What follows belongs to an exercise in optimizing a design on an open flow for small area; a production flow would make more cautious choices. Where RTL was checked, it was by simulation tests only, not by an equivalence proof against the original. Not every run is shown, and edits may drop behaviour that the tests do not exercise. Only the layout flow was run in runs 2 to 4 and 11; the RTL was not checked for function there.

Run 1, routed clock nets over the placement:
Scale: 2 px per µm.
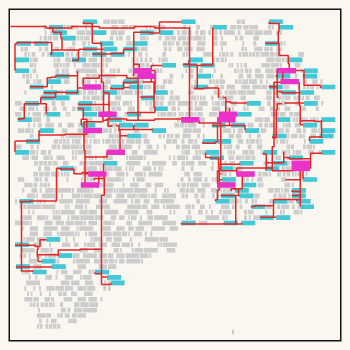
Run 1, M1 wires:
Scale: 3 px per µm.
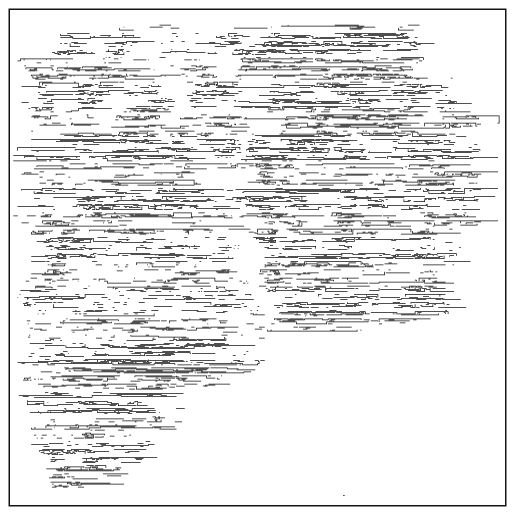
Run 1, top view of the die:
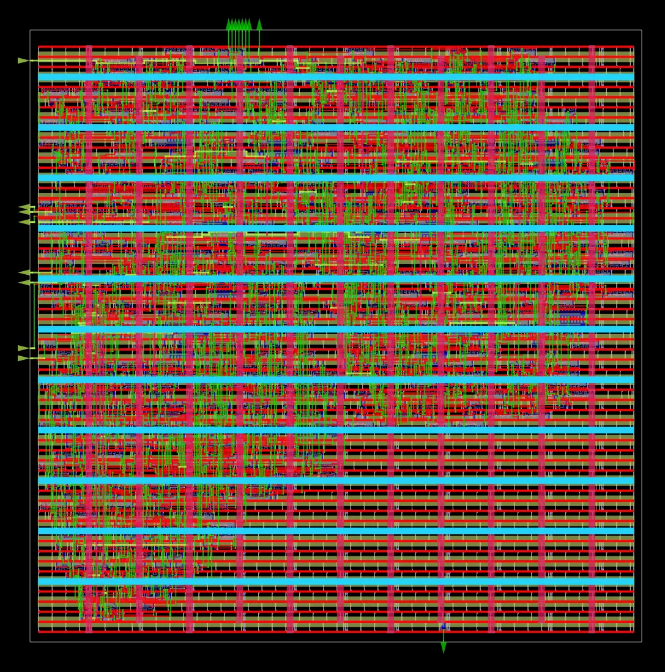
Run 1, sequential cells colored by netlist name:
Scale: 4 px per µm. Other sequential cells in the stronger gray, the rest of the logic in the fainter gray.
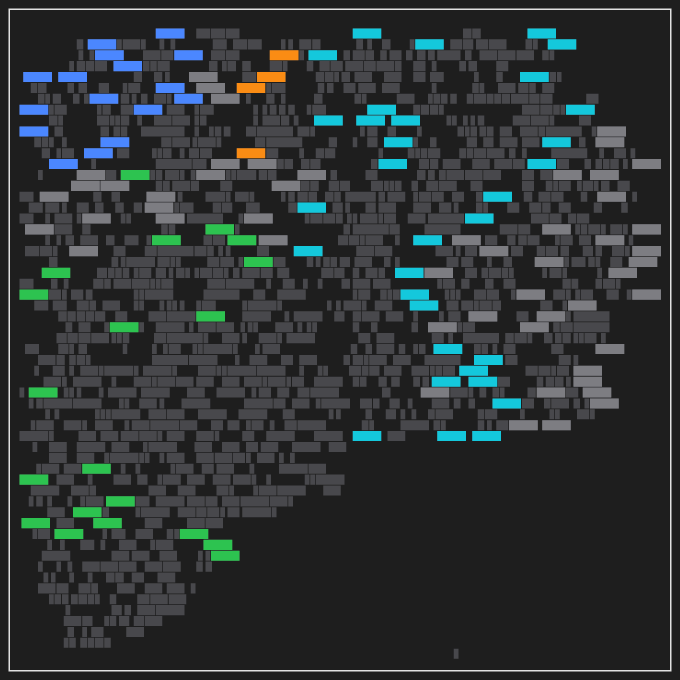
**flow/constraint.sdc**
```tcl
create_clock -name core_clock -period 7.0 [get_ports {clk}]
set_input_delay 1.4000 -clock core_clock [delete_from_list [all_inputs] [get_ports {clk}]]
set_output_delay 1.4000 -clock core_clock [all_outputs]
set_load 0.01 [all_outputs]
```
**flow/config.mk**
```make
export PLATFORM = sky130hd
export DESIGN_NAME = lab1_chip
export DESIGN_NICKNAME = lab1_chip
export VERILOG_FILES = /design/flow/design.v
export SDC_FILE = /design/flow/constraint.sdc
export NUM_CORES = 4
export LEC_CHECK = 0
export CAP_MARGIN = 20
export CORE_MARGIN = 2
export CORE_UTILIZATION = 40
export SLEW_MARGIN = 20
```
**flow/design.v**
```verilog
module SevenHexDecoder(
	input [3:0] i_hex,
  input i_on,
	output logic [6:0] o_seven_ten,
	output logic [6:0] o_seven_one
);
	parameter D0 = 7'b1000000;
	parameter D1 = 7'b1111001;
	parameter D2 = 7'b0100100;
	parameter D3 = 7'b0110000;
	parameter D4 = 7'b0011001;
	parameter D5 = 7'b0010010;
	parameter D6 = 7'b0000010;
	parameter D7 = 7'b1011000;
	parameter D8 = 7'b0000000;
	parameter D9 = 7'b0010000;
	always_comb begin
    if (i_on) begin
      case(i_hex)
        4'h0: begin o_seven_ten = D0; o_seven_one = D0; end
        4'h1: begin o_seven_ten = D0; o_seven_one = D1; end
        4'h2: begin o_seven_ten = D0; o_seven_one = D2; end
        4'h3: begin o_seven_ten = D0; o_seven_one = D3; end
        4'h4: begin o_seven_ten = D0; o_seven_one = D4; end
        4'h5: begin o_seven_ten = D0; o_seven_one = D5; end
        4'h6: begin o_seven_ten = D0; o_seven_one = D6; end
        4'h7: begin o_seven_ten = D0; o_seven_one = D7; end
        4'h8: begin o_seven_ten = D0; o_seven_one = D8; end
        4'h9: begin o_seven_ten = D0; o_seven_one = D9; end
        4'ha: begin o_seven_ten = D1; o_seven_one = D0; end
        4'hb: begin o_seven_ten = D1; o_seven_one = D1; end
        4'hc: begin o_seven_ten = D1; o_seven_one = D2; end
        4'hd: begin o_seven_ten = D1; o_seven_one = D3; end
        4'he: begin o_seven_ten = D1; o_seven_one = D4; end
        4'hf: begin o_seven_ten = D1; o_seven_one = D5; end
      endcase
    end
    else begin
      o_seven_ten = '1;
      o_seven_one = '1;
    end
	end
endmodule
module Debounce(
	input i_in,
	input i_clk,
	input i_rst,
	output o_debounced,
	output o_neg,
	output o_pos
);
	parameter CNT_N = 7;
	localparam CNT_BIT = $clog2(CNT_N+1);
	logic o_debounced_r, o_debounced_w;
	logic [CNT_BIT-1:0] counter_r, counter_w;
	logic neg_r, neg_w, pos_r, pos_w;
	assign o_debounced = o_debounced_r;
	assign o_pos = pos_r;
	assign o_neg = neg_r;
	always_comb begin
		pos_w = ~o_debounced_r &  o_debounced_w;
		neg_w =  o_debounced_r & ~o_debounced_w;
		if (i_in != o_debounced_r) begin
			counter_w = counter_r - 1;
		end else begin
			counter_w = CNT_N;
		end
		if (counter_r == 0) begin
			o_debounced_w = ~o_debounced_r;
		end else begin
			o_debounced_w = o_debounced_r;
		end
	end
	always_ff @(posedge i_clk) begin
		if (i_rst) begin
			o_debounced_r <= 1'b1;
			counter_r <= CNT_N;
			neg_r <= 1'b0;
			pos_r <= 1'b0;
		end else begin
			o_debounced_r <= o_debounced_w;
			counter_r <= counter_w;
			neg_r <= neg_w;
			pos_r <= pos_w;
		end
	end
endmodule
module RngGen(
    input i_clk,
    input i_rst,
    output [3:0] o_rnd
);
parameter a = 32'd22695477;
parameter b = 32'd1; 
parameter period = 32'd9;
reg [15:0] counter;
reg [31:0] state;
always @(posedge i_clk) begin
    if (i_rst) begin
        state <= '0;
        counter <= '0;
    end
    else if (counter == period) begin
        state <= (a * state + b);
        counter <= 0;
    end
    else 
        counter <= counter + 1;
end
assign o_rnd = state[19:16];
endmodule
module Top(
    input i_clk,
    input i_rst,
    input i_start,
    output [3:0] o_random_out,
    output o_led_on
);
reg [31:0] s_clock;
reg [3:0] cur_number;
reg [3:0] final_number;
reg [3:0] ticks_cnt;
reg [31:0] cur_tick_clocks;
wire [3:0] random;
parameter IDLE = 2'b00;
parameter START = 2'b01;
parameter BLINK = 2'b11;
parameter total_ticks_cnt = 4'd15;
parameter init_tick_clocks = (1 << 13);
parameter blink_tick_clocks = (32'd1 << 15);
wire tick_ended, process_ended;
assign tick_ended = (s_clock == cur_tick_clocks);
assign process_ended = (tick_ended && ticks_cnt == total_ticks_cnt);
reg is_on;
reg [1:0] cur_state;
RngGen rngGen(
    .i_clk(i_clk),
    .i_rst(i_rst),
    .o_rnd(random)
);
always @(posedge i_clk) begin
    if (i_rst) begin
        cur_state <= IDLE;
        s_clock <= '0;
        ticks_cnt <= '0;
        cur_tick_clocks <= '0;
        cur_number <= '0;
        final_number <= '0;
        is_on <= 1;
    end
    else if (i_start == 1) begin 
        cur_state <= START;
        s_clock <= '0;
        ticks_cnt <= '0;
        cur_tick_clocks <= init_tick_clocks;
        is_on <= 1;
    end
    else begin
        s_clock <= s_clock + 1;
        if (cur_state == START) begin
            if (tick_ended) begin
                cur_number <= random;
                ticks_cnt <= ticks_cnt + 1;
                s_clock <= 0;
                cur_tick_clocks <= (cur_tick_clocks >> 3) * 9;
            end 
            if (process_ended) begin
                cur_state <= BLINK;
                final_number <= random;
                s_clock <= 0;
                ticks_cnt <= 6;
                cur_tick_clocks <= blink_tick_clocks;
                is_on <= 1;
            end
        end
        else if (cur_state == BLINK) begin
            if (tick_ended) begin
                is_on <= ~is_on;
                ticks_cnt <= ticks_cnt + 1;
                s_clock <= 0;
            end
            if (process_ended) begin
                cur_state <= IDLE;
            end
        end
    end
end
assign o_random_out = cur_number;
assign o_led_on = is_on;
endmodule
module lab1_chip(
	input        clk,
	input        rst,
	input        key0,
	output [6:0] hex0,
	output [6:0] hex1
);
	logic keydown;
	logic [3:0] random_value;
	wire led_on;
	Debounce deb0(
		.i_in(key0),
		.i_clk(clk),
		.i_rst(rst),
		.o_debounced(),
		.o_neg(keydown),
		.o_pos()
	);
	Top top0(
		.i_clk(clk),
		.i_rst(rst),
		.i_start(keydown),
		.o_random_out(random_value),
		.o_led_on(led_on)
	);
	SevenHexDecoder seven_dec0(
		.i_hex(random_value),
		.i_on(led_on),
		.o_seven_ten(hex1),
		.o_seven_one(hex0)
	);
endmodule
```
**flow/run.sh**
```bash
#!/bin/bash
# synth_recipe.tcl (not shown) runs the flow's synth.tcl, then flattens the netlist and writes it again
# the make line also repeats each setting of config.mk as NAME=value (left out here)
make -C /OpenROAD-flow-scripts/flow DESIGN_CONFIG=/design/flow/config.mk WORK_HOME=/design/flow/orfs CLKGATE_MAP_FILE= SYNTH_SCRIPT=/design/flow/synth_recipe.tcl finish
```
==> reports/qor.csv, run 1 <==
metric;value;unit
Layout Nets;1410;
Resize count post-CTS;0;
Final Max Slew Viols;0;
Port Buffers;15;
Crit Path Class;register to register;
Initial Util;0.409;
synthesized area per cell;8.75;µm²
Worst EP required;7.36;ns
Pre-antenna DRT Iters;4;
most used cell, CP;fa_1;
Rows;58;
largest net degree at the start of global routing;38;
slowest stage delay, CP;0.54;ns
Syn Nets;1405;
Yosys top cell by area;dfxtp_1;
outcome;timing/DRC/antenna clean;
Yosys Warn Count;4;
via/cell ratio;5.11;
Clock transition at path regs;0.07;ns
Root Driver;clkbuf_16;
gr usage total;0.174;
H-tree levels;4;
asr flop ratio synth;0;
Max clock buf depth;2;
Cell variety after synth;65;
unrepaired setup endpoints after global routing;false;
Placement Setup Slack;1.81;ns
Final Hold Fails;0;
final setup vio count;0;
post-synth top area share;0.239;
crit path launch type;register;
worst hold path type;register to register;
CP max-delay cell;fa_1;
fmax;190;MHz
final RePlAce weighted congestion;0.872;
layout cells sized above 1;0.0424;
placed cells;1501;
ant diodes;0;
Tightest Pin Transition;0.840;ns
Main synth FF type;dfxtp_1;
Congestion Overflow GR;0;
Worst Path Arrival;5.63;ns
Clock Sinks;124;
Tmin final;5.27;ns
leading post-synthesis cells by cell area;dfxtp_1 (24%), ha_1 (20%), fa_1 (9.7%);
DR iter-0 viols;413;
max-cap viol count;0;
period utilization;0.753;
post-CTS setup buffer count;0;
relative slew slack;0.438;
worst path cell trace;ha_1 -> fa_1 -> fa_1 -> ha_1 -> inv_1 -> fa_1 -> inv_1 -> fa_1 -> inv_1 -> fa_1 -> inv_1 -> ha_1 -> o21a_1 -> o21ai_0 -> o21ai_0 -> nand2_1 -> nor4b_1 -> o31a_1;
About 'routed clock nets over the placement':
- flip-flops: cyan (count 124)
- clock-net drivers: magenta (count 17)
- clock wires: red (length 1910 µm)
- routed clock nets: 18
clk latency of the worst-skew pair: 0.42 ns
clock skew: 0.0132 ns

About 'M1 wires':
- wire length on this layer: 11000 µm
- share of all routed wire: 50%
- main direction: horizontal
Via Count: 7839
DRT Wirelength: 22300 µm
GR Layer Usage met1: 0.235

About 'top view of the die':
final core utilization: 0.449
final cell count without fillers: 1533
Design Area, Final: 11400 µm²
overall die width: 165 µm
die area: 27200 µm²

About 'sequential cells colored by netlist name':
- top0.ticks_cnt: orange (sequential cells 4)
- top0.cur_tick_clocks: cyan (sequential cells 32)
- top0.rngGen.counter: blue (sequential cells 16; where upper left)
- top0.rngGen.state: green (sequential cells 20)
- not colored: 52
Seq area share: 0.218
Reg area: 2480 µm²

[run 1: path summary, 6_finish.rpt]
kind | from | depth (start not counted) | endpoint | slack [ns]
max | top0.rngGen.state[9]$_SDFFE_PP0P_ | 18 | top0.rngGen.state[18]$_SDFFE_PP0P_ | 1.73
min | deb0.counter_r[0]$_SDFF_PP1_ | 1 | deb0.counter_r[0]$_SDFF_PP1_ | 0.38
max reg2reg | top0.rngGen.state[9]$_SDFFE_PP0P_ | 18 | top0.rngGen.state[18]$_SDFFE_PP0P_ | 1.73
min reg2reg | deb0.counter_r[0]$_SDFF_PP1_ | 1 | deb0.counter_r[0]$_SDFF_PP1_ | 0.38
[run 1: kinds of logic (layout without fill, tap and decap cells)]
group | Yosys count | count (layout) | share of synthesized area
xor+xnor | 133 | 133 | 0.112
buf+inv | 166 | 184 | 0.0643
compound gates | 179 | 179 | 0.108
flops | 124 | 124 | 0.239
simple gates | 349 | 349 | 0.161
fa+ha+maj | 217 | 217 | 0.298
other cells | 1 | 1 | 0.000362
mux | 16 | 16 | 0.0162
[run 1: synthesized netlist by cell type (all sizes together) (14+ instances only)]
master,count
ha,167
inv,131
dfxtp,124
nor2,117
xnor2,86
nand2,76
a21oi,66
fa,50
xor2,47
o21ai,44
nand3,40
nand4,21
buf,18
clkbuf,16
mux2i,16
nand2b,16
and3,14
[run 1: cell usage in the layout (no fill, tap or decap), types with 7 or more instances in the layout]
cell             instances
a211o_1                  7
a21o_1                  12
a21oi_1                 66
and3_1                  14
clkbuf_16               17
clkdlybuf4s50_1         15
dfxtp_1                124
fa_1                    50
ha_1                   167
inv_1                  130
inv_6                   10
mux2i_1                 14
nand2_1                 76
nand2b_1                16
nand3_1                 40
nand4_1                 21
nor2_1                 117
nor2b_1                 11
nor3_1                  11
o21ai_0                 25
o21ai_1                 19
or3_1                    9
xnor2_1                 86
xor2_1                  47
[run 1: critical path: cells and delay by family (launching register included)]
kind	cells	cell delay [ns]
simple gates	2	0.44
fa+ha+maj	8	3.33
flops	1	0.50
buf+inv	4	0.22
compound gates	4	0.71
[run 1: metrics by stage]
step	utilization	instance area (µm²)
after CTS	0.449	11400
final	0.449	11400
after global placement	0.426	10800
after global routing	0.449	11400
after floorplan	-	10400
after detailed placement	0.426	10800
[run 1: sequential cells by signal (all words and copies together) (netlist names), 2 cells and up, named ones only]
name                  cells
top0.cur_tick_clocks     32
top0.s_clock             32
top0.rngGen.state        20
top0.rngGen.counter      16
top0.cur_number           4
top0.ticks_cnt            4
deb0.counter_r            3
top0.cur_state            2
[run 1: layout make-up]
cell class                 instances  area share
multi-input combinational        895       0.635
sequential                       124       0.218
inverter                         132      0.0436
clock buffer                      17      0.0374
tap                              330      0.0363
timing repair buffer              20      0.0165
clock inverter                    15      0.0130
[run 1: layer usage]
metal / vias to the layer above / track usage / routed length [µm]
li1: 4017 / - / -
met1: 3716 / 0.235 / 11000
met2: 87 / 0.291 / 10300
met3: 19 / 0.0254 / 517
met4: 0 / 0.0478 / 390
met5: - / 0 / 0
## Run 2: files that changed since run 1, shown whole
==> flow/design.v <==
module SevenHexDecoder(
	input [3:0] i_hex,
	input i_on,
	output logic [6:0] o_seven_ten,
	output logic [6:0] o_seven_one
);
	parameter D0 = 7'b1000000;
	parameter D1 = 7'b1111001;
	parameter D2 = 7'b0100100;
	parameter D3 = 7'b0110000;
	parameter D4 = 7'b0011001;
	parameter D5 = 7'b0010010;
	parameter D6 = 7'b0000010;
	parameter D7 = 7'b1011000;
	parameter D8 = 7'b0000000;
	parameter D9 = 7'b0010000;
	always_comb begin
		if (i_on) begin
			case (i_hex)
				4'h0: begin o_seven_ten = D0; o_seven_one = D0; end
				4'h1: begin o_seven_ten = D0; o_seven_one = D1; end
				4'h2: begin o_seven_ten = D0; o_seven_one = D2; end
				4'h3: begin o_seven_ten = D0; o_seven_one = D3; end
				4'h4: begin o_seven_ten = D0; o_seven_one = D4; end
				4'h5: begin o_seven_ten = D0; o_seven_one = D5; end
				4'h6: begin o_seven_ten = D0; o_seven_one = D6; end
				4'h7: begin o_seven_ten = D0; o_seven_one = D7; end
				4'h8: begin o_seven_ten = D0; o_seven_one = D8; end
				4'h9: begin o_seven_ten = D0; o_seven_one = D9; end
				4'ha: begin o_seven_ten = D1; o_seven_one = D0; end
				4'hb: begin o_seven_ten = D1; o_seven_one = D1; end
				4'hc: begin o_seven_ten = D1; o_seven_one = D2; end
				4'hd: begin o_seven_ten = D1; o_seven_one = D3; end
				4'he: begin o_seven_ten = D1; o_seven_one = D4; end
				default: begin o_seven_ten = D1; o_seven_one = D5; end
			endcase
		end else begin
			o_seven_ten = '1;
			o_seven_one = '1;
		end
	end
endmodule
module Debounce(
	input i_in,
	input i_clk,
	input i_rst,
	output o_neg
);
	logic       deb_r;
	logic [2:0] cnt_r;
	logic       neg_r;
	wire        flip = (cnt_r == 3'd0);
	assign o_neg = neg_r;
	always_ff @(posedge i_clk) begin
		if (i_rst) begin
			deb_r <= 1'b1;
			cnt_r <= 3'd7;
			neg_r <= 1'b0;
		end else begin
			deb_r <= deb_r ^ flip;
			cnt_r <= (i_in != deb_r) ? cnt_r - 3'd1 : 3'd7;
			neg_r <= deb_r & flip;
		end
	end
endmodule
module RngGen(
    input i_clk,
    input i_rst,
    output [3:0] o_rnd
);
    reg [3:0]  counter;
    reg [19:0] state;
    wire [19:0] nxt;
    RngMul mul(.x(state), .y(nxt));
    always @(posedge i_clk) begin
        if (i_rst) begin
            state <= '0;
            counter <= '0;
        end else if (counter == 4'd9) begin
            state <= nxt;
            counter <= '0;
        end else
            counter <= counter + 4'd1;
    end
    assign o_rnd = state[19:16];
endmodule
module RngMul(
    input  [19:0] x,
    output [19:0] y
);
    wire [19:0] r1, r2, s;
    wire [20:0] c1, c2, c3, c4, c5;
    genvar i;
    assign r1[3:0] = x[3:0];
    assign c1[4] = 1'b0;
    for (i = 4; i < 20; i = i + 1) begin : g_r1
        assign r1[i]   = x[i] ^ x[i-4] ^ c1[i];
        assign c1[i+1] = (x[i] & x[i-4]) | (c1[i] & (x[i] ^ x[i-4]));
    end
    assign r2[11:0] = r1[11:0];
    assign c2[12] = 1'b0;
    for (i = 12; i < 20; i = i + 1) begin : g_r2
        assign r2[i]   = r1[i] ^ x[i-12] ^ c2[i];
        assign c2[i+1] = (r1[i] & x[i-12]) | (c2[i] & (r1[i] ^ x[i-12]));
    end
    assign s[17:0] = r2[17:0];
    assign c3[18] = 1'b1;
    for (i = 18; i < 20; i = i + 1) begin : g_s
        assign s[i]    = r2[i] ^ ~x[i-18] ^ c3[i];
        assign c3[i+1] = (r2[i] & ~x[i-18]) | (c3[i] & (r2[i] ^ ~x[i-18]));
    end
    wire [19:0] t1;
    assign t1[0] = ~s[0];
    assign c4[1] = s[0];
    assign t1[1] = s[1] ^ c4[1];
    assign c4[2] = s[1] & c4[1];
    for (i = 2; i < 20; i = i + 1) begin : g_t1
        assign t1[i]   = s[i] ^ s[i-2] ^ c4[i];
        assign c4[i+1] = (s[i] & s[i-2]) | (c4[i] & (s[i] ^ s[i-2]));
    end
    assign y[4:0] = t1[4:0];
    assign c5[5] = 1'b1;
    for (i = 5; i < 20; i = i + 1) begin : g_y
        assign y[i]    = t1[i] ^ ~s[i-5] ^ c5[i];
        assign c5[i+1] = (t1[i] & ~s[i-5]) | (c5[i] & (t1[i] ^ ~s[i-5]));
    end
endmodule
module Top(
    input i_clk,
    input i_rst,
    input i_start,
    output [3:0] o_random_out,
    output o_led_on
);
    reg        run, blink;
    reg [3:0]  ticks;
    reg [15:0] s_clock;
    reg [3:0]  cur_number;
    wire [3:0] random;
    RngGen rngGen(
        .i_clk(i_clk),
        .i_rst(i_rst),
        .o_rnd(random)
    );
    reg [15:0] tick_len;
    always_comb begin
        if (blink) tick_len = 16'd32768;
        else case (ticks)
            4'd0:  tick_len = 16'd8192;
            4'd1:  tick_len = 16'd9216;
            4'd2:  tick_len = 16'd10368;
            4'd3:  tick_len = 16'd11664;
            4'd4:  tick_len = 16'd13122;
            4'd5:  tick_len = 16'd14760;
            4'd6:  tick_len = 16'd16605;
            4'd7:  tick_len = 16'd18675;
            4'd8:  tick_len = 16'd21006;
            4'd9:  tick_len = 16'd23625;
            4'd10: tick_len = 16'd26577;
            4'd11: tick_len = 16'd29898;
            4'd12: tick_len = 16'd33633;
            4'd13: tick_len = 16'd37836;
            4'd14: tick_len = 16'd42561;
            default: tick_len = 16'd47880;
        endcase
    end
    wire tick_ended = &(s_clock | ~tick_len);
    wire last_tick  = blink ? (ticks == 4'd9) : (ticks == 4'd15);
    always @(posedge i_clk) begin
        if (i_rst) begin
            run <= 1'b0;
            blink <= 1'b0;
            s_clock <= '0;
            ticks <= '0;
            cur_number <= '0;
        end else if (i_start) begin
            run <= 1'b1;
            blink <= 1'b0;
            s_clock <= '0;
            ticks <= '0;
        end else begin
            s_clock <= s_clock + 16'd1;
            if (run && tick_ended) begin
                s_clock <= '0;
                ticks <= ticks + 4'd1;
                if (!blink)
                    cur_number <= random;
                if (last_tick) begin
                    if (blink) run <= 1'b0;
                    blink <= ~blink;
                end
            end
        end
    end
    assign o_random_out = cur_number;
    assign o_led_on = ~(blink & ticks[0]);
endmodule
module lab1_chip(
	input        clk,
	input        rst,
	input        key0,
	output [6:0] hex0,
	output [6:0] hex1
);
	logic keydown;
	logic [3:0] random_value;
	wire led_on;
	Debounce deb0(
		.i_in(key0),
		.i_clk(clk),
		.i_rst(rst),
		.o_neg(keydown)
	);
	Top top0(
		.i_clk(clk),
		.i_rst(rst),
		.i_start(keydown),
		.o_random_out(random_value),
		.o_led_on(led_on)
	);
	SevenHexDecoder seven_dec0(
		.i_hex(random_value),
		.i_on(led_on),
		.o_seven_ten(hex1),
		.o_seven_one(hex0)
	);
endmodule
==> run 2 against run 1 <==
Effect of this change:
- the layout now fails its checks (setup timing)
- flip-flop and latch count decreased by 45
- via count is 51% lower
- register-to-register slack lost 3.0 ns
- clock-buffer cell count shrank 6
- critical path type unchanged
==> reports/qor.csv, run 2 <==
metric;value;unit
slowest stage delay, CP;0.53;ns
most used cell, CP;fa_2;
top-count cell post-synth;dfxtp_1;
relative slew slack;0.392;
period utilization;1.19;
Congestion Overflow GR;0;
most frequent cells in the layout;dfxtp_1 (77), inv_1 (63), nor2_1 (49);
Port Buffers;15;
Rows;41;
Worst Path Arrival;8.58;ns
gr usage total;0.169;
Layout Nets;667;
layout cells sized above 1;0.203;
post-synth top area share;0.306;
Tightest Pin Transition;0.912;ns
fmax;120;MHz
largest net degree at the start of global routing;37;
worst hold path type;register to register;
CP max-delay cell;fa_2;
final RePlAce weighted congestion;0.822;
final worst slack;-1.30;ns
Initial Util;0.409;
Max clock buf depth;2;
Cell variety after synth;62;
ant diodes;0;
outcome;finished with violations;
Syn Nets;623;
crit path launch type;register;
Yosys top cell by area;dfxtp_1;
Crit Path Class;register to register;
Via Count;3840;
final setup vio count;3;
Worst EP required;7.28;ns
DRT Wirelength;10800;µm
Post-synth top cells;dfxtp_1 (79), inv_1 (66), fa_1 (50), nor2_1 (50), nand2_1 (47);
Clock transition at path regs;0.06;ns
Final Max Slew Viols;0;
Clock Sinks;79;
layout check failures;setup timing;
leading post-synthesis cells by cell area;dfxtp_1 (31%), fa_1 (19%), ha_1 (5.8%);
[run 2: through the flow]
stage               cell area [µm²]  std cells  setup slack [ns]
finish                         6100        767             -1.30
global route                   6100        767             -1.57
CTS                            6090        767             -1.31
detailed placement             5800        751             -1.30
global placement               5800        751             -1.18
floorplan                      5250        546             -1.11
[run 2: routing by layer]
metal	track usage	routed length [µm]
met1	0.232	5180
met2	0.267	4930
met4	0.0625	176
met3	0.0310	475
met5	0	0
[run 2: area by class of cell]
cell class              instances  area (µm²)  share of cell area
repair buffers                 53         435              0.0713
clock inverters                 5        40.0             0.00656
multi-input cells             380        3330               0.546
inverters                      67         251              0.0412
flip-flops and latches         79        1590               0.260
well taps                     172         215              0.0353
clock buffers                  11         243              0.0398
[run 2: what timing repair did]
action	CTS	global route
pin swaps	2	1
hold buffers	0	0
resized for setup	3	8
setup endpoints to repair	4	4
[run 2: worst paths after layout]
check	startpoint	end	slack (ns)	cells after the start
max	top0.rngGen.state[0]$_SDFFE_PP0P_	top0.rngGen.state[19]$_SDFFE_PP0P_	-1.30	28
min	deb0.cnt_r[0]$_SDFF_PP1_	deb0.cnt_r[0]$_SDFF_PP1_	0.38	1
max reg2reg	top0.rngGen.state[0]$_SDFFE_PP0P_	top0.rngGen.state[19]$_SDFFE_PP0P_	-1.30	28
min reg2reg	deb0.cnt_r[0]$_SDFF_PP1_	deb0.cnt_r[0]$_SDFF_PP1_	0.38	1
[run 2: worst max-delay path, delay by kind of cell, from the launching register on]
kind | cells | cell delay, ns
AO/OA/AOI/OAI | 1 | 0.14
adder cells (fa/ha/maj) | 19 | 6.91
XOR/XNOR | 4 | 0.65
AND/OR/NAND/NOR | 1 | 0.07
buffers and inverters | 3 | 0.11
flip-flops | 1 | 0.36
[run 2: cells by family (layout without fill, tap and decap cells)]
logic type | Yosys count | after routing | synth area share
AOI/OAI and AO/OA | 65 | 65 | 0.0870
muxes | 18 | 18 | 0.0373
xor gates and xnor gates | 31 | 31 | 0.0526
adders and majority gates | 74 | 74 | 0.252
other | 1 | 1 | 0.000727
buffers and inverters | 87 | 136 | 0.0703
and+or+nand+nor | 191 | 191 | 0.193
DFF | 79 | 79 | 0.306
Run 2, routed clock nets over the placement:
Scale: 3 px per µm.
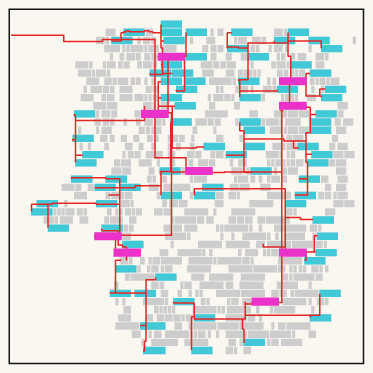
- flip-flops: cyan (count 79)
- clock wires: red (length 1120 µm)
- clock-net drivers: magenta (count 9)
- routed clock nets: 10
clock skew: 0.00761 ns

Run 2, sequential cells colored by instance or generate block:
Scale: 4 px per µm. Other sequential cells in the stronger gray, the rest of the logic in the fainter gray.
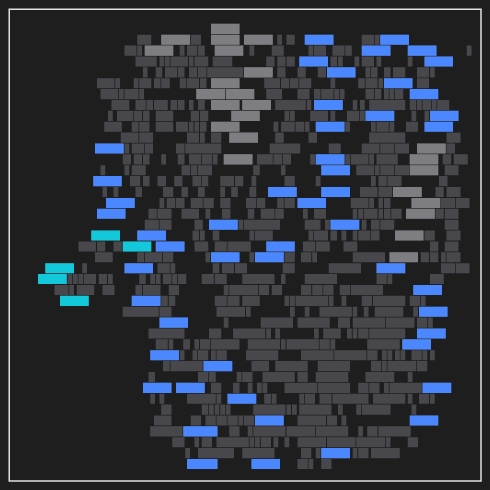
- top0: blue (sequential cells 50; where spread over the die)
- deb0: cyan (sequential cells 5; where middle left)
- not colored: 24
final cell count without fillers: 767
die area: 13800 µm²
final core utilization: 0.484

==> inputs of run 3 (changes only) <==
--- a/flow/design.v
+++ b/flow/design.v
@@ -70,9 +70,12 @@
 );
     reg [3:0]  counter;
     reg [19:0] state;
+    reg [2:0]  carry;
     wire [19:0] nxt;
-    RngMul mul(.x(state), .y(nxt));
+    wire [2:0]  carry_nxt;
+    RngMul mul(.x(state), .ci(carry), .y(nxt), .co(carry_nxt));
     always @(posedge i_clk) begin
+        carry <= carry_nxt;
         if (i_rst) begin
             state <= '0;
             counter <= '0;
@@ -86,16 +89,20 @@
 endmodule
 module RngMul(
     input  [19:0] x,
-    output [19:0] y
-);
+    input  [2:0]  ci,
+    output [19:0] y,
+    output [2:0]  co
+);
+    localparam SPLIT = 10;
     wire [19:0] r1, r2, s;
     wire [20:0] c1, c2, c3, c4, c5;
     genvar i;
     assign r1[3:0] = x[3:0];
     assign c1[4] = 1'b0;
     for (i = 4; i < 20; i = i + 1) begin : g_r1
-        assign r1[i]   = x[i] ^ x[i-4] ^ c1[i];
-        assign c1[i+1] = (x[i] & x[i-4]) | (c1[i] & (x[i] ^ x[i-4]));
+        wire cin = (i == SPLIT) ? ci[0] : c1[i];
+        assign r1[i]   = x[i] ^ x[i-4] ^ cin;
+        assign c1[i+1] = (x[i] & x[i-4]) | (cin & (x[i] ^ x[i-4]));
     end
     assign r2[11:0] = r1[11:0];
     assign c2[12] = 1'b0;
@@ -115,15 +122,18 @@
     assign t1[1] = s[1] ^ c4[1];
     assign c4[2] = s[1] & c4[1];
     for (i = 2; i < 20; i = i + 1) begin : g_t1
-        assign t1[i]   = s[i] ^ s[i-2] ^ c4[i];
-        assign c4[i+1] = (s[i] & s[i-2]) | (c4[i] & (s[i] ^ s[i-2]));
+        wire cin = (i == SPLIT) ? ci[1] : c4[i];
+        assign t1[i]   = s[i] ^ s[i-2] ^ cin;
+        assign c4[i+1] = (s[i] & s[i-2]) | (cin & (s[i] ^ s[i-2]));
     end
     assign y[4:0] = t1[4:0];
     assign c5[5] = 1'b1;
     for (i = 5; i < 20; i = i + 1) begin : g_y
-        assign y[i]    = t1[i] ^ ~s[i-5] ^ c5[i];
-        assign c5[i+1] = (t1[i] & ~s[i-5]) | (c5[i] & (t1[i] ^ ~s[i-5]));
-    end
+        wire cin = (i == SPLIT) ? ci[2] : c5[i];
+        assign y[i]    = t1[i] ^ ~s[i-5] ^ cin;
+        assign c5[i+1] = (t1[i] & ~s[i-5]) | (cin & (t1[i] ^ ~s[i-5]));
+    end
+    assign co = {c5[SPLIT], c4[SPLIT], c1[SPLIT]};
 endmodule
 module Top(
     input i_clk,
@@ -142,36 +152,31 @@
         .i_rst(i_rst),
         .o_rnd(random)
     );
-    reg [15:0] tick_len;
-    always_comb begin
-        if (blink) tick_len = 16'd32768;
-        else case (ticks)
-            4'd0:  tick_len = 16'd8192;
-            4'd1:  tick_len = 16'd9216;
-            4'd2:  tick_len = 16'd10368;
-            4'd3:  tick_len = 16'd11664;
-            4'd4:  tick_len = 16'd13122;
-            4'd5:  tick_len = 16'd14760;
-            4'd6:  tick_len = 16'd16605;
-            4'd7:  tick_len = 16'd18675;
-            4'd8:  tick_len = 16'd21006;
-            4'd9:  tick_len = 16'd23625;
-            4'd10: tick_len = 16'd26577;
-            4'd11: tick_len = 16'd29898;
-            4'd12: tick_len = 16'd33633;
-            4'd13: tick_len = 16'd37836;
-            4'd14: tick_len = 16'd42561;
-            default: tick_len = 16'd47880;
-        endcase
-    end
+    localparam [255:0] ROLL_END = {
+        16'd47880,
+        16'd42561,
+        16'd37836,
+        16'd33633,
+        16'd29898,
+        16'd26577,
+        16'd23625,
+        16'd21006,
+        16'd18675,
+        16'd16605,
+        16'd14760,
+        16'd13122,
+        16'd11664,
+        16'd10368,
+        16'd9216,
+        16'd8192
+    };
+    wire [15:0] tick_len = blink ? 16'd32768 : ROLL_END[{ticks, 4'd0} +: 16];
     wire tick_ended = &(s_clock | ~tick_len);
     wire last_tick  = blink ? (ticks == 4'd9) : (ticks == 4'd15);
     always @(posedge i_clk) begin
         if (i_rst) begin
             run <= 1'b0;
             blink <= 1'b0;
-            s_clock <= '0;
-            ticks <= '0;
             cur_number <= '0;
         end else if (i_start) begin
             run <= 1'b1;
==> run 3 against run 2 <==
Effect of this change:
- the run now finishes clean
- clock skew is 0.00094 ns lower
- flip-flop and latch count is 13 lower
- clock-buffer cell count is 1 lower
- die area is 6.5% lower
- non-clock buffer count is 26 lower
- global-route usage is 1.2 points lower
- first-iteration DRC count is 39% lower
- worst setup slack better by 1.5 ns
- critical path type unchanged
- largest cell class unchanged
- highest routed layer unchanged
==> reports/qor.csv, run 3 <==
metric;value;unit
outcome;timing/DRC/antenna clean;
placed cells;642;
worst path cell trace;ha_4 -> fa_2 -> inv_2 -> fa_2 -> fa_2 -> inv_2 -> fa_1 -> inv_2 -> fa_2 -> fa_2 -> fa_2 -> fa_2 -> fa_2 -> fa_2 -> fa_2 -> fa_2 -> fa_1 -> fa_2 -> xnor2_2 -> xnor2_1 -> xnor2_1 -> xnor2_1 -> or3_1 -> a21oi_2;
DR iter-0 viols;174;
fmax;146;MHz
clock skew;0.00667;ns
max-cap viol count;0;
multiplexer area fraction after synthesis;0.0359;
Yosys top cell by area;fa_1;
final RePlAce weighted congestion;0.868;
post-synth top area share;0.208;
Setup crit start;top0.rngGen.state[0]$_SDFFE_PP0P_;
top-count cell post-synth;inv_1;
Simple-Gate Fraction of Synth Area;0.147;
Initial Util;0.406;
H-tree levels;3;
DRT Wirelength;9290;µm
Worst Path Arrival;7.08;ns
layout cells sized above 1;0.146;
hold_buf cts;0;
Final Max Slew Viols;0;
clk latency of the worst-skew pair;0.33;ns
largest net degree at the start of global routing;24;
hold_sp;deb0.cnt_r[0]$_SDFF_PP1_;
crit path launch type;register;
Root Driver;clkbuf_16;
Main synth FF type;dfxtp_1;
Worst EP required;7.26;ns
delay-heaviest family, CP;adder cells;
run 3: changes by cell type after synthesis, sizes merged, moves of 7 or more:
cell / change
dfxtp: -33
inv: +12
nand4: -8
nand2: -19
edfxtp: +20
nand2b: -7
run 3: timing repair:
| action | CTS | global route |
|---|---|---|
| endpoints found under the setup margin | 1 | 1 |
| pin swaps | 5 | 10 |
| gates resized for setup | 9 | 16 |
| setup buffers | 1 | 0 |
run 3: per-stage QoR:
| step | setup slack (ns) | cell area, µm² | TNS, ns | hold slack, ns |
|---|---|---|---|---|
| final | 0.173 | 5480 | 0 | 0.380 |
| after global routing | -0.0668 | 5480 | -0.0668 | 0.410 |
| after CTS | 0.0181 | 5440 | 0 | 0.386 |
| after detailed placement | -0.225 | 5120 | -0.225 | 0.373 |
| after global placement | -0.101 | 5120 | -0.101 | 0.365 |
| after floorplan | 0.00422 | 4830 | 0 | 0.358 |
run 3: cell families after synthesis:
kind of cell | Yosys count
flip-flops | 66
adder cells (fa/ha/maj) | 74
buffers and inverters | 102
AND/OR/NAND/NOR | 142
multiplexers | 16
other | 1
XOR/XNOR | 31
AO/OA/AOI/OAI | 60
run 3: per-layer routing:
layer	vias to the layer above	track usage	part of all wire
met1	1587	0.213	0.49
met2	41	0.246	0.46
met4	0	0.0650	0.019
li1	1611	-	-
met5	-	0	0
met3	13	0.0340	0.024
run 3: area by class of cell:
cell class | instances | area, µm²
clock buffer | 10 | 250
inverter | 79 | 297
timing repair buffer | 27 | 240
clock inverter | 6 | 37.5
fill | 1110 | 6380
tap | 147 | 184
sequential | 66 | 1530
multi-input combinational | 324 | 2950
run 3: path summary, 6_finish.rpt:
path / endpoint / cells after the start / slack (ns)
setup / recovery: top0.rngGen.state[19]$_SDFFE_PP0P_ / 24 / 0.17
hold / removal: deb0.cnt_r[0]$_SDFF_PP1_ / 1 / 0.38
setup reg to reg: top0.rngGen.state[19]$_SDFFE_PP0P_ / 24 / 0.17
hold reg to reg: deb0.cnt_r[0]$_SDFF_PP1_ / 1 / 0.38
Run 3, routed clock nets over the placement:
Scale: 3 px per µm.
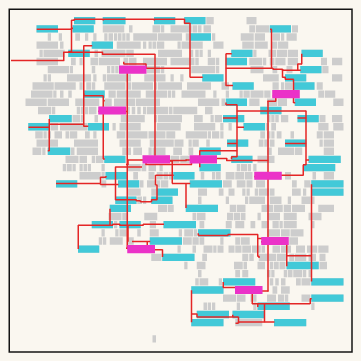
- flip-flops: cyan (count 66)
- clock-net drivers: magenta (count 9)
- clock wires: red (length 1040 µm)
- flops lie: spread over the die

Run 3, top view of the die:
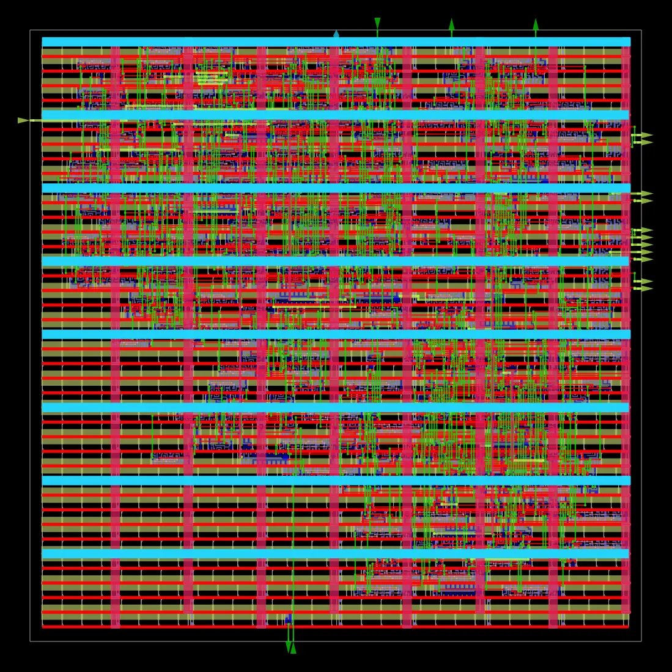
die height: 114 µm
final core utilization: 0.462
Rows: 40
Design Area, Final: 5480 µm²
final cell count without fillers: 659

==> inputs of run 4 (changes only) <==
--- a/flow/config.mk
+++ b/flow/config.mk
@@ -5,6 +5,7 @@
 export SDC_FILE = /design/flow/constraint.sdc
 export NUM_CORES = 4
 export LEC_CHECK = 0
+export ABC_AREA = 1
 export CAP_MARGIN = 20
 export CORE_MARGIN = 2
 export CORE_UTILIZATION = 40
==> run 4 against run 3 <==
Effect of this change:
- still clean
- worst setup slack better by 0.077 ns
- clock-buffer cell count rose by 1
- clock skew fell by 0.00056 ns
- critical path depth is 1 lower
- cell count grew 9.9%
- register-to-register slack improved by 0.08 ns
- first-iteration DRC count grew 17%
- sequential share of layout area increased by 0.31 points
- synthesized area up 0.26%
- maximum frequency is 1.1% higher
- routed wire length rose by 7.4%
- critical path type unchanged
- largest cell class unchanged
- highest routed layer unchanged
==> reports/qor.csv, run 4 <==
metric;value;unit
Placement Setup Slack;0.0162;ns
Worst path depth;23;
Clock Sinks;66;
clock skew;0.00610;ns
die area;13000;µm²
unrepaired setup endpoints after global routing;false;
Pre-antenna DRT Iters;4;
post-synth top area share;0.207;
ant diodes;0;
Worst EP required;7.23;ns
final RePlAce weighted congestion;0.873;
Port Buffers;15;
hold path depth;1;
Layout Nets;649;
Congestion Overflow GR;0;
worst hold path type;register to register;
outcome;timing/DRC/antenna clean;
Post-synth top cells;inv_1 (115), nand2_1 (88), fa_1 (50), dfxtp_1 (46), a21oi_1 (38);
Initial Util;0.405;
most frequent cells in the layout;inv_1 (114), nand2_1 (88), dfxtp_1 (45);
max-cap viol count;0;
Max clock buf depth;2;
Root Driver;clkbuf_16;
Cell variety after synth;35;
final setup vio count;0;
H-tree levels;3;
crit path launch type;register;
Worst Path Arrival;6.98;ns
Clock transition at path regs;0.06;ns
leading post-synthesis cells by cell area;fa_1 (21%), dfxtp_1 (19%), edfxtp_1 (12%);
run 4: cell count changes after synthesis, moves of 13 or more:
| cell | before | now |
|---|---|---|
| nand2_1 | 29 | 88 |
| inv_1 | 78 | 115 |
| nor2_1 | 51 | 26 |
| o21ai_0 | 4 | 29 |
| nand3_1 | 11 | 34 |
| a21oi_1 | 17 | 38 |
| xnor2_1 | 23 | 9 |
| nand2b_1 | 13 | 0 |
run 4: cell families after synthesis:
kind of cell,count (synthesis),share of synthesized area
AND/OR/NAND/NOR,193,0.200
buffers and inverters,134,0.110
adder cells (fa/ha/maj),74,0.270
AO/OA/AOI/OAI,72,0.0770
flip-flops,66,0.315
XOR/XNOR,15,0.0272
other,1,0.000777
run 4: metal layers:
metal,vias to the layer above,global-route usage,share of wire
li1,1754,-,-
met1,1680,0.220,0.47
met2,45,0.283,0.49
met3,9,0.0430,0.029
met4,0,0.0407,0.0099
met5,-,0,0
run 4: worst reg2reg max path, cell delays in order, from the launching register on:
cell,delay (ns)
dfxtp_1,0.32
ha_1,0.22
fa_1,0.43
inv_1,0.09
fa_2,0.21
fa_1,0.16
inv_1,0.05
fa_1,0.53
inv_2,0.07
fa_1,0.42
fa_2,0.35
fa_1,0.39
fa_1,0.39
fa_1,0.49
fa_2,0.38
fa_1,0.39
fa_2,0.35
fa_1,0.38
fa_1,0.38
xor2_1,0.16
xor2_1,0.17
xnor2_1,0.14
o21ai_1,0.12
inv_1,0.05
run 4: what timing repair did:
| action | in CTS | in global routing |
|---|---|---|
| buffers inserted | 0 | 1 |
| hold buffers | 0 | 0 |
| pin swaps | 0 | 2 |
| resized for setup | 1 | 8 |
| endpoints found under the setup margin | 1 | 1 |
run 4: path summary, 6_finish.rpt:
check             slack, ns                               from                                 end
hold / removal         0.40           deb0.cnt_r[0]$_SDFF_PP1_            deb0.cnt_r[0]$_SDFF_PP1_
setup reg to reg       0.25  top0.rngGen.state[0]$_SDFFE_PP0P_  top0.rngGen.state[19]$_SDFFE_PP0P_
hold reg to reg        0.40           deb0.cnt_r[0]$_SDFF_PP1_            deb0.cnt_r[0]$_SDFF_PP1_
setup / recovery       0.25  top0.rngGen.state[0]$_SDFFE_PP0P_  top0.rngGen.state[19]$_SDFFE_PP0P_
run 4: final cells by class:
cell class	count	area, µm²	share of cell area
Tap cell	147	184	0.0340
Clock inverter	5	30.0	0.00555
Sequential cell	66	1520	0.281
Multi-Input combinational cell	355	2790	0.515
Timing Repair Buffer	22	203	0.0374
Inverter	118	443	0.0818
Clock buffer	11	243	0.0448
run 4: metrics by stage:
stage          utilization  hold WS, ns  cell area, µm²  cells
2_1_floorplan            -        0.365            4830    555
6_report             0.455        0.396            5410    724
4_1_cts              0.453        0.393            5390    723
3_3_place_gp         0.430        0.376            5120    707
5_1_grt              0.455        0.405            5410    724
3_5_place_dp         0.430        0.381            5120    707
Run 4, routed clock nets over the placement:
Scale: 3 px per µm.
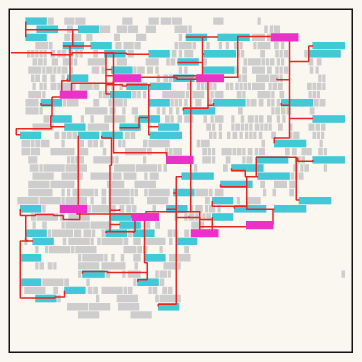
- clock wires: red (length 1020 µm)
- flip-flops: cyan (count 66)
- clock-net drivers: magenta (count 9)
- routed clock nets: 10
clk latency of the worst-skew pair: 0.33 ns

Run 4, M1 wires:
Scale: 4 px per µm.
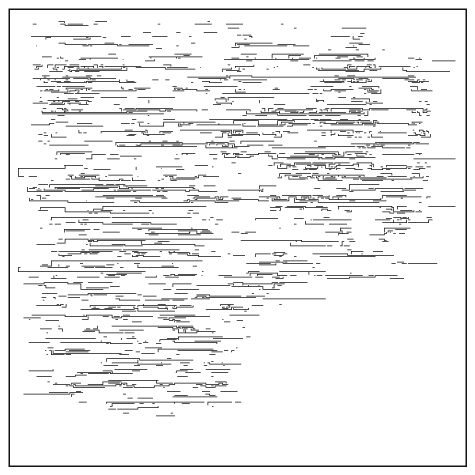
Via Count: 3488
GR Layer Usage met1: 0.220
DRT Wirelength: 9970 µm

==> inputs of run 5 (changes only) <==
--- a/flow/design.v
+++ b/flow/design.v
@@ -1,44 +1,18 @@
 module SevenHexDecoder(
 	input [3:0] i_hex,
 	input i_on,
-	output logic [6:0] o_seven_ten,
-	output logic [6:0] o_seven_one
+	output [6:0] o_seven_ten,
+	output [6:0] o_seven_one
 );
-	parameter D0 = 7'b1000000;
-	parameter D1 = 7'b1111001;
-	parameter D2 = 7'b0100100;
-	parameter D3 = 7'b0110000;
-	parameter D4 = 7'b0011001;
-	parameter D5 = 7'b0010010;
-	parameter D6 = 7'b0000010;
-	parameter D7 = 7'b1011000;
-	parameter D8 = 7'b0000000;
-	parameter D9 = 7'b0010000;
-	always_comb begin
-		if (i_on) begin
-			case (i_hex)
-				4'h0: begin o_seven_ten = D0; o_seven_one = D0; end
-				4'h1: begin o_seven_ten = D0; o_seven_one = D1; end
-				4'h2: begin o_seven_ten = D0; o_seven_one = D2; end
-				4'h3: begin o_seven_ten = D0; o_seven_one = D3; end
-				4'h4: begin o_seven_ten = D0; o_seven_one = D4; end
-				4'h5: begin o_seven_ten = D0; o_seven_one = D5; end
-				4'h6: begin o_seven_ten = D0; o_seven_one = D6; end
-				4'h7: begin o_seven_ten = D0; o_seven_one = D7; end
-				4'h8: begin o_seven_ten = D0; o_seven_one = D8; end
-				4'h9: begin o_seven_ten = D0; o_seven_one = D9; end
-				4'ha: begin o_seven_ten = D1; o_seven_one = D0; end
-				4'hb: begin o_seven_ten = D1; o_seven_one = D1; end
-				4'hc: begin o_seven_ten = D1; o_seven_one = D2; end
-				4'hd: begin o_seven_ten = D1; o_seven_one = D3; end
-				4'he: begin o_seven_ten = D1; o_seven_one = D4; end
-				default: begin o_seven_ten = D1; o_seven_one = D5; end
-			endcase
-		end else begin
-			o_seven_ten = '1;
-			o_seven_one = '1;
-		end
-	end
+	localparam [111:0] ONES = {
+		7'b0010010, 7'b0011001, 7'b0110000, 7'b0100100, 7'b1111001, 7'b1000000,
+		7'b0010000, 7'b0000000, 7'b1011000, 7'b0000010, 7'b0010010, 7'b0011001,
+		7'b0110000, 7'b0100100, 7'b1111001, 7'b1000000
+	};
+	wire ten = i_hex[3] & (i_hex[2] | i_hex[1]);
+	wire [6:0] one = ONES[i_hex * 7 +: 7];
+	assign o_seven_ten = i_on ? {1'b1, ten, ten, ten, 1'b0, 1'b0, ten} : 7'h7f;
+	assign o_seven_one = i_on ? one : 7'h7f;
 endmodule
 module Debounce(
 	input i_in,
@@ -153,26 +127,19 @@
         .o_rnd(random)
     );
     localparam [255:0] ROLL_END = {
-        16'd47880,
-        16'd42561,
-        16'd37836,
-        16'd33633,
-        16'd29898,
-        16'd26577,
-        16'd23625,
-        16'd21006,
-        16'd18675,
-        16'd16605,
-        16'd14760,
-        16'd13122,
-        16'd11664,
-        16'd10368,
-        16'd9216,
-        16'd8192
+        16'd47880, 16'd42561, 16'd37836, 16'd33633,
+        16'd29898, 16'd26577, 16'd23625, 16'd21006,
+        16'd18675, 16'd16605, 16'd14760, 16'd13122,
+        16'd11664, 16'd10368, 16'd9216,  16'd8192
     };
     wire [15:0] tick_len = blink ? 16'd32768 : ROLL_END[{ticks, 4'd0} +: 16];
     wire tick_ended = &(s_clock | ~tick_len);
     wire last_tick  = blink ? (ticks == 4'd9) : (ticks == 4'd15);
+    wire tick_done  = run & tick_ended;
+    always @(posedge i_clk) begin
+        s_clock <= (i_start | tick_done) ? 16'd0 : s_clock + 16'd1;
+        ticks   <= i_start ? 4'd0 : ticks + {3'd0, tick_done};
+    end
     always @(posedge i_clk) begin
         if (i_rst) begin
             run <= 1'b0;
@@ -181,19 +148,12 @@
         end else if (i_start) begin
             run <= 1'b1;
             blink <= 1'b0;
-            s_clock <= '0;
-            ticks <= '0;
-        end else begin
-            s_clock <= s_clock + 16'd1;
-            if (run && tick_ended) begin
-                s_clock <= '0;
-                ticks <= ticks + 4'd1;
-                if (!blink)
-                    cur_number <= random;
-                if (last_tick) begin
-                    if (blink) run <= 1'b0;
-                    blink <= ~blink;
-                end
+        end else if (tick_done) begin
+            if (!blink)
+                cur_number <= random;
+            if (last_tick) begin
+                if (blink) run <= 1'b0;
+                blink <= ~blink;
             end
         end
     end
--- a/flow/config.mk
+++ b/flow/config.mk
@@ -9,4 +9,5 @@
 export CAP_MARGIN = 20
 export CORE_MARGIN = 2
 export CORE_UTILIZATION = 40
+export CTS_BUF_LIST = sky130_fd_sc_hd__clkbuf_2 sky130_fd_sc_hd__clkbuf_4 sky130_fd_sc_hd__clkbuf_8
 export SLEW_MARGIN = 20
==> run 5 against run 4 <==
Effect of this change:
- synthesized cell count decreased by 7.7%
- first-iteration DRC count shrank 16%
- worst setup slack worse by 0.0087 ns
- critical path depth decreased by 1
- cell area fell by 12%
- critical path type unchanged
- critical endpoint unchanged
==> reports/qor.csv, run 5 <==
metric;value;unit
outcome;timing/DRC/antenna clean;
hold path depth;1;
die area;11600;µm²
layout cells sized above 1;0.103;
die height;108;µm
Port Buffers;15;
Yosys Warn Count;3;
Main synth FF type;dfxtp_1;
DP Area;4570;µm²
most used cell, CP;fa_1;
DR iter-0 viols;171;
crit path launch type;register;
final setup vio count;0;
hold_buf cts;0;
synthesized area per cell;8.43;µm²
Clock Sinks;58;
Clock transition at path regs;0.07;ns
gr usage total;0.170;
Layout Nets;607;
overall die width;108;µm
CP max-delay cell;fa_1;
DRT Wirelength;8660;µm
Final Hold Fails;0;
Tightest Pin Transition;0.732;ns
Worst Path Arrival;7.02;ns
Design Area, Final;4790;µm²
post-CTS setup buffer count;0;
most flop-heavy register;top0.rngGen.state;
worst path cell trace;ha_2 -> fa_1 -> inv_1 -> fa_2 -> fa_2 -> fa_1 -> fa_2 -> fa_1 -> fa_2 -> fa_1 -> fa_1 -> fa_2 -> fa_1 -> fa_2 -> fa_1 -> fa_1 -> xnor2_1 -> xor2_1 -> xnor2_1 -> nand2_1 -> nand2_1 -> inv_1;
delay-heaviest family, CP;adder cells;
post-synth top area share;0.269;
slowest stage delay, CP;0.53;ns
r2r setup slk;0.24;ns
hold_sp;deb0.cnt_r[0]$_SDFF_PP1_;
period utilization;0.966;
Worst EP required;7.26;ns
relative slew slack;0.509;
WHS Endpoint;deb0.cnt_r[0]$_SDFF_PP1_;
Reg2Reg Depth;22;
Yosys top cell by area;dfxtp_1;
H-tree levels;3;
Root Driver;clkbuf_8;
reg2reg end;top0.rngGen.state[19]$_SDFFE_PP0P_;
max reg flops;20;
final cell count without fillers;669;
-- run 5: changes by cell type after synthesis, sizes merged, moves of 3 or more --
cell	change
dfxtp	+12
nand3	-18
xor2	+3
nor3b	+3
nand2	-16
or2	-12
edfxtp	-20
o211ai	+3
a21oi	-4
nand4	-7
inv	-18
nor2	+21
-- run 5: kinds of logic (layout without fill, tap and decap cells) --
| logic type | Yosys count | count (layout) | share of synthesized area |
|---|---|---|---|
| xor gates and xnor gates | 20 | 20 | 0.0406 |
| adders and majority gates | 75 | 75 | 0.304 |
| AOI/OAI and AO/OA | 74 | 74 | 0.0930 |
| other | 1 | 1 | 0.000868 |
| and+or+nand+nor | 167 | 167 | 0.177 |
| buffers and inverters | 117 | 138 | 0.115 |
| DFF | 58 | 58 | 0.269 |
-- run 5: worst max-delay path by stage --
stage,from,endpoint,slack [ns],cells after the start
after global routing,top0.rngGen.state[10]$_SDFFE_PP0P_,top0.rngGen.state[19]$_SDFFE_PP0P_,0.0009,22
after floorplan,top0.rngGen.state[0]$_SDFFE_PP0P_,top0.rngGen.state[19]$_SDFFE_PP0P_,0.08,22
after global placement,top0.rngGen.state[0]$_SDFFE_PP0P_,top0.rngGen.state[19]$_SDFFE_PP0P_,0.08,22
after detailed placement,top0.rngGen.state[4]$_SDFFE_PP0P_,top0.rngGen.state[19]$_SDFFE_PP0P_,-0.02,22
final,top0.rngGen.state[4]$_SDFFE_PP0P_,top0.rngGen.state[19]$_SDFFE_PP0P_,0.24,22
after CTS,top0.rngGen.state[4]$_SDFFE_PP0P_,top0.rngGen.state[19]$_SDFFE_PP0P_,0.02,22
-- run 5: area by class of cell --
cell class	instances	area (µm²)
Tap cell	136	170
Clock inverter	6	68.8
Sequential cell	58	1160
Timing Repair Buffer	22	203
Clock buffer	9	124
Multi-Input combinational cell	337	2680
Inverter	101	379
Fill cell	1021	5630
-- run 5: metrics by stage --
| step | setup WS [ns] | hold WS [ns] |
|---|---|---|
| after floorplan | 0.0810 | 0.365 |
| after global placement | 0.0816 | 0.374 |
| after detailed placement | -0.0244 | 0.377 |
| after CTS | 0.0221 | 0.396 |
| after global routing | 0.000947 | 0.421 |
| final | 0.241 | 0.392 |
-- run 5: what timing repair did --
item / in CTS / in global routing
resized for setup: 1 / 9
setup endpoints to repair: 1 / 1
pin swaps: 3 / 3
cloned: 0 / 0
-- run 5: per-layer routing --
metal	up-vias	track usage	routed length, µm
met3	12	0.0484	419
met4	0	0.0540	125
met2	60	0.259	3820
met5	-	0	0
li1	1596	-	-
met1	1486	0.233	4290
Run 5, routed clock nets over the placement:
Scale: 3 px per µm.
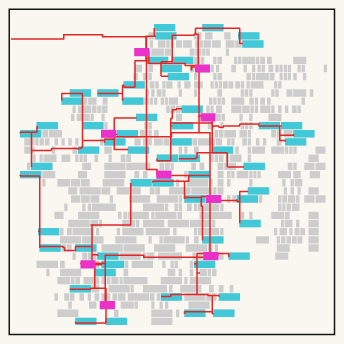
- clock wires: red (length 913 µm)
- flip-flops: cyan (count 58)
- clock-net drivers: magenta (count 9)
- routed clock nets: 10
clk latency of the worst-skew pair: 0.36 ns
clock skew: 0.0153 ns

Run 5, sequential cells colored by netlist name:
Scale: 6 px per µm. Other sequential cells in the stronger gray, the rest of the logic in the fainter gray.
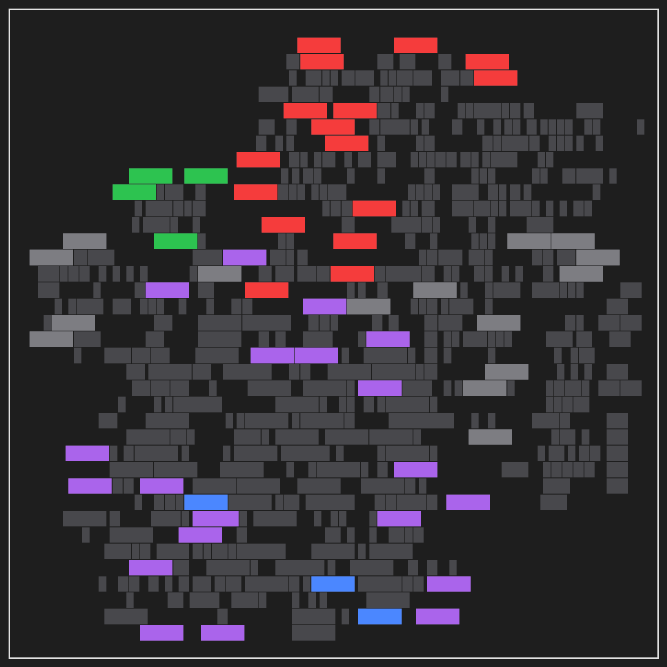
- top0.rngGen.carry: blue (sequential cells 3)
- top0.s_clock: red (sequential cells 16; where top center)
- top0.rngGen.state: purple (sequential cells 20)
- top0.rngGen.counter: green (sequential cells 4; where upper left)
- not colored: 15
Reg area: 1160 µm²
Seq area share: 0.243
final core utilization: 0.460

==> inputs of run 6 (changes only) <==
--- a/flow/config.mk
+++ b/flow/config.mk
@@ -9,5 +9,7 @@
 export CAP_MARGIN = 20
 export CORE_MARGIN = 2
 export CORE_UTILIZATION = 40
-export CTS_BUF_LIST = sky130_fd_sc_hd__clkbuf_2 sky130_fd_sc_hd__clkbuf_4 sky130_fd_sc_hd__clkbuf_8
+export CTS_BUF_LIST = sky130_fd_sc_hd__clkbuf_4
+export CTS_CLUSTER_DIAMETER = 100
+export CTS_CLUSTER_SIZE = 30
 export SLEW_MARGIN = 20
==> run 6 against run 5 <==
Effect of this change:
- clock skew rose by 0.0067 ns
- sequential share of layout area rose by 0.32 points
- routed wire length fell by 0.60%
- cell count did not move
- still clean
==> reports/qor.csv, run 6 <==
metric;value;unit
Reg2Reg Depth;22;
outcome;timing/DRC/antenna clean;
unrepaired setup endpoints after global routing;false;
Worst EP required;7.34;ns
hold_sp;deb0.cnt_r[0]$_SDFF_PP1_;
max reg flops;20;
die height;108;µm
TNS Setup;0;ns
fmax;148;MHz
Worst Path Arrival;7.11;ns
placed cells;654;
Post-synth top cells;inv_1 (98), nand2_1 (75), dfxtp_1 (58), fa_1 (50), nor2_1 (38);
clk latency of the worst-skew pair;0.43;ns
Via Count;3159;
Yosys Warn Count;3;
H-tree levels;3;
Hold Slack;0.401;ns
worst hold path type;register to register;
period utilization;0.967;
Initial Util;0.415;
Max clock buf depth;2;
Syn Nets;590;
post-synth top area share;0.269;
## run 6: worst max-delay path by stage
stage                                      startpoint  slack (ns)  cells after the start                                  to
detailed placement  top0.rngGen.state[4]$_SDFFE_PP0P_       -0.02                     22  top0.rngGen.state[19]$_SDFFE_PP0P_
finish              top0.rngGen.state[6]$_SDFFE_PP0P_        0.23                     22  top0.rngGen.state[19]$_SDFFE_PP0P_
CTS                 top0.rngGen.state[4]$_SDFFE_PP0P_        0.03                     22  top0.rngGen.state[19]$_SDFFE_PP0P_
floorplan           top0.rngGen.state[0]$_SDFFE_PP0P_        0.08                     22  top0.rngGen.state[19]$_SDFFE_PP0P_
global placement    top0.rngGen.state[0]$_SDFFE_PP0P_        0.08                     22  top0.rngGen.state[19]$_SDFFE_PP0P_
global route        top0.rngGen.state[6]$_SDFFE_PP0P_       0.007                     22  top0.rngGen.state[19]$_SDFFE_PP0P_
## run 6: logic make-up (layout without fill, tap and decap cells)
| family | after synthesis | in the layout | share of synthesized area |
|---|---|---|---|
| buffers and inverters | 117 | 138 | 0.115 |
| AO/OA/AOI/OAI | 74 | 74 | 0.0930 |
| flip-flops | 58 | 58 | 0.269 |
| AND/OR/NAND/NOR | 167 | 167 | 0.177 |
| other | 1 | 1 | 0.000868 |
| adder cells (fa/ha/maj) | 75 | 75 | 0.304 |
| XOR/XNOR | 20 | 20 | 0.0406 |
## run 6: metal layers
metal | up-vias | global-route usage | part of all wire
met4 | 0 | 0.0687 | 0.018
li1 | 1599 | - | -
met1 | 1489 | 0.228 | 0.49
met5 | - | 0 | 0
met3 | 11 | 0.0381 | 0.048
met2 | 60 | 0.256 | 0.44
## run 6: what timing repair did
action,4_1_cts,5_1_grt
setup endpoints to repair,1,1
cloned,0,0
pin swaps,3,3
hold buffers,0,0
resized for setup,1,8
## run 6: cell type report
cell class | count | area (µm²)
timing repair buffer | 22 | 203
inverter | 101 | 379
clock buffer | 9 | 67.6
sequential | 58 | 1160
multi-input combinational | 337 | 2680
clock inverter | 6 | 68.8
fill | 1027 | 5690
tap | 136 | 170
## run 6: critical path: stages, from the launching register on
cell     delay [ns]
dfxtp_1        0.43
fa_1           0.20
inv_1          0.05
fa_1           0.48
fa_1           0.48
fa_1           0.46
fa_1           0.39
fa_1           0.53
inv_1          0.07
fa_1           0.41
fa_1           0.39
fa_1           0.39
fa_1           0.50
inv_1          0.05
ha_1           0.29
fa_1           0.49
fa_1           0.43
xnor2_1        0.19
xor2_1         0.19
xnor2_1        0.13
nand2_1        0.06
nand2_1        0.05
inv_1          0.03
## run 6: through the flow
step           instance area [µm²]   util  worst slack [ns]
2_1_floorplan                 4320      -            0.0810
3_3_place_gp                  4570  0.439            0.0816
3_5_place_dp                  4570  0.439           -0.0244
4_1_cts                       4710  0.452            0.0283
5_1_grt                       4730  0.454           0.00730
6_report                      4730  0.454             0.230
Run 6, sequential cells colored by netlist name:
Scale: 6 px per µm. Other sequential cells in the stronger gray, the rest of the logic in the fainter gray.
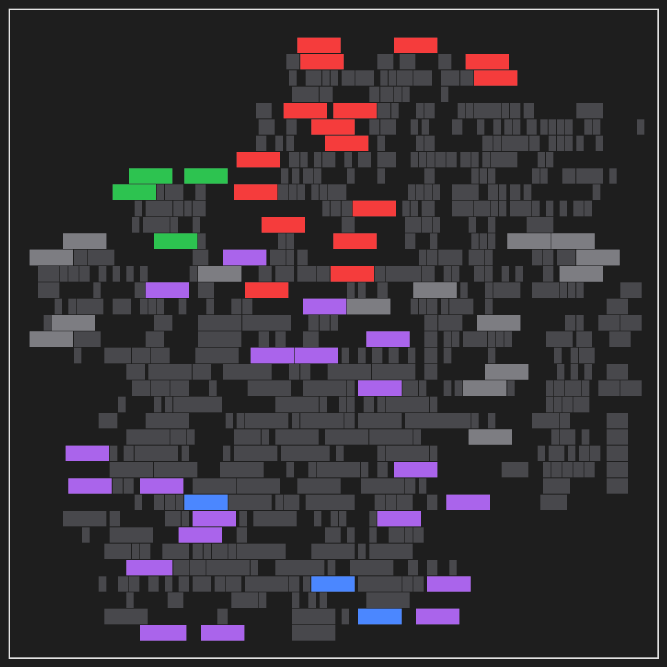
- top0.rngGen.state: purple (sequential cells 20)
- top0.s_clock: red (sequential cells 16; where top center)
- top0.rngGen.counter: green (sequential cells 4; where upper left)
- top0.rngGen.carry: blue (sequential cells 3)
- not colored: 15
Seq area share: 0.246
Reg area: 1160 µm²
final core utilization: 0.454

Run 6, sequential cells colored by instance or generate block:
Scale: 6 px per µm. Other cells in gray.
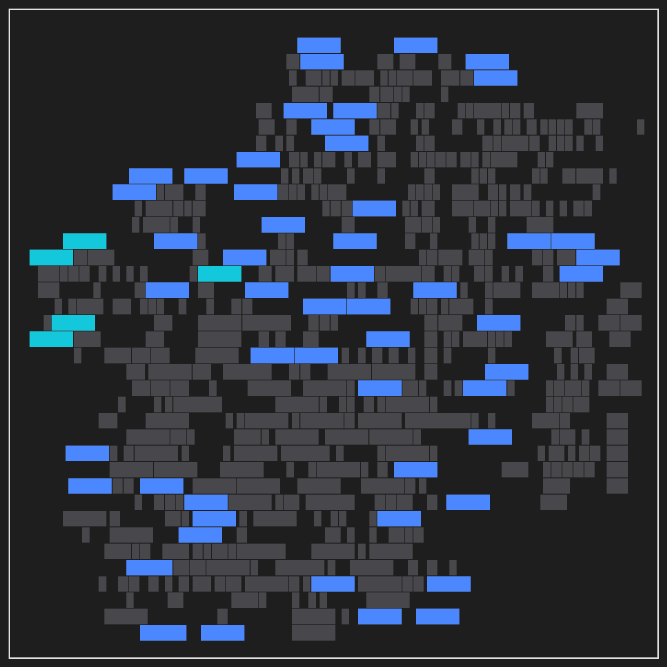
- top0: blue (sequential cells 53)
- deb0: cyan (sequential cells 5; where middle left)
die area: 11600 µm²
final cell count without fillers: 669

==> inputs of run 7 (changes only) <==
==> flow/flow/run.sh (new file) <==
#!/bin/bash
# Own layout flow: the standard synthesis, then its combinational logic re-optimised for
# area (full adders in the polarity that needs the fewest inverters, then ABC with the
# flip-flops, adders and tie cells kept as they are), then the standard flow from the
# floorplan on, with smaller clock-tree and port buffers.
set -euo pipefail
W=$PWD
F=$W/flow
R=$W/orfs/results/$FLOW_PLATFORM/lab1_chip/base
LIB=$FLOW_HOME/platforms/sky130hd/lib/sky130_fd_sc_hd__tt_025C_1v80.lib
YOSYS=$FLOW_HOME/../tools/install/yosys/bin/yosys
[ -x "$YOSYS" ] || YOSYS=yosys

bash standard.sh synth > $W/run_synth.log 2>&1
cp $R/1_2_yosys.v $W/std_1_2_yosys.v

mkdir -p $W/reopt
python3 $F/libsplit.py $LIB $W/reopt > $W/run_libsplit.log 2>&1
python3 $F/fapol.py $W/std_1_2_yosys.v $W/reopt/pol.v > $W/run_fapol.log 2>&1

DU=$(grep -o -- "-dont_use [A-Za-z0-9_]*" $W/orfs/logs/$FLOW_PLATFORM/lab1_chip/base/1_2_yosys.log | sort -u | tr '\n' ' ')
cat > $W/reopt/reopt.ys <<EOF
read_liberty -lib $W/reopt/box.lib
read_liberty -ignore_miss_func $W/reopt/logic.lib
read_verilog $W/reopt/pol.v
hierarchy -top $FLOW_TOP
flatten
opt_clean -purge
abc -liberty $LIB $DU -script "+strash;&get,-n;&deepsyn,-T,30;&put;&get,-n;&dch,-f;&nf,-R,1000,-a;&put"
opt_clean -purge
hilomap -singleton -hicell sky130_fd_sc_hd__conb_1 HI -locell sky130_fd_sc_hd__conb_1 LO
splitnets
opt_clean -purge
stat -liberty $LIB
write_verilog -noattr -nohex -nodec $W/reopt/reopt.v
EOF
$YOSYS -s $W/reopt/reopt.ys > $W/run_reopt.log 2>&1
cp $W/reopt/reopt.v $R/1_2_yosys.v
rm -f $R/1_synth.odb $R/1_synth.sdc

bash standard.sh finish \
  "CTS_ARGS=-sink_clustering_enable -repair_clock_nets -dont_use_dummy_load -buf_list sky130_fd_sc_hd__clkbuf_4" \
  "BUFFER_PORTS_ARGS=-buffer_cell sky130_fd_sc_hd__buf_1" > $W/run_finish.log 2>&1
==> flow/flow/fapol.py (new file) <==
#!/usr/bin/env python3
"""Choose, for each full adder (sky130 fa cell), whether to build it in inverted form.
A full adder is self-dual: FA(~a, ~b, ~c) = (~sum, ~cout). Inverting one moves the
inverters from some of its pins to the others; this picks the forms that leave the
fewest inverters between adders, half adders and flip-flops, where logic cannot absorb
them. A flipped adder gets an inverter on each of its five pins; the logic
re-optimisation that follows cancels the inverter pairs.
usage: fapol.py IN.v OUT.v"""
import re, sys, random

src = open(sys.argv[1]).read()
inst_re = re.compile(r'^(\s*)(sky130_fd_sc_hd__\w+)\s+(\S+)\s*\((.*?)\);', re.S | re.M)
pin_re = re.compile(r'\.(\w+)\(([^()]*)\)')

cells = []
for m in inst_re.finditer(src):
    pins = {p: n.strip() for p, n in pin_re.findall(m.group(4))}
    cells.append(dict(span=m.span(), indent=m.group(1), typ=m.group(2)[17:], name=m.group(3), pins=pins))

OUTS = ('X', 'Y', 'Q', 'Q_N', 'SUM', 'COUT', 'HI', 'LO')
drv = {}
for i, c in enumerate(cells):
    for p, n in c['pins'].items():
        if p in OUTS:
            drv[n] = (i, p)

def is_inv(c):
    return re.match(r'(clk)?inv_\d+$', c['typ']) is not None

def root(n):
    par = 0
    seen = 0
    while n in drv and is_inv(cells[drv[n][0]]) and seen < 50:
        n = cells[drv[n][0]]['pins']['A']
        par ^= 1
        seen += 1
    return n, par

fas = [i for i, c in enumerate(cells) if re.match(r'fa_\d+$', c['typ'])]
fa_idx = {i: k for k, i in enumerate(fas)}
# box input pins: (owner fa index or None, root net, parity)
box_pins = []
for i, c in enumerate(cells):
    if is_inv(c):
        continue
    t = c['typ']
    if re.match(r'fa_\d+$', t):
        names = ('A', 'B', 'CIN')
    elif re.match(r'ha_\d+$', t):
        names = ('A', 'B')
    elif 'df' in t:
        names = tuple(p for p in c['pins'] if p not in OUTS and p != 'CLK')
    else:
        continue
    for p in names:
        r, par = root(c['pins'][p])
        box_pins.append((fa_idx.get(i), r, par))

def root_flip(r, flip):
    if r in drv and drv[r][0] in fa_idx:
        return flip[fa_idx[drv[r][0]]]
    return 0

def cost(flip):
    need = set()
    for owner, r, par in box_pins:
        f = flip[owner] if owner is not None else 0
        if par ^ f ^ root_flip(r, flip):
            need.add(r)
    return len(need)

n = len(fas)
best = [0] * n
best_c = cost(best)
print('adders', n, 'inverters between boxes before', best_c)
rng = random.Random(1)
for restart in range(20):
    flip = [0] * n if restart == 0 else [rng.randint(0, 1) for _ in range(n)]
    c = cost(flip)
    improved = True
    while improved:
        improved = False
        for k in rng.sample(range(n), n):
            flip[k] ^= 1
            c2 = cost(flip)
            if c2 < c:
                c = c2
                improved = True
            else:
                flip[k] ^= 1
    if c < best_c:
        best, best_c = flip[:], c
print('after', best_c, 'flipped', sum(best))

# emit: flipped adders drive new nets, with an inverter back to the old net for
# any other load; every adder, half adder and flip-flop input is rewired to the
# root of its inverter chain, or to one shared inverter of it.
cnt = [0]
extra_wires = []
extra_invs = []
def fmt(n):
    return n + ' ' if n.startswith('\\') else n
def newnet():
    cnt[0] += 1
    w = '_fapol_%d_' % cnt[0]
    extra_wires.append(w)
    return w
avail = {}      # root net -> net carrying the root's value as the adders now give it
inv_of = {}     # net -> net carrying its inverse
for i in fas:
    if best[fa_idx[i]]:
        c = cells[i]
        for p in ('SUM', 'COUT'):
            n = c['pins'].get(p)
            if n:
                w = newnet()
                c['pins'][p] = w
                extra_invs.append((w, n))
                avail[n] = w
                inv_of[w] = n
def inv_net(n):
    if n not in inv_of:
        w = newnet()
        extra_invs.append((n, w))
        inv_of[n] = w
    return inv_of[n]
for i, c in enumerate(cells):
    if is_inv(c):
        continue
    t = c['typ']
    if re.match(r'fa_\d+$', t):
        names = ('A', 'B', 'CIN')
    elif re.match(r'ha_\d+$', t):
        names = ('A', 'B')
    elif 'df' in t:
        names = tuple(p for p in c['pins'] if p not in OUTS and p != 'CLK')
    else:
        continue
    pg = best[fa_idx[i]] if i in fa_idx else 0
    for p in names:
        r, par = root(c['pins'][p])
        pr = 1 if r in avail else 0
        base = avail.get(r, r)
        c['pins'][p] = inv_net(base) if (par ^ pg ^ pr) else base

out = []
pos = 0
for i, c in enumerate(cells):
    s, e = c['span']
    out.append(src[pos:s])
    pos = e
    body = ',\n'.join('    .%s(%s)' % (p, fmt(v)) for p, v in c['pins'].items())
    out.append('%ssky130_fd_sc_hd__%s %s (\n%s\n  );' % (c['indent'], c['typ'], c['name'], body))
rest = src[pos:]
k = rest.rfind('endmodule')
add = ''.join('  wire %s;\n' % w for w in extra_wires)
for j, (a, y) in enumerate(extra_invs):
    add += '  sky130_fd_sc_hd__inv_1 _fapol_inv_%d_ (\n    .A(%s),\n    .Y(%s)\n  );\n' % (j, fmt(a), fmt(y))
out.append(rest[:k] + add + rest[k:])
open(sys.argv[2], 'w').write(''.join(out))
==> flow/flow/libsplit.py (new file) <==
#!/usr/bin/env python3
"""Split the platform's liberty file for re-optimising a mapped netlist in Yosys:
box.lib holds the cells kept as they are (flip-flops, latches, adders, tie cells),
logic.lib the other cells, read as logic.
usage: libsplit.py LIB OUTDIR"""
import re, sys
src = open(sys.argv[1]).read()
hdr_end = re.search(r'\n\s*cell\s*\(', src).start()
hdr = src[:hdr_end]
cells = []
pos = hdr_end
pat = re.compile(r'\n\s*cell\s*\(')
while True:
    m = pat.search(src, pos)
    if not m:
        break
    j = src.index('{', m.start())
    depth, k = 1, j + 1
    while depth:
        ch = src[k]
        if ch == '{':
            depth += 1
        elif ch == '}':
            depth -= 1
        k += 1
    name = re.search(r'cell\s*\(\s*"?(\w+)"?', src[m.start():j]).group(1)
    cells.append((name, src[m.start():k]))
    pos = k
def boxed(n, body):
    return (re.search(r'__(fa|ha|conb)_', n) is not None
            or re.search(r'\b(ff|latch|statetable)\s*\(', body) is not None)
open(sys.argv[2] + '/box.lib', 'w').write(hdr + ''.join(b for n, b in cells if boxed(n, b)) + '\n}\n')
open(sys.argv[2] + '/logic.lib', 'w').write(hdr + ''.join(b for n, b in cells if not boxed(n, b)) + '\n}\n')
print(len(cells), 'cells,', sum(1 for n, b in cells if boxed(n, b)), 'boxed')
==> flow/standard.sh (new file) <==
#!/bin/bash
# synth_recipe.tcl (not shown) runs the flow's synth.tcl, then flattens the netlist and writes it again
# the make line also repeats each setting of config.mk as NAME=value (left out here)
make -C /OpenROAD-flow-scripts/flow DESIGN_CONFIG=/design/flow/config.mk WORK_HOME=/design/flow/orfs CLKGATE_MAP_FILE= SYNTH_SCRIPT=/design/flow/synth_recipe.tcl "${@:-finish}"
--- a/flow/config.mk
+++ b/flow/config.mk
@@ -9,7 +9,4 @@
 export CAP_MARGIN = 20
 export CORE_MARGIN = 2
 export CORE_UTILIZATION = 40
-export CTS_BUF_LIST = sky130_fd_sc_hd__clkbuf_4
-export CTS_CLUSTER_DIAMETER = 100
-export CTS_CLUSTER_SIZE = 30
 export SLEW_MARGIN = 20
removed: flow/run.sh
==> run 7 against run 6 <==
Effect of this change:
- sequential share of layout area rose by 3.5 points
- clock skew up 0.013 ns
- via count down 16%
- highest routed layer unchanged
- worst hold slack got worse by 0.0094 ns
- cell count down 25%
- non-clock buffer count up 1
==> reports/qor.csv, run 7 <==
metric;value;unit
outcome;timing/DRC/antenna clean;
worst path cell trace;ha_2 -> fa_2 -> fa_2 -> fa_2 -> fa_2 -> fa_2 -> fa_2 -> fa_2 -> fa_2 -> fa_2 -> fa_2 -> fa_2 -> fa_2 -> fa_1 -> fa_2 -> xor2_1 -> xnor2_1 -> xnor2_1 -> nor2_1 -> a21oi_1 -> o21a_1;
Clock Sinks;58;
H-tree levels;3;
Port Buffers;15;
Tightest Pin Transition;0.935;ns
Max clock buf depth;2;
layout cells sized above 1;0.120;
relative slew slack;0.375;
CP max-delay cell;fa_1;
ant diodes;0;
hold_buf cts;0;
Root Driver;clkbuf_4;
DR iter-0 viols;41;
final setup vio count;0;
via/cell ratio;5.30;
final RePlAce weighted congestion;0.832;
unrepaired setup endpoints after global routing;false;
final cell count without fillers;502;
Hold Slack;0.392;ns
Worst EP required;7.27;ns
Rows;35;
overall die width;101;µm
most common cell after layout, fill and taps aside;dfxtp_1;
Initial Util;0.409;
max reg flops;20;
Fillers;854;
largest net degree at the start of global routing;17;
fmax;148;MHz
most frequent cells in the layout;dfxtp_1 (56), clkinv_1 (29), fa_2 (27);
gr usage total;0.162;
==> run 7: per-layer routing <==
metal / vias up / track usage / wire (µm)
met4: 0 / 0.0601 / 63
met5: - / 0 / 0
li1: 1308 / - / -
met1: 1293 / 0.236 / 3690
met2: 53 / 0.234 / 3260
met3: 6 / 0.0361 / 329
==> run 7: worst register-to-register path, cell delays in order, from the launching register on <==
cell and delay (ns):
dfxtp_2 0.33, ha_2 0.18, fa_2 0.38, fa_2 0.36, fa_2 0.42, fa_2 0.37
fa_2 0.45, fa_2 0.41, fa_2 0.35, fa_2 0.36, fa_2 0.36, fa_2 0.35
fa_2 0.35, fa_2 0.35, fa_1 0.49, fa_2 0.37, xor2_1 0.15, xnor2_1 0.19
xnor2_1 0.09, nor2_1 0.12, a21oi_1 0.08, o21a_1 0.12
==> run 7: stage by stage <==
step | setup TNS, ns | setup WS (ns) | utilization | area, µm²
after global placement | -0.103 | -0.103 | 0.439 | 4010
final | 0 | 0.251 | 0.452 | 4140
after floorplan | 0 | 0.00155 | - | 3760
after CTS | 0 | 0.00228 | 0.448 | 4100
after global routing | 0 | 0.0178 | 0.452 | 4140
after detailed placement | -0.177 | -0.177 | 0.439 | 4010
==> run 7: path summary, 6_finish.rpt <==
| path | startpoint | endpoint | slack [ns] |
|---|---|---|---|
| worst max-delay path | top0.rngGen.state[0]$_SDFFE_PP0P_ | top0.rngGen.state[19]$_SDFFE_PP0P_ | 0.25 |
| worst min register to register | deb0.cnt_r[0]$_SDFF_PP1_ | deb0.cnt_r[0]$_SDFF_PP1_ | 0.39 |
| worst max register to register | top0.rngGen.state[0]$_SDFFE_PP0P_ | top0.rngGen.state[19]$_SDFFE_PP0P_ | 0.25 |
| worst min-delay path | deb0.cnt_r[0]$_SDFF_PP1_ | deb0.cnt_r[0]$_SDFF_PP1_ | 0.39 |
==> run 7: cell type report <==
| class | instances | area [µm²] | share of cell area |
|---|---|---|---|
| Clock buffer | 9 | 67.6 | 0.0163 |
| Inverter | 29 | 109 | 0.0263 |
| Multi-Input combinational cell | 272 | 2540 | 0.614 |
| Sequential cell | 58 | 1160 | 0.281 |
| Tap cell | 111 | 139 | 0.0336 |
| Timing Repair Buffer | 23 | 116 | 0.0281 |
==> run 7: repair_timing <==
| item | in CTS | in global routing |
|---|---|---|
| endpoints found under the setup margin | 1 | 1 |
| gates resized for setup | 8 | 15 |
| pin swaps | 3 | 8 |
| gates cloned | 0 | 0 |
| hold endpoints to repair | 0 | 0 |
Run 7, M1 wires:
Scale: 6 px per µm.
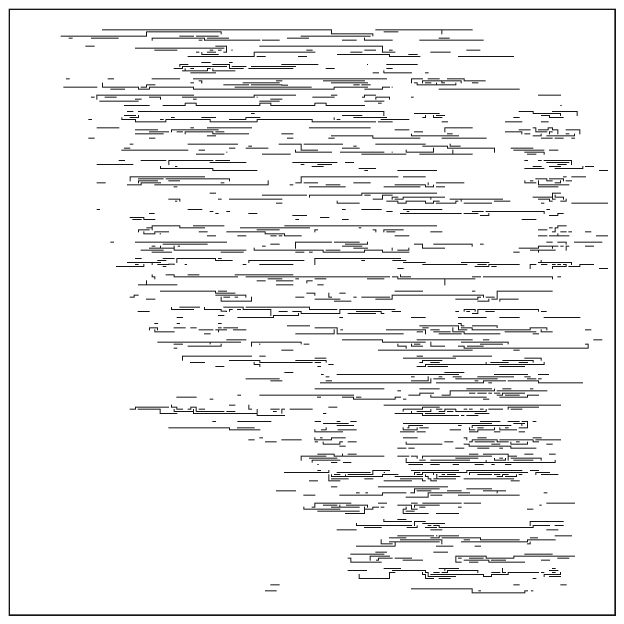
Via Count: 2660
GR Layer Usage met1: 0.236
DRT Wirelength: 7340 µm

Run 7, sequential cells colored by netlist name:
Scale: 6 px per µm. Other sequential cells in the stronger gray, the rest of the logic in the fainter gray.
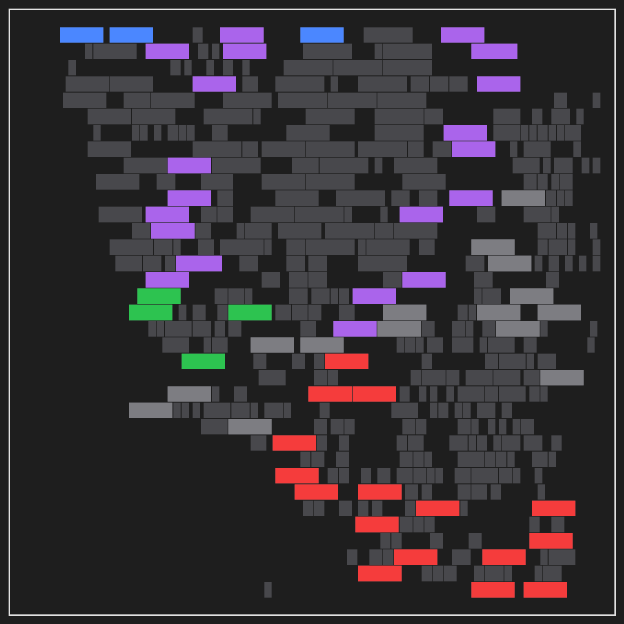
Seq area share: 0.281
final core utilization: 0.452

==> inputs of run 8 (changes only) <==
--- a/flow/design.v
+++ b/flow/design.v
@@ -67,14 +67,14 @@
     output [19:0] y,
     output [2:0]  co
 );
-    localparam SPLIT = 10;
+    localparam SPLIT_R1 = 12, SPLIT_T1 = 14, SPLIT_Y = 14;
     wire [19:0] r1, r2, s;
     wire [20:0] c1, c2, c3, c4, c5;
     genvar i;
     assign r1[3:0] = x[3:0];
     assign c1[4] = 1'b0;
     for (i = 4; i < 20; i = i + 1) begin : g_r1
-        wire cin = (i == SPLIT) ? ci[0] : c1[i];
+        wire cin = (i == SPLIT_R1) ? ci[0] : c1[i];
         assign r1[i]   = x[i] ^ x[i-4] ^ cin;
         assign c1[i+1] = (x[i] & x[i-4]) | (cin & (x[i] ^ x[i-4]));
     end
@@ -96,18 +96,18 @@
     assign t1[1] = s[1] ^ c4[1];
     assign c4[2] = s[1] & c4[1];
     for (i = 2; i < 20; i = i + 1) begin : g_t1
-        wire cin = (i == SPLIT) ? ci[1] : c4[i];
+        wire cin = (i == SPLIT_T1) ? ci[1] : c4[i];
         assign t1[i]   = s[i] ^ s[i-2] ^ cin;
         assign c4[i+1] = (s[i] & s[i-2]) | (cin & (s[i] ^ s[i-2]));
     end
     assign y[4:0] = t1[4:0];
     assign c5[5] = 1'b1;
     for (i = 5; i < 20; i = i + 1) begin : g_y
-        wire cin = (i == SPLIT) ? ci[2] : c5[i];
+        wire cin = (i == SPLIT_Y) ? ci[2] : c5[i];
         assign y[i]    = t1[i] ^ ~s[i-5] ^ cin;
         assign c5[i+1] = (t1[i] & ~s[i-5]) | (cin & (t1[i] ^ ~s[i-5]));
     end
-    assign co = {c5[SPLIT], c4[SPLIT], c1[SPLIT]};
+    assign co = {c5[SPLIT_Y], c4[SPLIT_T1], c1[SPLIT_R1]};
 endmodule
 module Top(
     input i_clk,
--- a/flow/flow/run.sh
+++ b/flow/flow/run.sh
@@ -1,8 +1,9 @@
 #!/bin/bash
 # Own layout flow: the standard synthesis, then its combinational logic re-optimised for
 # area (full adders in the polarity that needs the fewest inverters, then ABC with the
-# flip-flops, adders and tie cells kept as they are), then the standard flow from the
-# floorplan on, with smaller clock-tree and port buffers.
+# flip-flops, full adders and tie cells kept as they are and the rest, half adders too,
+# remapped), then the standard flow from the floorplan on, with smaller clock-tree and
+# port buffers.
 set -euo pipefail
 W=$PWD
 F=$W/flow
@@ -15,7 +16,7 @@
 cp $R/1_2_yosys.v $W/std_1_2_yosys.v
 
 mkdir -p $W/reopt
-python3 $F/libsplit.py $LIB $W/reopt > $W/run_libsplit.log 2>&1
+python3 $F/libsplit.py $LIB $W/reopt "fa|conb" > $W/run_libsplit.log 2>&1
 python3 $F/fapol.py $W/std_1_2_yosys.v $W/reopt/pol.v > $W/run_fapol.log 2>&1
 
 DU=$(grep -o -- "-dont_use [A-Za-z0-9_]*" $W/orfs/logs/$FLOW_PLATFORM/lab1_chip/base/1_2_yosys.log | sort -u | tr '\n' ' ')
--- a/flow/flow/fapol.py
+++ b/flow/flow/fapol.py
@@ -2,13 +2,14 @@
 """Choose, for each full adder (sky130 fa cell), whether to build it in inverted form.
 A full adder is self-dual: FA(~a, ~b, ~c) = (~sum, ~cout). Inverting one moves the
 inverters from some of its pins to the others; this picks the forms that leave the
-fewest inverters between adders, half adders and flip-flops, where logic cannot absorb
+fewest inverters between adders and flip-flops, where logic cannot absorb
 them. A flipped adder gets an inverter on each of its five pins; the logic
 re-optimisation that follows cancels the inverter pairs.
 usage: fapol.py IN.v OUT.v"""
 import re, sys, random
 
 src = open(sys.argv[1]).read()
+KEEP_HA = False  # half adders are re-optimised as logic
 inst_re = re.compile(r'^(\s*)(sky130_fd_sc_hd__\w+)\s+(\S+)\s*\((.*?)\);', re.S | re.M)
 pin_re = re.compile(r'\.(\w+)\(([^()]*)\)')
 
@@ -46,7 +47,7 @@
     t = c['typ']
     if re.match(r'fa_\d+$', t):
         names = ('A', 'B', 'CIN')
-    elif re.match(r'ha_\d+$', t):
+    elif re.match(r'ha_\d+$', t) and KEEP_HA:
         names = ('A', 'B')
     elif 'df' in t:
         names = tuple(p for p in c['pins'] if p not in OUTS and p != 'CLK')
@@ -93,7 +94,7 @@
 print('after', best_c, 'flipped', sum(best))
 
 # emit: flipped adders drive new nets, with an inverter back to the old net for
-# any other load; every adder, half adder and flip-flop input is rewired to the
+# any other load; every adder and flip-flop input is rewired to the
 # root of its inverter chain, or to one shared inverter of it.
 cnt = [0]
 extra_wires = []
@@ -130,7 +131,7 @@
     t = c['typ']
     if re.match(r'fa_\d+$', t):
         names = ('A', 'B', 'CIN')
-    elif re.match(r'ha_\d+$', t):
+    elif re.match(r'ha_\d+$', t) and KEEP_HA:
         names = ('A', 'B')
     elif 'df' in t:
         names = tuple(p for p in c['pins'] if p not in OUTS and p != 'CLK')
--- a/flow/flow/libsplit.py
+++ b/flow/flow/libsplit.py
@@ -5,6 +5,7 @@
 usage: libsplit.py LIB OUTDIR"""
 import re, sys
 src = open(sys.argv[1]).read()
+BOXED = sys.argv[3] if len(sys.argv) > 3 else 'fa|ha|conb'
 hdr_end = re.search(r'\n\s*cell\s*\(', src).start()
 hdr = src[:hdr_end]
 cells = []
@@ -27,7 +28,7 @@
     cells.append((name, src[m.start():k]))
     pos = k
 def boxed(n, body):
-    return (re.search(r'__(fa|ha|conb)_', n) is not None
+    return (re.search(r'__(%s)_' % BOXED, n) is not None
             or re.search(r'\b(ff|latch|statetable)\s*\(', body) is not None)
 open(sys.argv[2] + '/box.lib', 'w').write(hdr + ''.join(b for n, b in cells if boxed(n, b)) + '\n}\n')
 open(sys.argv[2] + '/logic.lib', 'w').write(hdr + ''.join(b for n, b in cells if not boxed(n, b)) + '\n}\n')
==> run 8 against run 7 <==
Effect of this change:
- worst hold slack gained 0.025 ns
- clock-buffer cell count is the same
- die area shrank 8.1%
- critical path type unchanged
- cell count shrank 7.6%
- highest routed layer unchanged
- synthesized area shrank 8.5%
- maximum frequency grew 2.6%
- clock skew shrank 0.0010 ns
==> reports/qor.csv, run 8 <==
metric;value;unit
reg2reg end;top0.rngGen.state[13]$_SDFFE_PP0P_;
H-tree levels;3;
worst hold path type;register to register;
final worst slack;0.423;ns
final setup vio count;0;
most common cell after layout, fill and taps aside;dfxtp_1;
hold_buf cts;0;
Via Count;2451;
Max clock buf depth;2;
CP endpoint;top0.rngGen.state[13]$_SDFFE_PP0P_;
synthesized area per cell;10.3;µm²
footprint of the multi-input gates;2200;µm²
Clock Sinks;58;
fmax;152;MHz
gr usage total;0.168;
Rows;33;
crit path launch type;register;
Worst Path Arrival;6.86;ns
outcome;timing/DRC/antenna clean;
die area;9320;µm²
Resize count post-CTS;0;
DRT Wirelength;6820;µm
most flop-heavy register;top0.rngGen.state;
most frequent cells in the layout;dfxtp_1 (58), fa_1 (50), nor2_1 (30);
layout cells sized above 1;0.0306;
Final Max Slew Viols;0;
Final Hold Fails;0;
max-cap viol count;0;
Pre-antenna DRT Iters;4;
Initial Util;0.415;
Layout Nets;414;
Syn Nets;386;
max reg flops;20;
biggest regs;top0.rngGen.state: 20 flops, top0.s_clock: 16 flops;
period utilization;0.940;
r2r setup slk;0.42;ns
clock skew;0.0338;ns
Tightest Pin Transition;0.898;ns
via/cell ratio;5.28;
Reg2Reg Depth;17;
Port Buffers;15;
Setup crit start;top0.rngGen.state[0]$_SDFFE_PP0P_;
Clock transition at path regs;0.08;ns
TNS Setup;0;ns
Crit Path Class;register to register;
final RePlAce weighted congestion;0.838;
unrepaired setup endpoints after global routing;false;
Congestion Overflow GR;0;
post-CTS setup buffer count;0;
DR iter-0 viols;151;
Tmin final;6.58;ns
ant diodes;0;
## run 8: how the worst min path moves through the flow
stage / to / start / slack (ns)
detailed placement: deb0.cnt_r[0]$_SDFF_PP1_ / deb0.cnt_r[0]$_SDFF_PP1_ / 0.41
floorplan: deb0.cnt_r[0]$_SDFF_PP1_ / deb0.cnt_r[0]$_SDFF_PP1_ / 0.39
global route: deb0.cnt_r[0]$_SDFF_PP1_ / deb0.cnt_r[0]$_SDFF_PP1_ / 0.46
global placement: deb0.cnt_r[0]$_SDFF_PP1_ / deb0.cnt_r[0]$_SDFF_PP1_ / 0.40
finish: deb0.cnt_r[0]$_SDFF_PP1_ / deb0.cnt_r[0]$_SDFF_PP1_ / 0.42
CTS: deb0.cnt_r[0]$_SDFF_PP1_ / deb0.cnt_r[0]$_SDFF_PP1_ / 0.42
## run 8: layout make-up
cell class,instances,area share
well taps,105,0.0355
flip-flops and latches,58,0.314
multi-input cells,259,0.596
repair buffers,17,0.0193
clock buffers,9,0.0183
inverters,16,0.0162
## run 8: stage by stage
stage | hold WS [ns] | area [µm²]
floorplan | 0.388 | 3430
global placement | 0.399 | 3630
detailed placement | 0.406 | 3630
CTS | 0.424 | 3700
global route | 0.460 | 3700
finish | 0.417 | 3700
## run 8: worst max-delay path, stage by stage (launching register included)
cell      delay (ns)
dfxtp_1         0.45
and2_0          0.27
fa_1            0.46
fa_1            0.46
fa_1            0.43
fa_1            0.41
fa_1            0.38
fa_1            0.50
clkinv_1        0.09
fa_1            0.44
fa_1            0.39
fa_1            0.39
fa_1            0.39
fa_1            0.38
fa_1            0.38
clkinv_1        0.07
fa_1            0.40
a22o_1          0.20
## run 8: per-layer routing
metal	global-route usage	wire, µm
met3	0.0334	250
met2	0.269	3180
met5	0	0
met4	0.0775	148
met1	0.221	3240
Run 8, sequential cells colored by netlist name:
Scale: 6 px per µm. Other sequential cells in the stronger gray, the rest of the logic in the fainter gray.
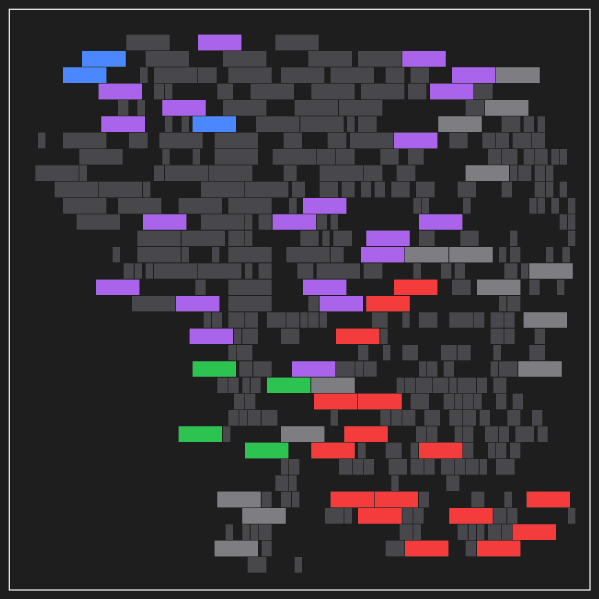
final core utilization: 0.448
Seq area share: 0.314
Reg area: 1160 µm²

Run 8, top view of the die:
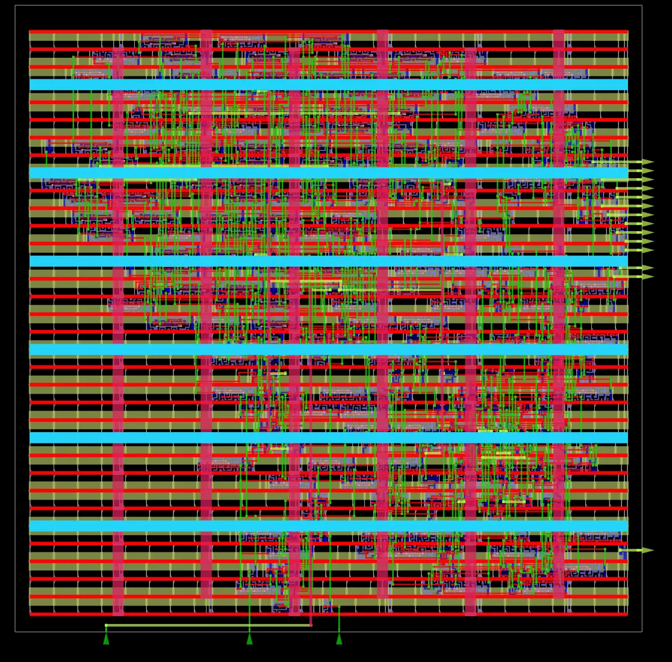
final cell count without fillers: 464
die height: 96.5 µm
Design Area, Final: 3700 µm²
overall die width: 96.5 µm

==> inputs of run 9 (changes only) <==
--- a/flow/design.v
+++ b/flow/design.v
@@ -116,8 +116,7 @@
     output [3:0] o_random_out,
     output o_led_on
 );
-    reg        run, blink;
-    reg [3:0]  ticks;
+    reg [4:0]  phase;
     reg [15:0] s_clock;
     reg [3:0]  cur_number;
     wire [3:0] random;
@@ -126,39 +125,33 @@
         .i_rst(i_rst),
         .o_rnd(random)
     );
+    wire idle  = phase[4] & phase[3] & (phase[2] | phase[1]);
+    wire blink = phase[4] & ~idle;
     localparam [255:0] ROLL_END = {
         16'd47880, 16'd42561, 16'd37836, 16'd33633,
         16'd29898, 16'd26577, 16'd23625, 16'd21006,
         16'd18675, 16'd16605, 16'd14760, 16'd13122,
         16'd11664, 16'd10368, 16'd9216,  16'd8192
     };
-    wire [15:0] tick_len = blink ? 16'd32768 : ROLL_END[{ticks, 4'd0} +: 16];
+    wire [15:0] tick_len = phase[4] ? 16'd32768 : ROLL_END[{phase[3:0], 4'd0} +: 16];
     wire tick_ended = &(s_clock | ~tick_len);
-    wire last_tick  = blink ? (ticks == 4'd9) : (ticks == 4'd15);
-    wire tick_done  = run & tick_ended;
-    always @(posedge i_clk) begin
+    wire tick_done  = ~idle & tick_ended;
+    always @(posedge i_clk)
         s_clock <= (i_start | tick_done) ? 16'd0 : s_clock + 16'd1;
-        ticks   <= i_start ? 4'd0 : ticks + {3'd0, tick_done};
-    end
     always @(posedge i_clk) begin
         if (i_rst) begin
-            run <= 1'b0;
-            blink <= 1'b0;
+            phase <= 5'd26;
             cur_number <= '0;
         end else if (i_start) begin
-            run <= 1'b1;
-            blink <= 1'b0;
+            phase <= 5'd0;
         end else if (tick_done) begin
-            if (!blink)
+            phase <= phase + 5'd1;
+            if (!phase[4])
                 cur_number <= random;
-            if (last_tick) begin
-                if (blink) run <= 1'b0;
-                blink <= ~blink;
-            end
         end
     end
     assign o_random_out = cur_number;
-    assign o_led_on = ~(blink & ticks[0]);
+    assign o_led_on = ~(blink & phase[0]);
 endmodule
 module lab1_chip(
 	input        clk,
--- a/flow/config.mk
+++ b/flow/config.mk
@@ -8,5 +8,6 @@
 export ABC_AREA = 1
 export CAP_MARGIN = 20
 export CORE_MARGIN = 2
-export CORE_UTILIZATION = 40
+export CORE_UTILIZATION = 65
+export PLACE_DENSITY = 0.75
 export SLEW_MARGIN = 20
==> run 9 against run 8 <==
Effect of this change:
- non-clock buffer count up 1
- critical path depth unchanged
- register-to-register slack better by 0.15 ns
- sequential share of layout area up 0.066 points
- flip-flop and latch count down 1
- worst setup slack better by 0.15 ns
- cell count down 7.3%
- via count up 1.8%
- routed wire length up 3.6%
- maximum frequency up 2.3%
==> reports/qor.csv, run 9 <==
metric;value;unit
Crit Path Class;register to register;
Rows;26;
hold path depth;1;
relative slew slack;0.405;
biggest regs;top0.rngGen.state: 20 flops, top0.s_clock: 16 flops, top0.phase: 5 flops;
most flop-heavy register;top0.rngGen.state;
outcome;timing/DRC/antenna clean;
hold_buf cts;0;
most frequent cells in the layout;dfxtp_1 (57), fa_1 (50), nand2_1 (31);
Layout Nets;415;
Congestion Overflow GR;0;
Tightest Pin Transition;0.892;ns
Worst R2R Start;top0.rngGen.state[0]$_SDFFE_PP0P_;
met2 Usage GRT;0.476;
Hold Slack;0.427;ns
DR iter-0 viols;125;
worst path cell trace;and2_0 -> fa_1 -> fa_1 -> fa_1 -> fa_1 -> fa_1 -> clkinv_1 -> fa_1 -> fa_1 -> fa_1 -> fa_1 -> fa_1 -> fa_1 -> fa_1 -> clkinv_1 -> fa_1 -> a22o_1;
TNS Setup;0;ns
Clock transition at path regs;0.09;ns
max reg flops;20;
Reg2Reg Depth;17;
most used cell, CP;fa_1;
post-CTS setup buffer count;0;
Worst EP required;7.29;ns
WHS Endpoint;deb0.cnt_r[0]$_SDFF_PP1_;
placed cells;421;
r2r setup slk;0.57;ns
Initial Util;0.668;
gr usage total;0.271;
largest net degree at the start of global routing;17;
[run 9: cell types whose count changed in the layout (fill, tap and decap cells not counted), moves of 3 or more]
cell,previous run,this run
nor3_1,17,14
nor2b_1,10,5
xor2_1,8,5
nand2_1,24,31
nor2_1,30,27
[run 9: layout make-up]
class	instances	area (µm²)	area share
multi-input combinational	258	2180	0.602
sequential	57	1140	0.315
tap	70	87.6	0.0242
timing repair buffer	18	78.8	0.0217
clock buffer	9	67.6	0.0186
inverter	18	67.6	0.0186
[run 9: how the worst max path moves through the flow]
stage	startpoint	endpoint	slack [ns]
2_1_floorplan	top0.rngGen.state[0]$_SDFFE_PP0P_	top0.rngGen.state[13]$_SDFFE_PP0P_	0.59
3_3_place_gp	top0.rngGen.state[0]$_SDFFE_PP0P_	top0.rngGen.state[13]$_SDFFE_PP0P_	0.68
3_5_place_dp	top0.rngGen.state[0]$_SDFFE_PP0P_	top0.rngGen.state[13]$_SDFFE_PP0P_	0.55
4_1_cts	top0.rngGen.state[0]$_SDFFE_PP0P_	top0.rngGen.state[13]$_SDFFE_PP0P_	0.56
5_1_grt	top0.rngGen.state[0]$_SDFFE_PP0P_	top0.rngGen.state[13]$_SDFFE_PP0P_	0.34
6_report	top0.rngGen.state[0]$_SDFFE_PP0P_	top0.rngGen.state[13]$_SDFFE_PP0P_	0.57
[run 9: worst max-delay path, delay by kind of cell, from the launching register on]
family / cells / cell delay [ns]
AOI/OAI and AO/OA: 1 / 0.20
adders and majority gates: 13 / 5.49
buffers and inverters: 2 / 0.15
DFF: 1 / 0.32
and+or+nand+nor: 1 / 0.17
[run 9: through the flow]
step	worst slack (ns)	cell area, µm²
after floorplan	0.591	3390
after global routing	0.338	3620
after global placement	0.676	3560
after detailed placement	0.555	3560
final	0.572	3620
after CTS	0.560	3620
[run 9: per-layer routing]
layer	share of wire	vias up	wire, µm
li1	-	1196	-
met1	0.40	1219	2850
met2	0.54	69	3800
met3	0.041	10	287
met4	0.018	0	129
met5	0	-	0
Run 9, M1 wires:
Scale: 8 px per µm.
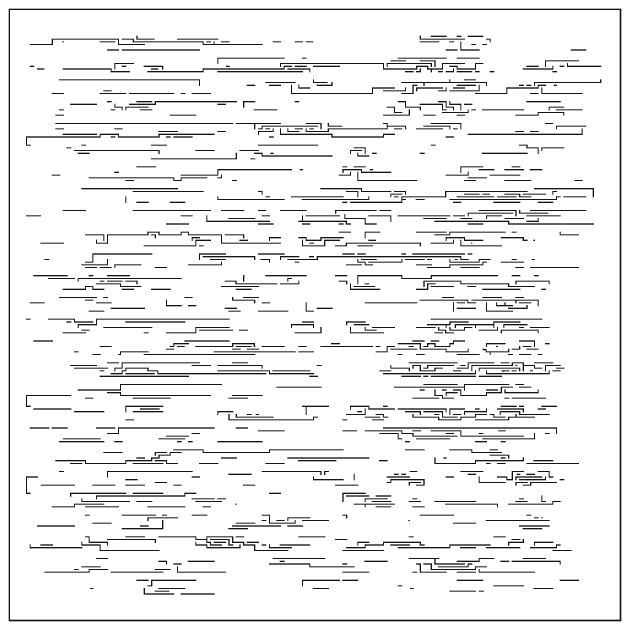
Via Count: 2494
GR Layer Usage met1: 0.316
DRT Wirelength: 7060 µm

Run 9, routed clock nets over the placement:
Scale: 4 px per µm.
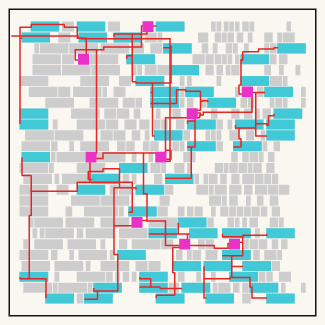
- flip-flops: cyan (count 57)
- clock wires: red (length 738 µm)
- clock-net drivers: magenta (count 9)
- routed clock nets: 10
clk latency of the worst-skew pair: 0.39 ns
clock skew: 0.0160 ns

==> inputs of run 10 (changes only) <==
--- a/flow/config.mk
+++ b/flow/config.mk
@@ -8,6 +8,5 @@
 export ABC_AREA = 1
 export CAP_MARGIN = 20
 export CORE_MARGIN = 2
-export CORE_UTILIZATION = 65
-export PLACE_DENSITY = 0.75
+export CORE_UTILIZATION = 40
 export SLEW_MARGIN = 20
==> run 10 against run 9 <==
Effect of this change:
- cell area grew 1.2%
- utilization shrank 27 points
- flip-flop and latch count is the same
- critical path type unchanged
==> reports/qor.csv, run 10 <==
metric;value;unit
Layout Nets;415;
worst hold path type;register to register;
max-cap viol count;0;
Yosys Warn Count;3;
Worst EP required;7.29;ns
Resize count post-CTS;0;
Clock transition at path regs;0.09;ns
layout cells sized above 1;0.0333;
crit path launch type;register;
relative slew slack;0.411;
DR iter-0 viols;98;
synthesized area per cell;10.2;µm²
Max clock buf depth;2;
Tmin final;6.41;ns
period utilization;0.915;
max reg flops;20;
most frequent cells in the layout;dfxtp_1 (57), fa_1 (50), nand2_1 (31);
hold_buf cts;0;
final setup vio count;0;
overall die width;96.1;µm
worst path cell trace;and2_0 -> fa_1 -> fa_1 -> fa_1 -> fa_1 -> fa_1 -> clkinv_1 -> fa_1 -> fa_1 -> fa_1 -> fa_1 -> fa_1 -> fa_1 -> fa_1 -> clkinv_1 -> fa_1 -> a22o_1;
slowest stage delay, CP;0.50;ns
Final Hold Fails;0;
outcome;timing/DRC/antenna clean;
biggest regs;top0.rngGen.state: 20 flops, top0.s_clock: 16 flops, top0.phase: 5 flops;
TNS Setup;0;ns
largest net degree at the start of global routing;17;
## run 10: cell counts in the layout (fill, tap and decap cells not counted)
Identical to the previous run, type by type.
## run 10: through the flow
stage / setup slack (ns) / std cells / hold WS, ns
after global placement: 0.653 / 456 / 0.398
after floorplan: 0.591 / 333 / 0.388
after detailed placement: 0.546 / 456 / 0.406
final: 0.593 / 465 / 0.423
after CTS: 0.534 / 465 / 0.428
after global routing: 0.348 / 465 / 0.470
## run 10: layout make-up
class / count / area (µm²) / area share
multi-input cells: 258 / 2180 / 0.595
flip-flops and latches: 57 / 1140 / 0.311
well taps: 105 / 131 / 0.0358
repair buffers: 18 / 78.8 / 0.0215
clock buffers: 9 / 67.6 / 0.0184
inverters: 18 / 67.6 / 0.0184
## run 10: path summary, 6_finish.rpt
| path | startpoint | endpoint | slack (ns) | cells past startpoint |
|---|---|---|---|---|
| worst min register to register | deb0.cnt_r[0]$_SDFF_PP1_ | deb0.cnt_r[0]$_SDFF_PP1_ | 0.42 | 1 |
| worst min-delay path | deb0.cnt_r[0]$_SDFF_PP1_ | deb0.cnt_r[0]$_SDFF_PP1_ | 0.42 | 1 |
| worst max register to register | top0.rngGen.state[1]$_SDFFE_PP0P_ | top0.rngGen.state[13]$_SDFFE_PP0P_ | 0.59 | 17 |
| worst max-delay path | top0.rngGen.state[1]$_SDFFE_PP0P_ | top0.rngGen.state[13]$_SDFFE_PP0P_ | 0.59 | 17 |
## run 10: layer usage
layer	vias to the layer above	routed length [µm]	global-route usage
met5	-	0	0
met4	0	66	0.0405
met3	6	236	0.0446
met2	36	3320	0.273
met1	1160	3150	0.225
li1	1199	-	-
Run 10, sequential cells colored by instance or generate block:
Scale: 6 px per µm. Other cells in gray.
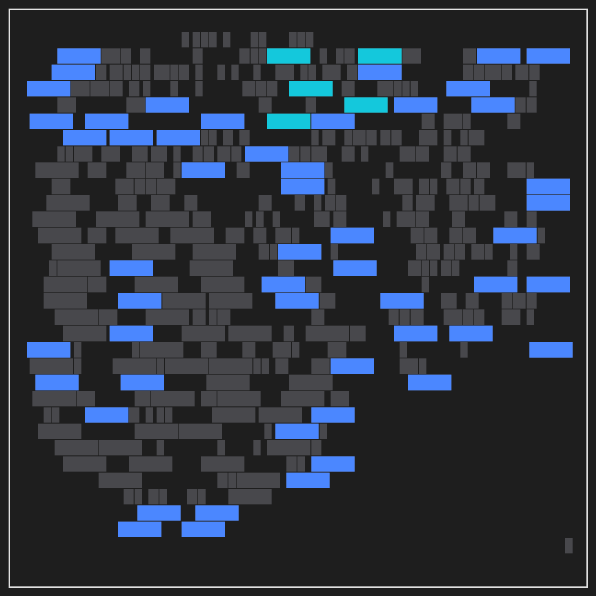
- top0: blue (sequential cells 52; where spread over the die)
- deb0: cyan (sequential cells 5; where top center)
die area: 9230 µm²
final core utilization: 0.446

Run 10, routed clock nets over the placement:
Scale: 4 px per µm.
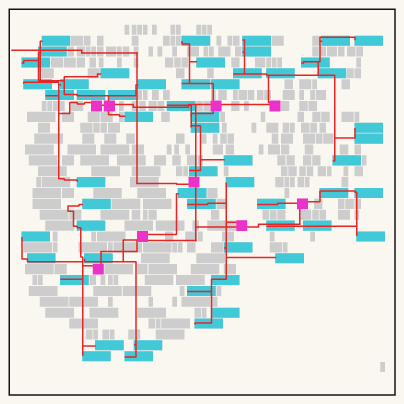
- flip-flops: cyan (count 57)
- clock-net drivers: magenta (count 9)
- clock wires: red (length 807 µm)
- routed clock nets: 10
- flops lie: spread over the die
clock skew: 0.0315 ns
clk latency of the worst-skew pair: 0.40 ns

==> inputs of run 11 (changes only) <==
--- a/flow/design.v
+++ b/flow/design.v
@@ -44,70 +44,68 @@
 );
     reg [3:0]  counter;
     reg [19:0] state;
-    reg [2:0]  carry;
+    reg [3:0]  held;
+    reg        carry;
     wire [19:0] nxt;
-    wire [2:0]  carry_nxt;
-    RngMul mul(.x(state), .ci(carry), .y(nxt), .co(carry_nxt));
+    wire        carry_nxt;
+    wire last = (counter == 4'd9);
+    RngMulW mul(.x(state), .inc(counter[3]), .ci(carry), .y(nxt), .co(carry_nxt));
     always @(posedge i_clk) begin
         carry <= carry_nxt;
         if (i_rst) begin
             state <= '0;
             counter <= '0;
-        end else if (counter == 4'd9) begin
-            state <= nxt;
-            counter <= '0;
-        end else
-            counter <= counter + 4'd1;
+            held <= '0;
+        end else begin
+            counter <= last ? 4'd0 : counter + 4'd1;
+            if (counter[0])
+                state <= nxt;
+            if (last)
+                held <= nxt[19:16];
+        end
     end
-    assign o_rnd = state[19:16];
+    assign o_rnd = held;
 endmodule
-module RngMul(
+module RngMulW(
     input  [19:0] x,
-    input  [2:0]  ci,
+    input         inc,
+    input         ci,
     output [19:0] y,
-    output [2:0]  co
+    output        co
 );
-    localparam SPLIT_R1 = 12, SPLIT_T1 = 14, SPLIT_Y = 14;
-    wire [19:0] r1, r2, s;
-    wire [20:0] c1, c2, c3, c4, c5;
+    localparam SPLIT = 12;
     genvar i;
-    assign r1[3:0] = x[3:0];
-    assign c1[4] = 1'b0;
-    for (i = 4; i < 20; i = i + 1) begin : g_r1
-        wire cin = (i == SPLIT_R1) ? ci[0] : c1[i];
-        assign r1[i]   = x[i] ^ x[i-4] ^ cin;
-        assign c1[i+1] = (x[i] & x[i-4]) | (cin & (x[i] ^ x[i-4]));
+    wire [19:0] t1, t;
+    wire [20:0] c1, c2, c3, c4;
+    assign t1[8:0] = x[8:0];
+    assign c1[9] = 1'b0;
+    for (i = 9; i < 20; i = i + 1) begin : g_t1
+        assign t1[i]   = x[i] ^ x[i-9] ^ c1[i];
+        assign c1[i+1] = (x[i] & x[i-9]) | (c1[i] & (x[i] ^ x[i-9]));
     end
-    assign r2[11:0] = r1[11:0];
-    assign c2[12] = 1'b0;
-    for (i = 12; i < 20; i = i + 1) begin : g_r2
-        assign r2[i]   = r1[i] ^ x[i-12] ^ c2[i];
-        assign c2[i+1] = (r1[i] & x[i-12]) | (c2[i] & (r1[i] ^ x[i-12]));
+    assign t[14:0] = t1[14:0];
+    assign c2[15] = 1'b1;
+    for (i = 15; i < 20; i = i + 1) begin : g_t
+        assign t[i]    = t1[i] ^ ~x[i-15] ^ c2[i];
+        assign c2[i+1] = (t1[i] & ~x[i-15]) | (c2[i] & (t1[i] ^ ~x[i-15]));
     end
-    assign s[17:0] = r2[17:0];
-    assign c3[18] = 1'b1;
-    for (i = 18; i < 20; i = i + 1) begin : g_s
-        assign s[i]    = r2[i] ^ ~x[i-18] ^ c3[i];
-        assign c3[i+1] = (r2[i] & ~x[i-18]) | (c3[i] & (r2[i] ^ ~x[i-18]));
+    wire [19:0] y1;
+    assign y1[0] = t[0] ^ inc;
+    assign c3[1] = t[0] & inc;
+    assign y1[1] = t[1] ^ c3[1];
+    assign c3[2] = t[1] & c3[1];
+    for (i = 2; i < 20; i = i + 1) begin : g_y1
+        wire cin = (i == SPLIT) ? ci : c3[i];
+        assign y1[i]   = t[i] ^ t[i-2] ^ cin;
+        assign c3[i+1] = (t[i] & t[i-2]) | (cin & (t[i] ^ t[i-2]));
     end
-    wire [19:0] t1;
-    assign t1[0] = ~s[0];
-    assign c4[1] = s[0];
-    assign t1[1] = s[1] ^ c4[1];
-    assign c4[2] = s[1] & c4[1];
-    for (i = 2; i < 20; i = i + 1) begin : g_t1
-        wire cin = (i == SPLIT_T1) ? ci[1] : c4[i];
-        assign t1[i]   = s[i] ^ s[i-2] ^ cin;
-        assign c4[i+1] = (s[i] & s[i-2]) | (cin & (s[i] ^ s[i-2]));
+    assign y[11:0] = y1[11:0];
+    assign c4[12] = 1'b1;
+    for (i = 12; i < 20; i = i + 1) begin : g_y
+        assign y[i]    = y1[i] ^ ~t[i-12] ^ c4[i];
+        assign c4[i+1] = (y1[i] & ~t[i-12]) | (c4[i] & (y1[i] ^ ~t[i-12]));
     end
-    assign y[4:0] = t1[4:0];
-    assign c5[5] = 1'b1;
-    for (i = 5; i < 20; i = i + 1) begin : g_y
-        wire cin = (i == SPLIT_Y) ? ci[2] : c5[i];
-        assign y[i]    = t1[i] ^ ~s[i-5] ^ cin;
-        assign c5[i+1] = (t1[i] & ~s[i-5]) | (cin & (t1[i] ^ ~s[i-5]));
-    end
-    assign co = {c5[SPLIT_Y], c4[SPLIT_T1], c1[SPLIT_R1]};
+    assign co = c3[SPLIT];
 endmodule
 module Top(
     input i_clk,
--- a/flow/config.mk
+++ b/flow/config.mk
@@ -8,5 +8,6 @@
 export ABC_AREA = 1
 export CAP_MARGIN = 20
 export CORE_MARGIN = 2
-export CORE_UTILIZATION = 40
+export CORE_UTILIZATION = 65
+export PLACE_DENSITY = 0.75
 export SLEW_MARGIN = 20
==> run 11 against run 10 <==
Effect of this change:
- still clean on timing, DRC and antenna
- non-clock buffer count grew 2
- global-route usage grew 7.8 points
- worst setup slack lost 0.37 ns
- maximum frequency shrank 5.4%
- register-to-register slack lost 0.37 ns
- worst hold slack gained 0.0049 ns
- sequential share of layout area grew 3.7 points
- utilization grew 28 points
==> reports/qor.csv, run 11 <==
metric;value;unit
Pre-antenna DRT Iters;4;
hold path depth;1;
die area;5420;µm²
layout cells sized above 1;0.0503;
placed cells;402;
most frequent cells in the layout;dfxtp_1 (59), nand2_1 (35), fa_1 (32);
DR WL met2;2910;µm
Worst R2R Start;top0.rngGen.state[9]$_SDFFE_PP0P_;
met1 wire length;2710;µm
Clock transition at path regs;0.09;ns
outcome;timing/DRC/antenna clean;
worst hold path type;register to register;
Syn Nets;367;
CP max-delay cell;fa_2;
r2r setup slk;0.22;ns
reg2reg end;top0.rngGen.held[3]$_SDFFE_PP0P_;
Buf/Inv on CP;1;
Layout Nets;398;
most flop-heavy register;top0.rngGen.state;
Tmin final;6.78;ns
gr usage total;0.247;
worst path cell trace;and2_1 -> fa_1 -> fa_2 -> fa_1 -> fa_1 -> fa_1 -> fa_1 -> fa_1 -> clkinv_1 -> fa_2 -> fa_1 -> fa_1 -> fa_1 -> fa_2 -> xnor2_2 -> xnor2_1 -> xnor2_1 -> nand2_1 -> xor2_1 -> o21ai_0;
max-cap viol count;0;
crit path launch type;register;
routed wl met3;275;µm
die height;73.6;µm
final worst slack;0.224;ns
H-tree levels;3;
most used cell, CP;fa_1;
Yosys Warn Count;3;
Highest Signal Layer;met4;
hold_sp;deb0.cnt_r[0]$_SDFF_PP1_;
biggest regs;top0.rngGen.state: 20 flops, top0.s_clock: 16 flops, top0.phase: 5 flops;
ant diodes;0;
[run 11: area by class of cell]
| cell class | count | area, µm² | area share |
|---|---|---|---|
| Multi-Input combinational cell | 251 | 1910 | 0.563 |
| Tap cell | 54 | 67.6 | 0.0199 |
| Inverter | 19 | 71.3 | 0.0210 |
| Clock buffer | 9 | 67.6 | 0.0199 |
| Sequential cell | 59 | 1180 | 0.348 |
| Timing Repair Buffer | 20 | 93.8 | 0.0277 |
[run 11: timing repair]
action,CTS,global route
endpoints found under the setup margin,0,2
hold endpoints to repair,0,0
buffers inserted,0,1
resized for setup,0,5
[run 11: worst max path at each step]
stage / slack, ns / cells past startpoint / start / end
2_1_floorplan: 0.31 / 20 / top0.rngGen.state[0]$_SDFFE_PP0P_ / top0.rngGen.held[3]$_SDFFE_PP0P_
3_3_place_gp: 0.27 / 20 / top0.rngGen.state[9]$_SDFFE_PP0P_ / top0.rngGen.held[3]$_SDFFE_PP0P_
3_5_place_dp: 0.15 / 20 / top0.rngGen.state[9]$_SDFFE_PP0P_ / top0.rngGen.held[3]$_SDFFE_PP0P_
4_1_cts: 0.10 / 20 / top0.rngGen.state[9]$_SDFFE_PP0P_ / top0.rngGen.held[3]$_SDFFE_PP0P_
5_1_grt: -0.007 / 20 / top0.rngGen.state[9]$_SDFFE_PP0P_ / top0.rngGen.held[3]$_SDFFE_PP0P_
6_report: 0.22 / 20 / top0.rngGen.state[9]$_SDFFE_PP0P_ / top0.rngGen.held[3]$_SDFFE_PP0P_
[run 11: per-stage QoR]
step	util	TNS, ns	hold WS (ns)
final	0.723	0	0.428
after global routing	0.723	-0.00749	0.448
after CTS	0.718	0	0.430
after detailed placement	0.704	0	0.406
after global placement	0.704	0	0.398
after floorplan	-	0	0.388
[run 11: metal layers]
| metal | up-vias | global-route usage |
|---|---|---|
| met5 | - | 0 |
| met4 | 0 | 0.117 |
| met3 | 16 | 0.0576 |
| met2 | 60 | 0.380 |
| met1 | 1116 | 0.330 |
| li1 | 1193 | - |
Run 11, routed clock nets over the placement:
Scale: 4 px per µm.
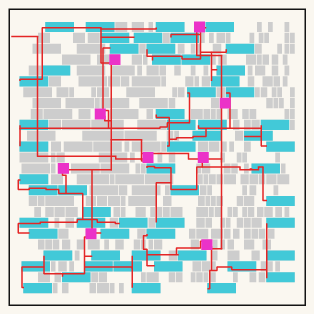
- clock-net drivers: magenta (count 9)
- flip-flops: cyan (count 59)
- clock wires: red (length 756 µm)
- routed clock nets: 10
clock skew: 0.0154 ns

Run 11, sequential cells colored by netlist name:
Scale: 10 px per µm. Other sequential cells in the stronger gray, the rest of the logic in the fainter gray.
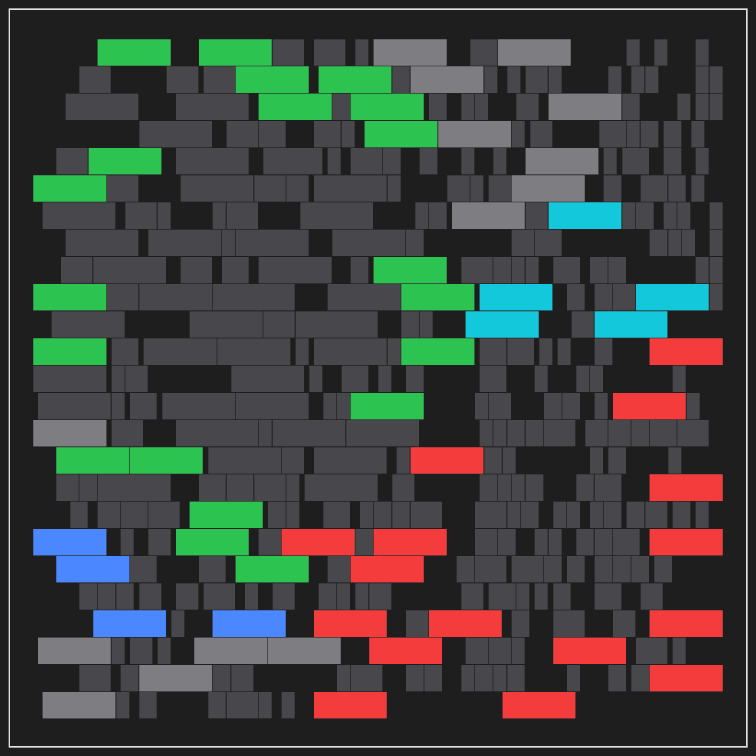
- top0.rngGen.counter: blue (sequential cells 4; where lower left)
- top0.rngGen.state: green (sequential cells 20)
- top0.s_clock: red (sequential cells 16)
- top0.phase: cyan (sequential cells 5; where middle right)
- not colored: 14
final core utilization: 0.723
Reg area: 1180 µm²
Seq area share: 0.348

==> inputs of run 12 (changes only) <==
--- a/flow/design.v
+++ b/flow/design.v
@@ -45,9 +45,9 @@
     reg [3:0]  counter;
     reg [19:0] state;
     reg [3:0]  held;
-    reg        carry;
+    reg [1:0]  carry;
     wire [19:0] nxt;
-    wire        carry_nxt;
+    wire [1:0]  carry_nxt;
     wire last = (counter == 4'd9);
     RngMulW mul(.x(state), .inc(counter[3]), .ci(carry), .y(nxt), .co(carry_nxt));
     always @(posedge i_clk) begin
@@ -69,9 +69,9 @@
 module RngMulW(
     input  [19:0] x,
     input         inc,
-    input         ci,
+    input  [1:0]  ci,
     output [19:0] y,
-    output        co
+    output [1:0]  co
 );
     localparam SPLIT = 12;
     genvar i;
@@ -80,8 +80,9 @@
     assign t1[8:0] = x[8:0];
     assign c1[9] = 1'b0;
     for (i = 9; i < 20; i = i + 1) begin : g_t1
-        assign t1[i]   = x[i] ^ x[i-9] ^ c1[i];
-        assign c1[i+1] = (x[i] & x[i-9]) | (c1[i] & (x[i] ^ x[i-9]));
+        wire cin = (i == SPLIT) ? ci[0] : c1[i];
+        assign t1[i]   = x[i] ^ x[i-9] ^ cin;
+        assign c1[i+1] = (x[i] & x[i-9]) | (cin & (x[i] ^ x[i-9]));
     end
     assign t[14:0] = t1[14:0];
     assign c2[15] = 1'b1;
@@ -95,7 +96,7 @@
     assign y1[1] = t[1] ^ c3[1];
     assign c3[2] = t[1] & c3[1];
     for (i = 2; i < 20; i = i + 1) begin : g_y1
-        wire cin = (i == SPLIT) ? ci : c3[i];
+        wire cin = (i == SPLIT) ? ci[1] : c3[i];
         assign y1[i]   = t[i] ^ t[i-2] ^ cin;
         assign c3[i+1] = (t[i] & t[i-2]) | (cin & (t[i] ^ t[i-2]));
     end
@@ -105,7 +106,7 @@
         assign y[i]    = y1[i] ^ ~t[i-12] ^ c4[i];
         assign c4[i+1] = (y1[i] & ~t[i-12]) | (c4[i] & (y1[i] ^ ~t[i-12]));
     end
-    assign co = c3[SPLIT];
+    assign co = {c3[SPLIT], c1[SPLIT]};
 endmodule
 module Top(
     input i_clk,
--- a/flow/config.mk
+++ b/flow/config.mk
@@ -8,6 +8,5 @@
 export ABC_AREA = 1
 export CAP_MARGIN = 20
 export CORE_MARGIN = 2
-export CORE_UTILIZATION = 65
-export PLACE_DENSITY = 0.75
+export CORE_UTILIZATION = 40
 export SLEW_MARGIN = 20
==> run 12 against run 11 <==
Effect of this change:
- still clean
- synthesized cell count is 3.3% lower
- non-clock buffer count is 3 lower
- critical path depth is 3 lower
- cell count is 8.3% higher
- maximum frequency is 14% higher
- highest routed layer unchanged
==> reports/qor.csv, run 12 <==
metric;value;unit
crit path launch type;register;
Clock transition at path regs;0.09;ns
met2 Usage GRT;0.259;
Initial Util;0.410;
Pre-antenna DRT Iters;4;
Yosys Warn Count;3;
Reg2Reg Depth;17;
biggest regs;top0.rngGen.state: 20 flops, top0.s_clock: 16 flops, top0.phase: 5 flops;
Final Max Slew Viols;0;
Clock Sinks;60;
GRT busiest layer;met2;
hold_buf cts;0;
ant diodes;0;
overall die width;92.5;µm
gr usage total;0.165;
Resize count post-CTS;0;
CP max-delay cell;fa_1;
post-CTS setup buffer count;0;
Design Area, Final;3400;µm²
most used cell, CP;fa_1;
H-tree levels;3;
Root Driver;clkbuf_4;
most flop-heavy register;top0.rngGen.state;
DR iter-0 viols;111;
die area;8560;µm²
largest net degree at the start of global routing;19;
hold path depth;1;
die height;92.5;µm
Hold Slack;0.418;ns
met3 usage;0.0350;
relative slew slack;0.530;
final RePlAce weighted congestion;0.831;
Syn Nets;356;
Rows;32;
DP Area;3330;µm²
final setup vio count;0;
outcome;timing/DRC/antenna clean;
via/cell ratio;5.18;
[run 12: through the flow]
stage / std cells / utilization / setup slack [ns]
finish: 446 / 0.445 / 1.08
floorplan: 318 / - / 1.40
global placement: 437 / 0.436 / 1.27
CTS: 446 / 0.445 / 1.07
detailed placement: 437 / 0.436 / 1.11
global route: 446 / 0.445 / 0.813
[run 12: cell type report]
cell class / instances / area, µm² / share of cell area
clock buffer: 9 / 67.6 / 0.0199
timing repair buffer: 17 / 71.3 / 0.0210
multi-input combinational: 244 / 1880 / 0.553
sequential: 60 / 1200 / 0.353
tap: 102 / 128 / 0.0375
inverter: 14 / 52.6 / 0.0155
[run 12: final timing paths]
path                                          start                               end  slack (ns)
setup / recovery  top0.rngGen.state[3]$_SDFFE_PP0P_  top0.rngGen.held[3]$_SDFFE_PP0P_        1.08
hold / removal             deb0.cnt_r[0]$_SDFF_PP1_          deb0.cnt_r[0]$_SDFF_PP1_        0.42
setup reg to reg  top0.rngGen.state[3]$_SDFFE_PP0P_  top0.rngGen.held[3]$_SDFFE_PP0P_        1.08
hold reg to reg            deb0.cnt_r[0]$_SDFF_PP1_          deb0.cnt_r[0]$_SDFF_PP1_        0.42
[run 12: metal layers]
layer	part of all wire	routed length (µm)	up-vias
li1	-	-	1159
met1	0.50	3030	1092
met2	0.44	2690	46
met3	0.039	237	13
met4	0.022	135	0
met5	0	0	-
[run 12: worst max-delay path: cells and delay by family (launching register included)]
kind	cells	cell delay, ns
compound gates	1	0.09
xor+xnor	4	0.68
fa+ha+maj	10	4.45
buf+inv	1	0.08
flops	1	0.43
simple gates	1	0.08
Run 12, routed clock nets over the placement:
Scale: 4 px per µm.
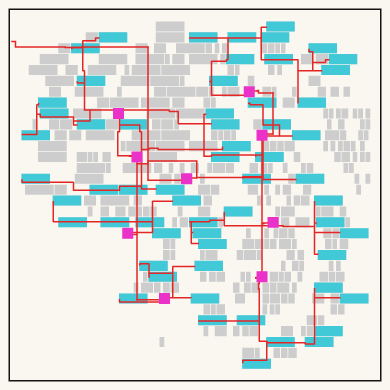
- clock-net drivers: magenta (count 9)
- flip-flops: cyan (count 60)
- clock wires: red (length 821 µm)
- flops lie: spread over the die
clock skew: 0.0408 ns

Run 12, M1 wires:
Scale: 6 px per µm.
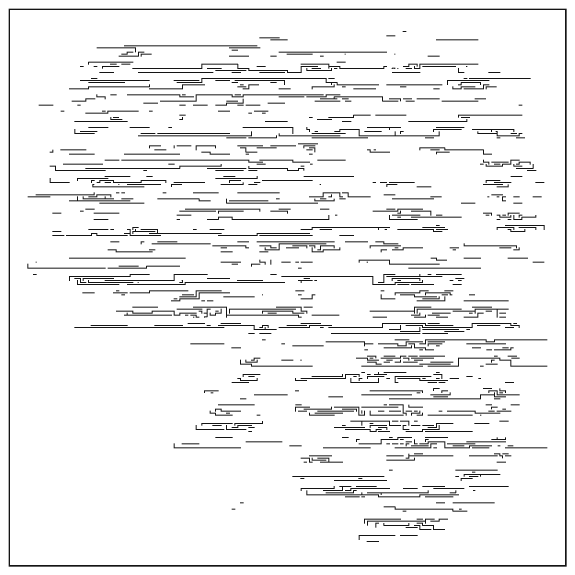
GR Layer Usage met1: 0.218
Via Count: 2310
DRT Wirelength: 6090 µm

[what the ideal ports hide]
Ports are ideal in the flow. The routed layouts listed here were re-timed in OpenROAD. Step 1 (the two cells are an assumption about what drives the block):
set clk [get_ports {clk}]
set_driving_cell -lib_cell sky130_fd_sc_hd__clkbuf_16 $clk
set_driving_cell -lib_cell sky130_fd_sc_hd__buf_2 [delete_from_list [all_inputs] $clk]
Step 2, shift: input delay + t, output delay - t, t = (earliest + latest rising clock arrival at the registers) / 2. This alone moves slack from input paths to output paths. a / b / c = ideal ports / drivers / drivers and shift; a / b = the first two.
run	shift t [ns]	setup slack, ns	worst register clock-pin slew, ns	worst data-port slew with drivers (ns)
run 1	0.462	1.728 / 1.728 / 1.728	0.07 / 0.07	0.03
run 2	0.382	-1.301 / -1.301 / -1.301	0.06 / 0.06	0.03
run 3	0.371	0.173 / 0.173 / 0.173	0.06 / 0.06	0.04
run 4	0.369	0.250 / 0.250 / 0.250	0.06 / 0.06	0.03
run 5	0.384	0.241 / 0.241 / 0.241	0.08 / 0.08	0.03
run 6	0.451	0.230 / 0.230 / 0.230	0.12 / 0.12	0.03
run 7	0.416	0.251 / 0.251 / 0.251	0.11 / 0.11	0.03
run 8	0.414	0.423 / 0.423 / 0.423	0.11 / 0.11	0.03
run 9	0.411	0.572 / 0.572 / 0.572	0.09 / 0.09	0.03
run 10	0.413	0.593 / 0.593 / 0.593	0.11 / 0.11	0.03
run 11	0.416	0.224 / 0.224 / 0.224	0.09 / 0.09	0.03
run 12	0.418	1.076 / 1.076 / 1.076	0.11 / 0.11	0.03
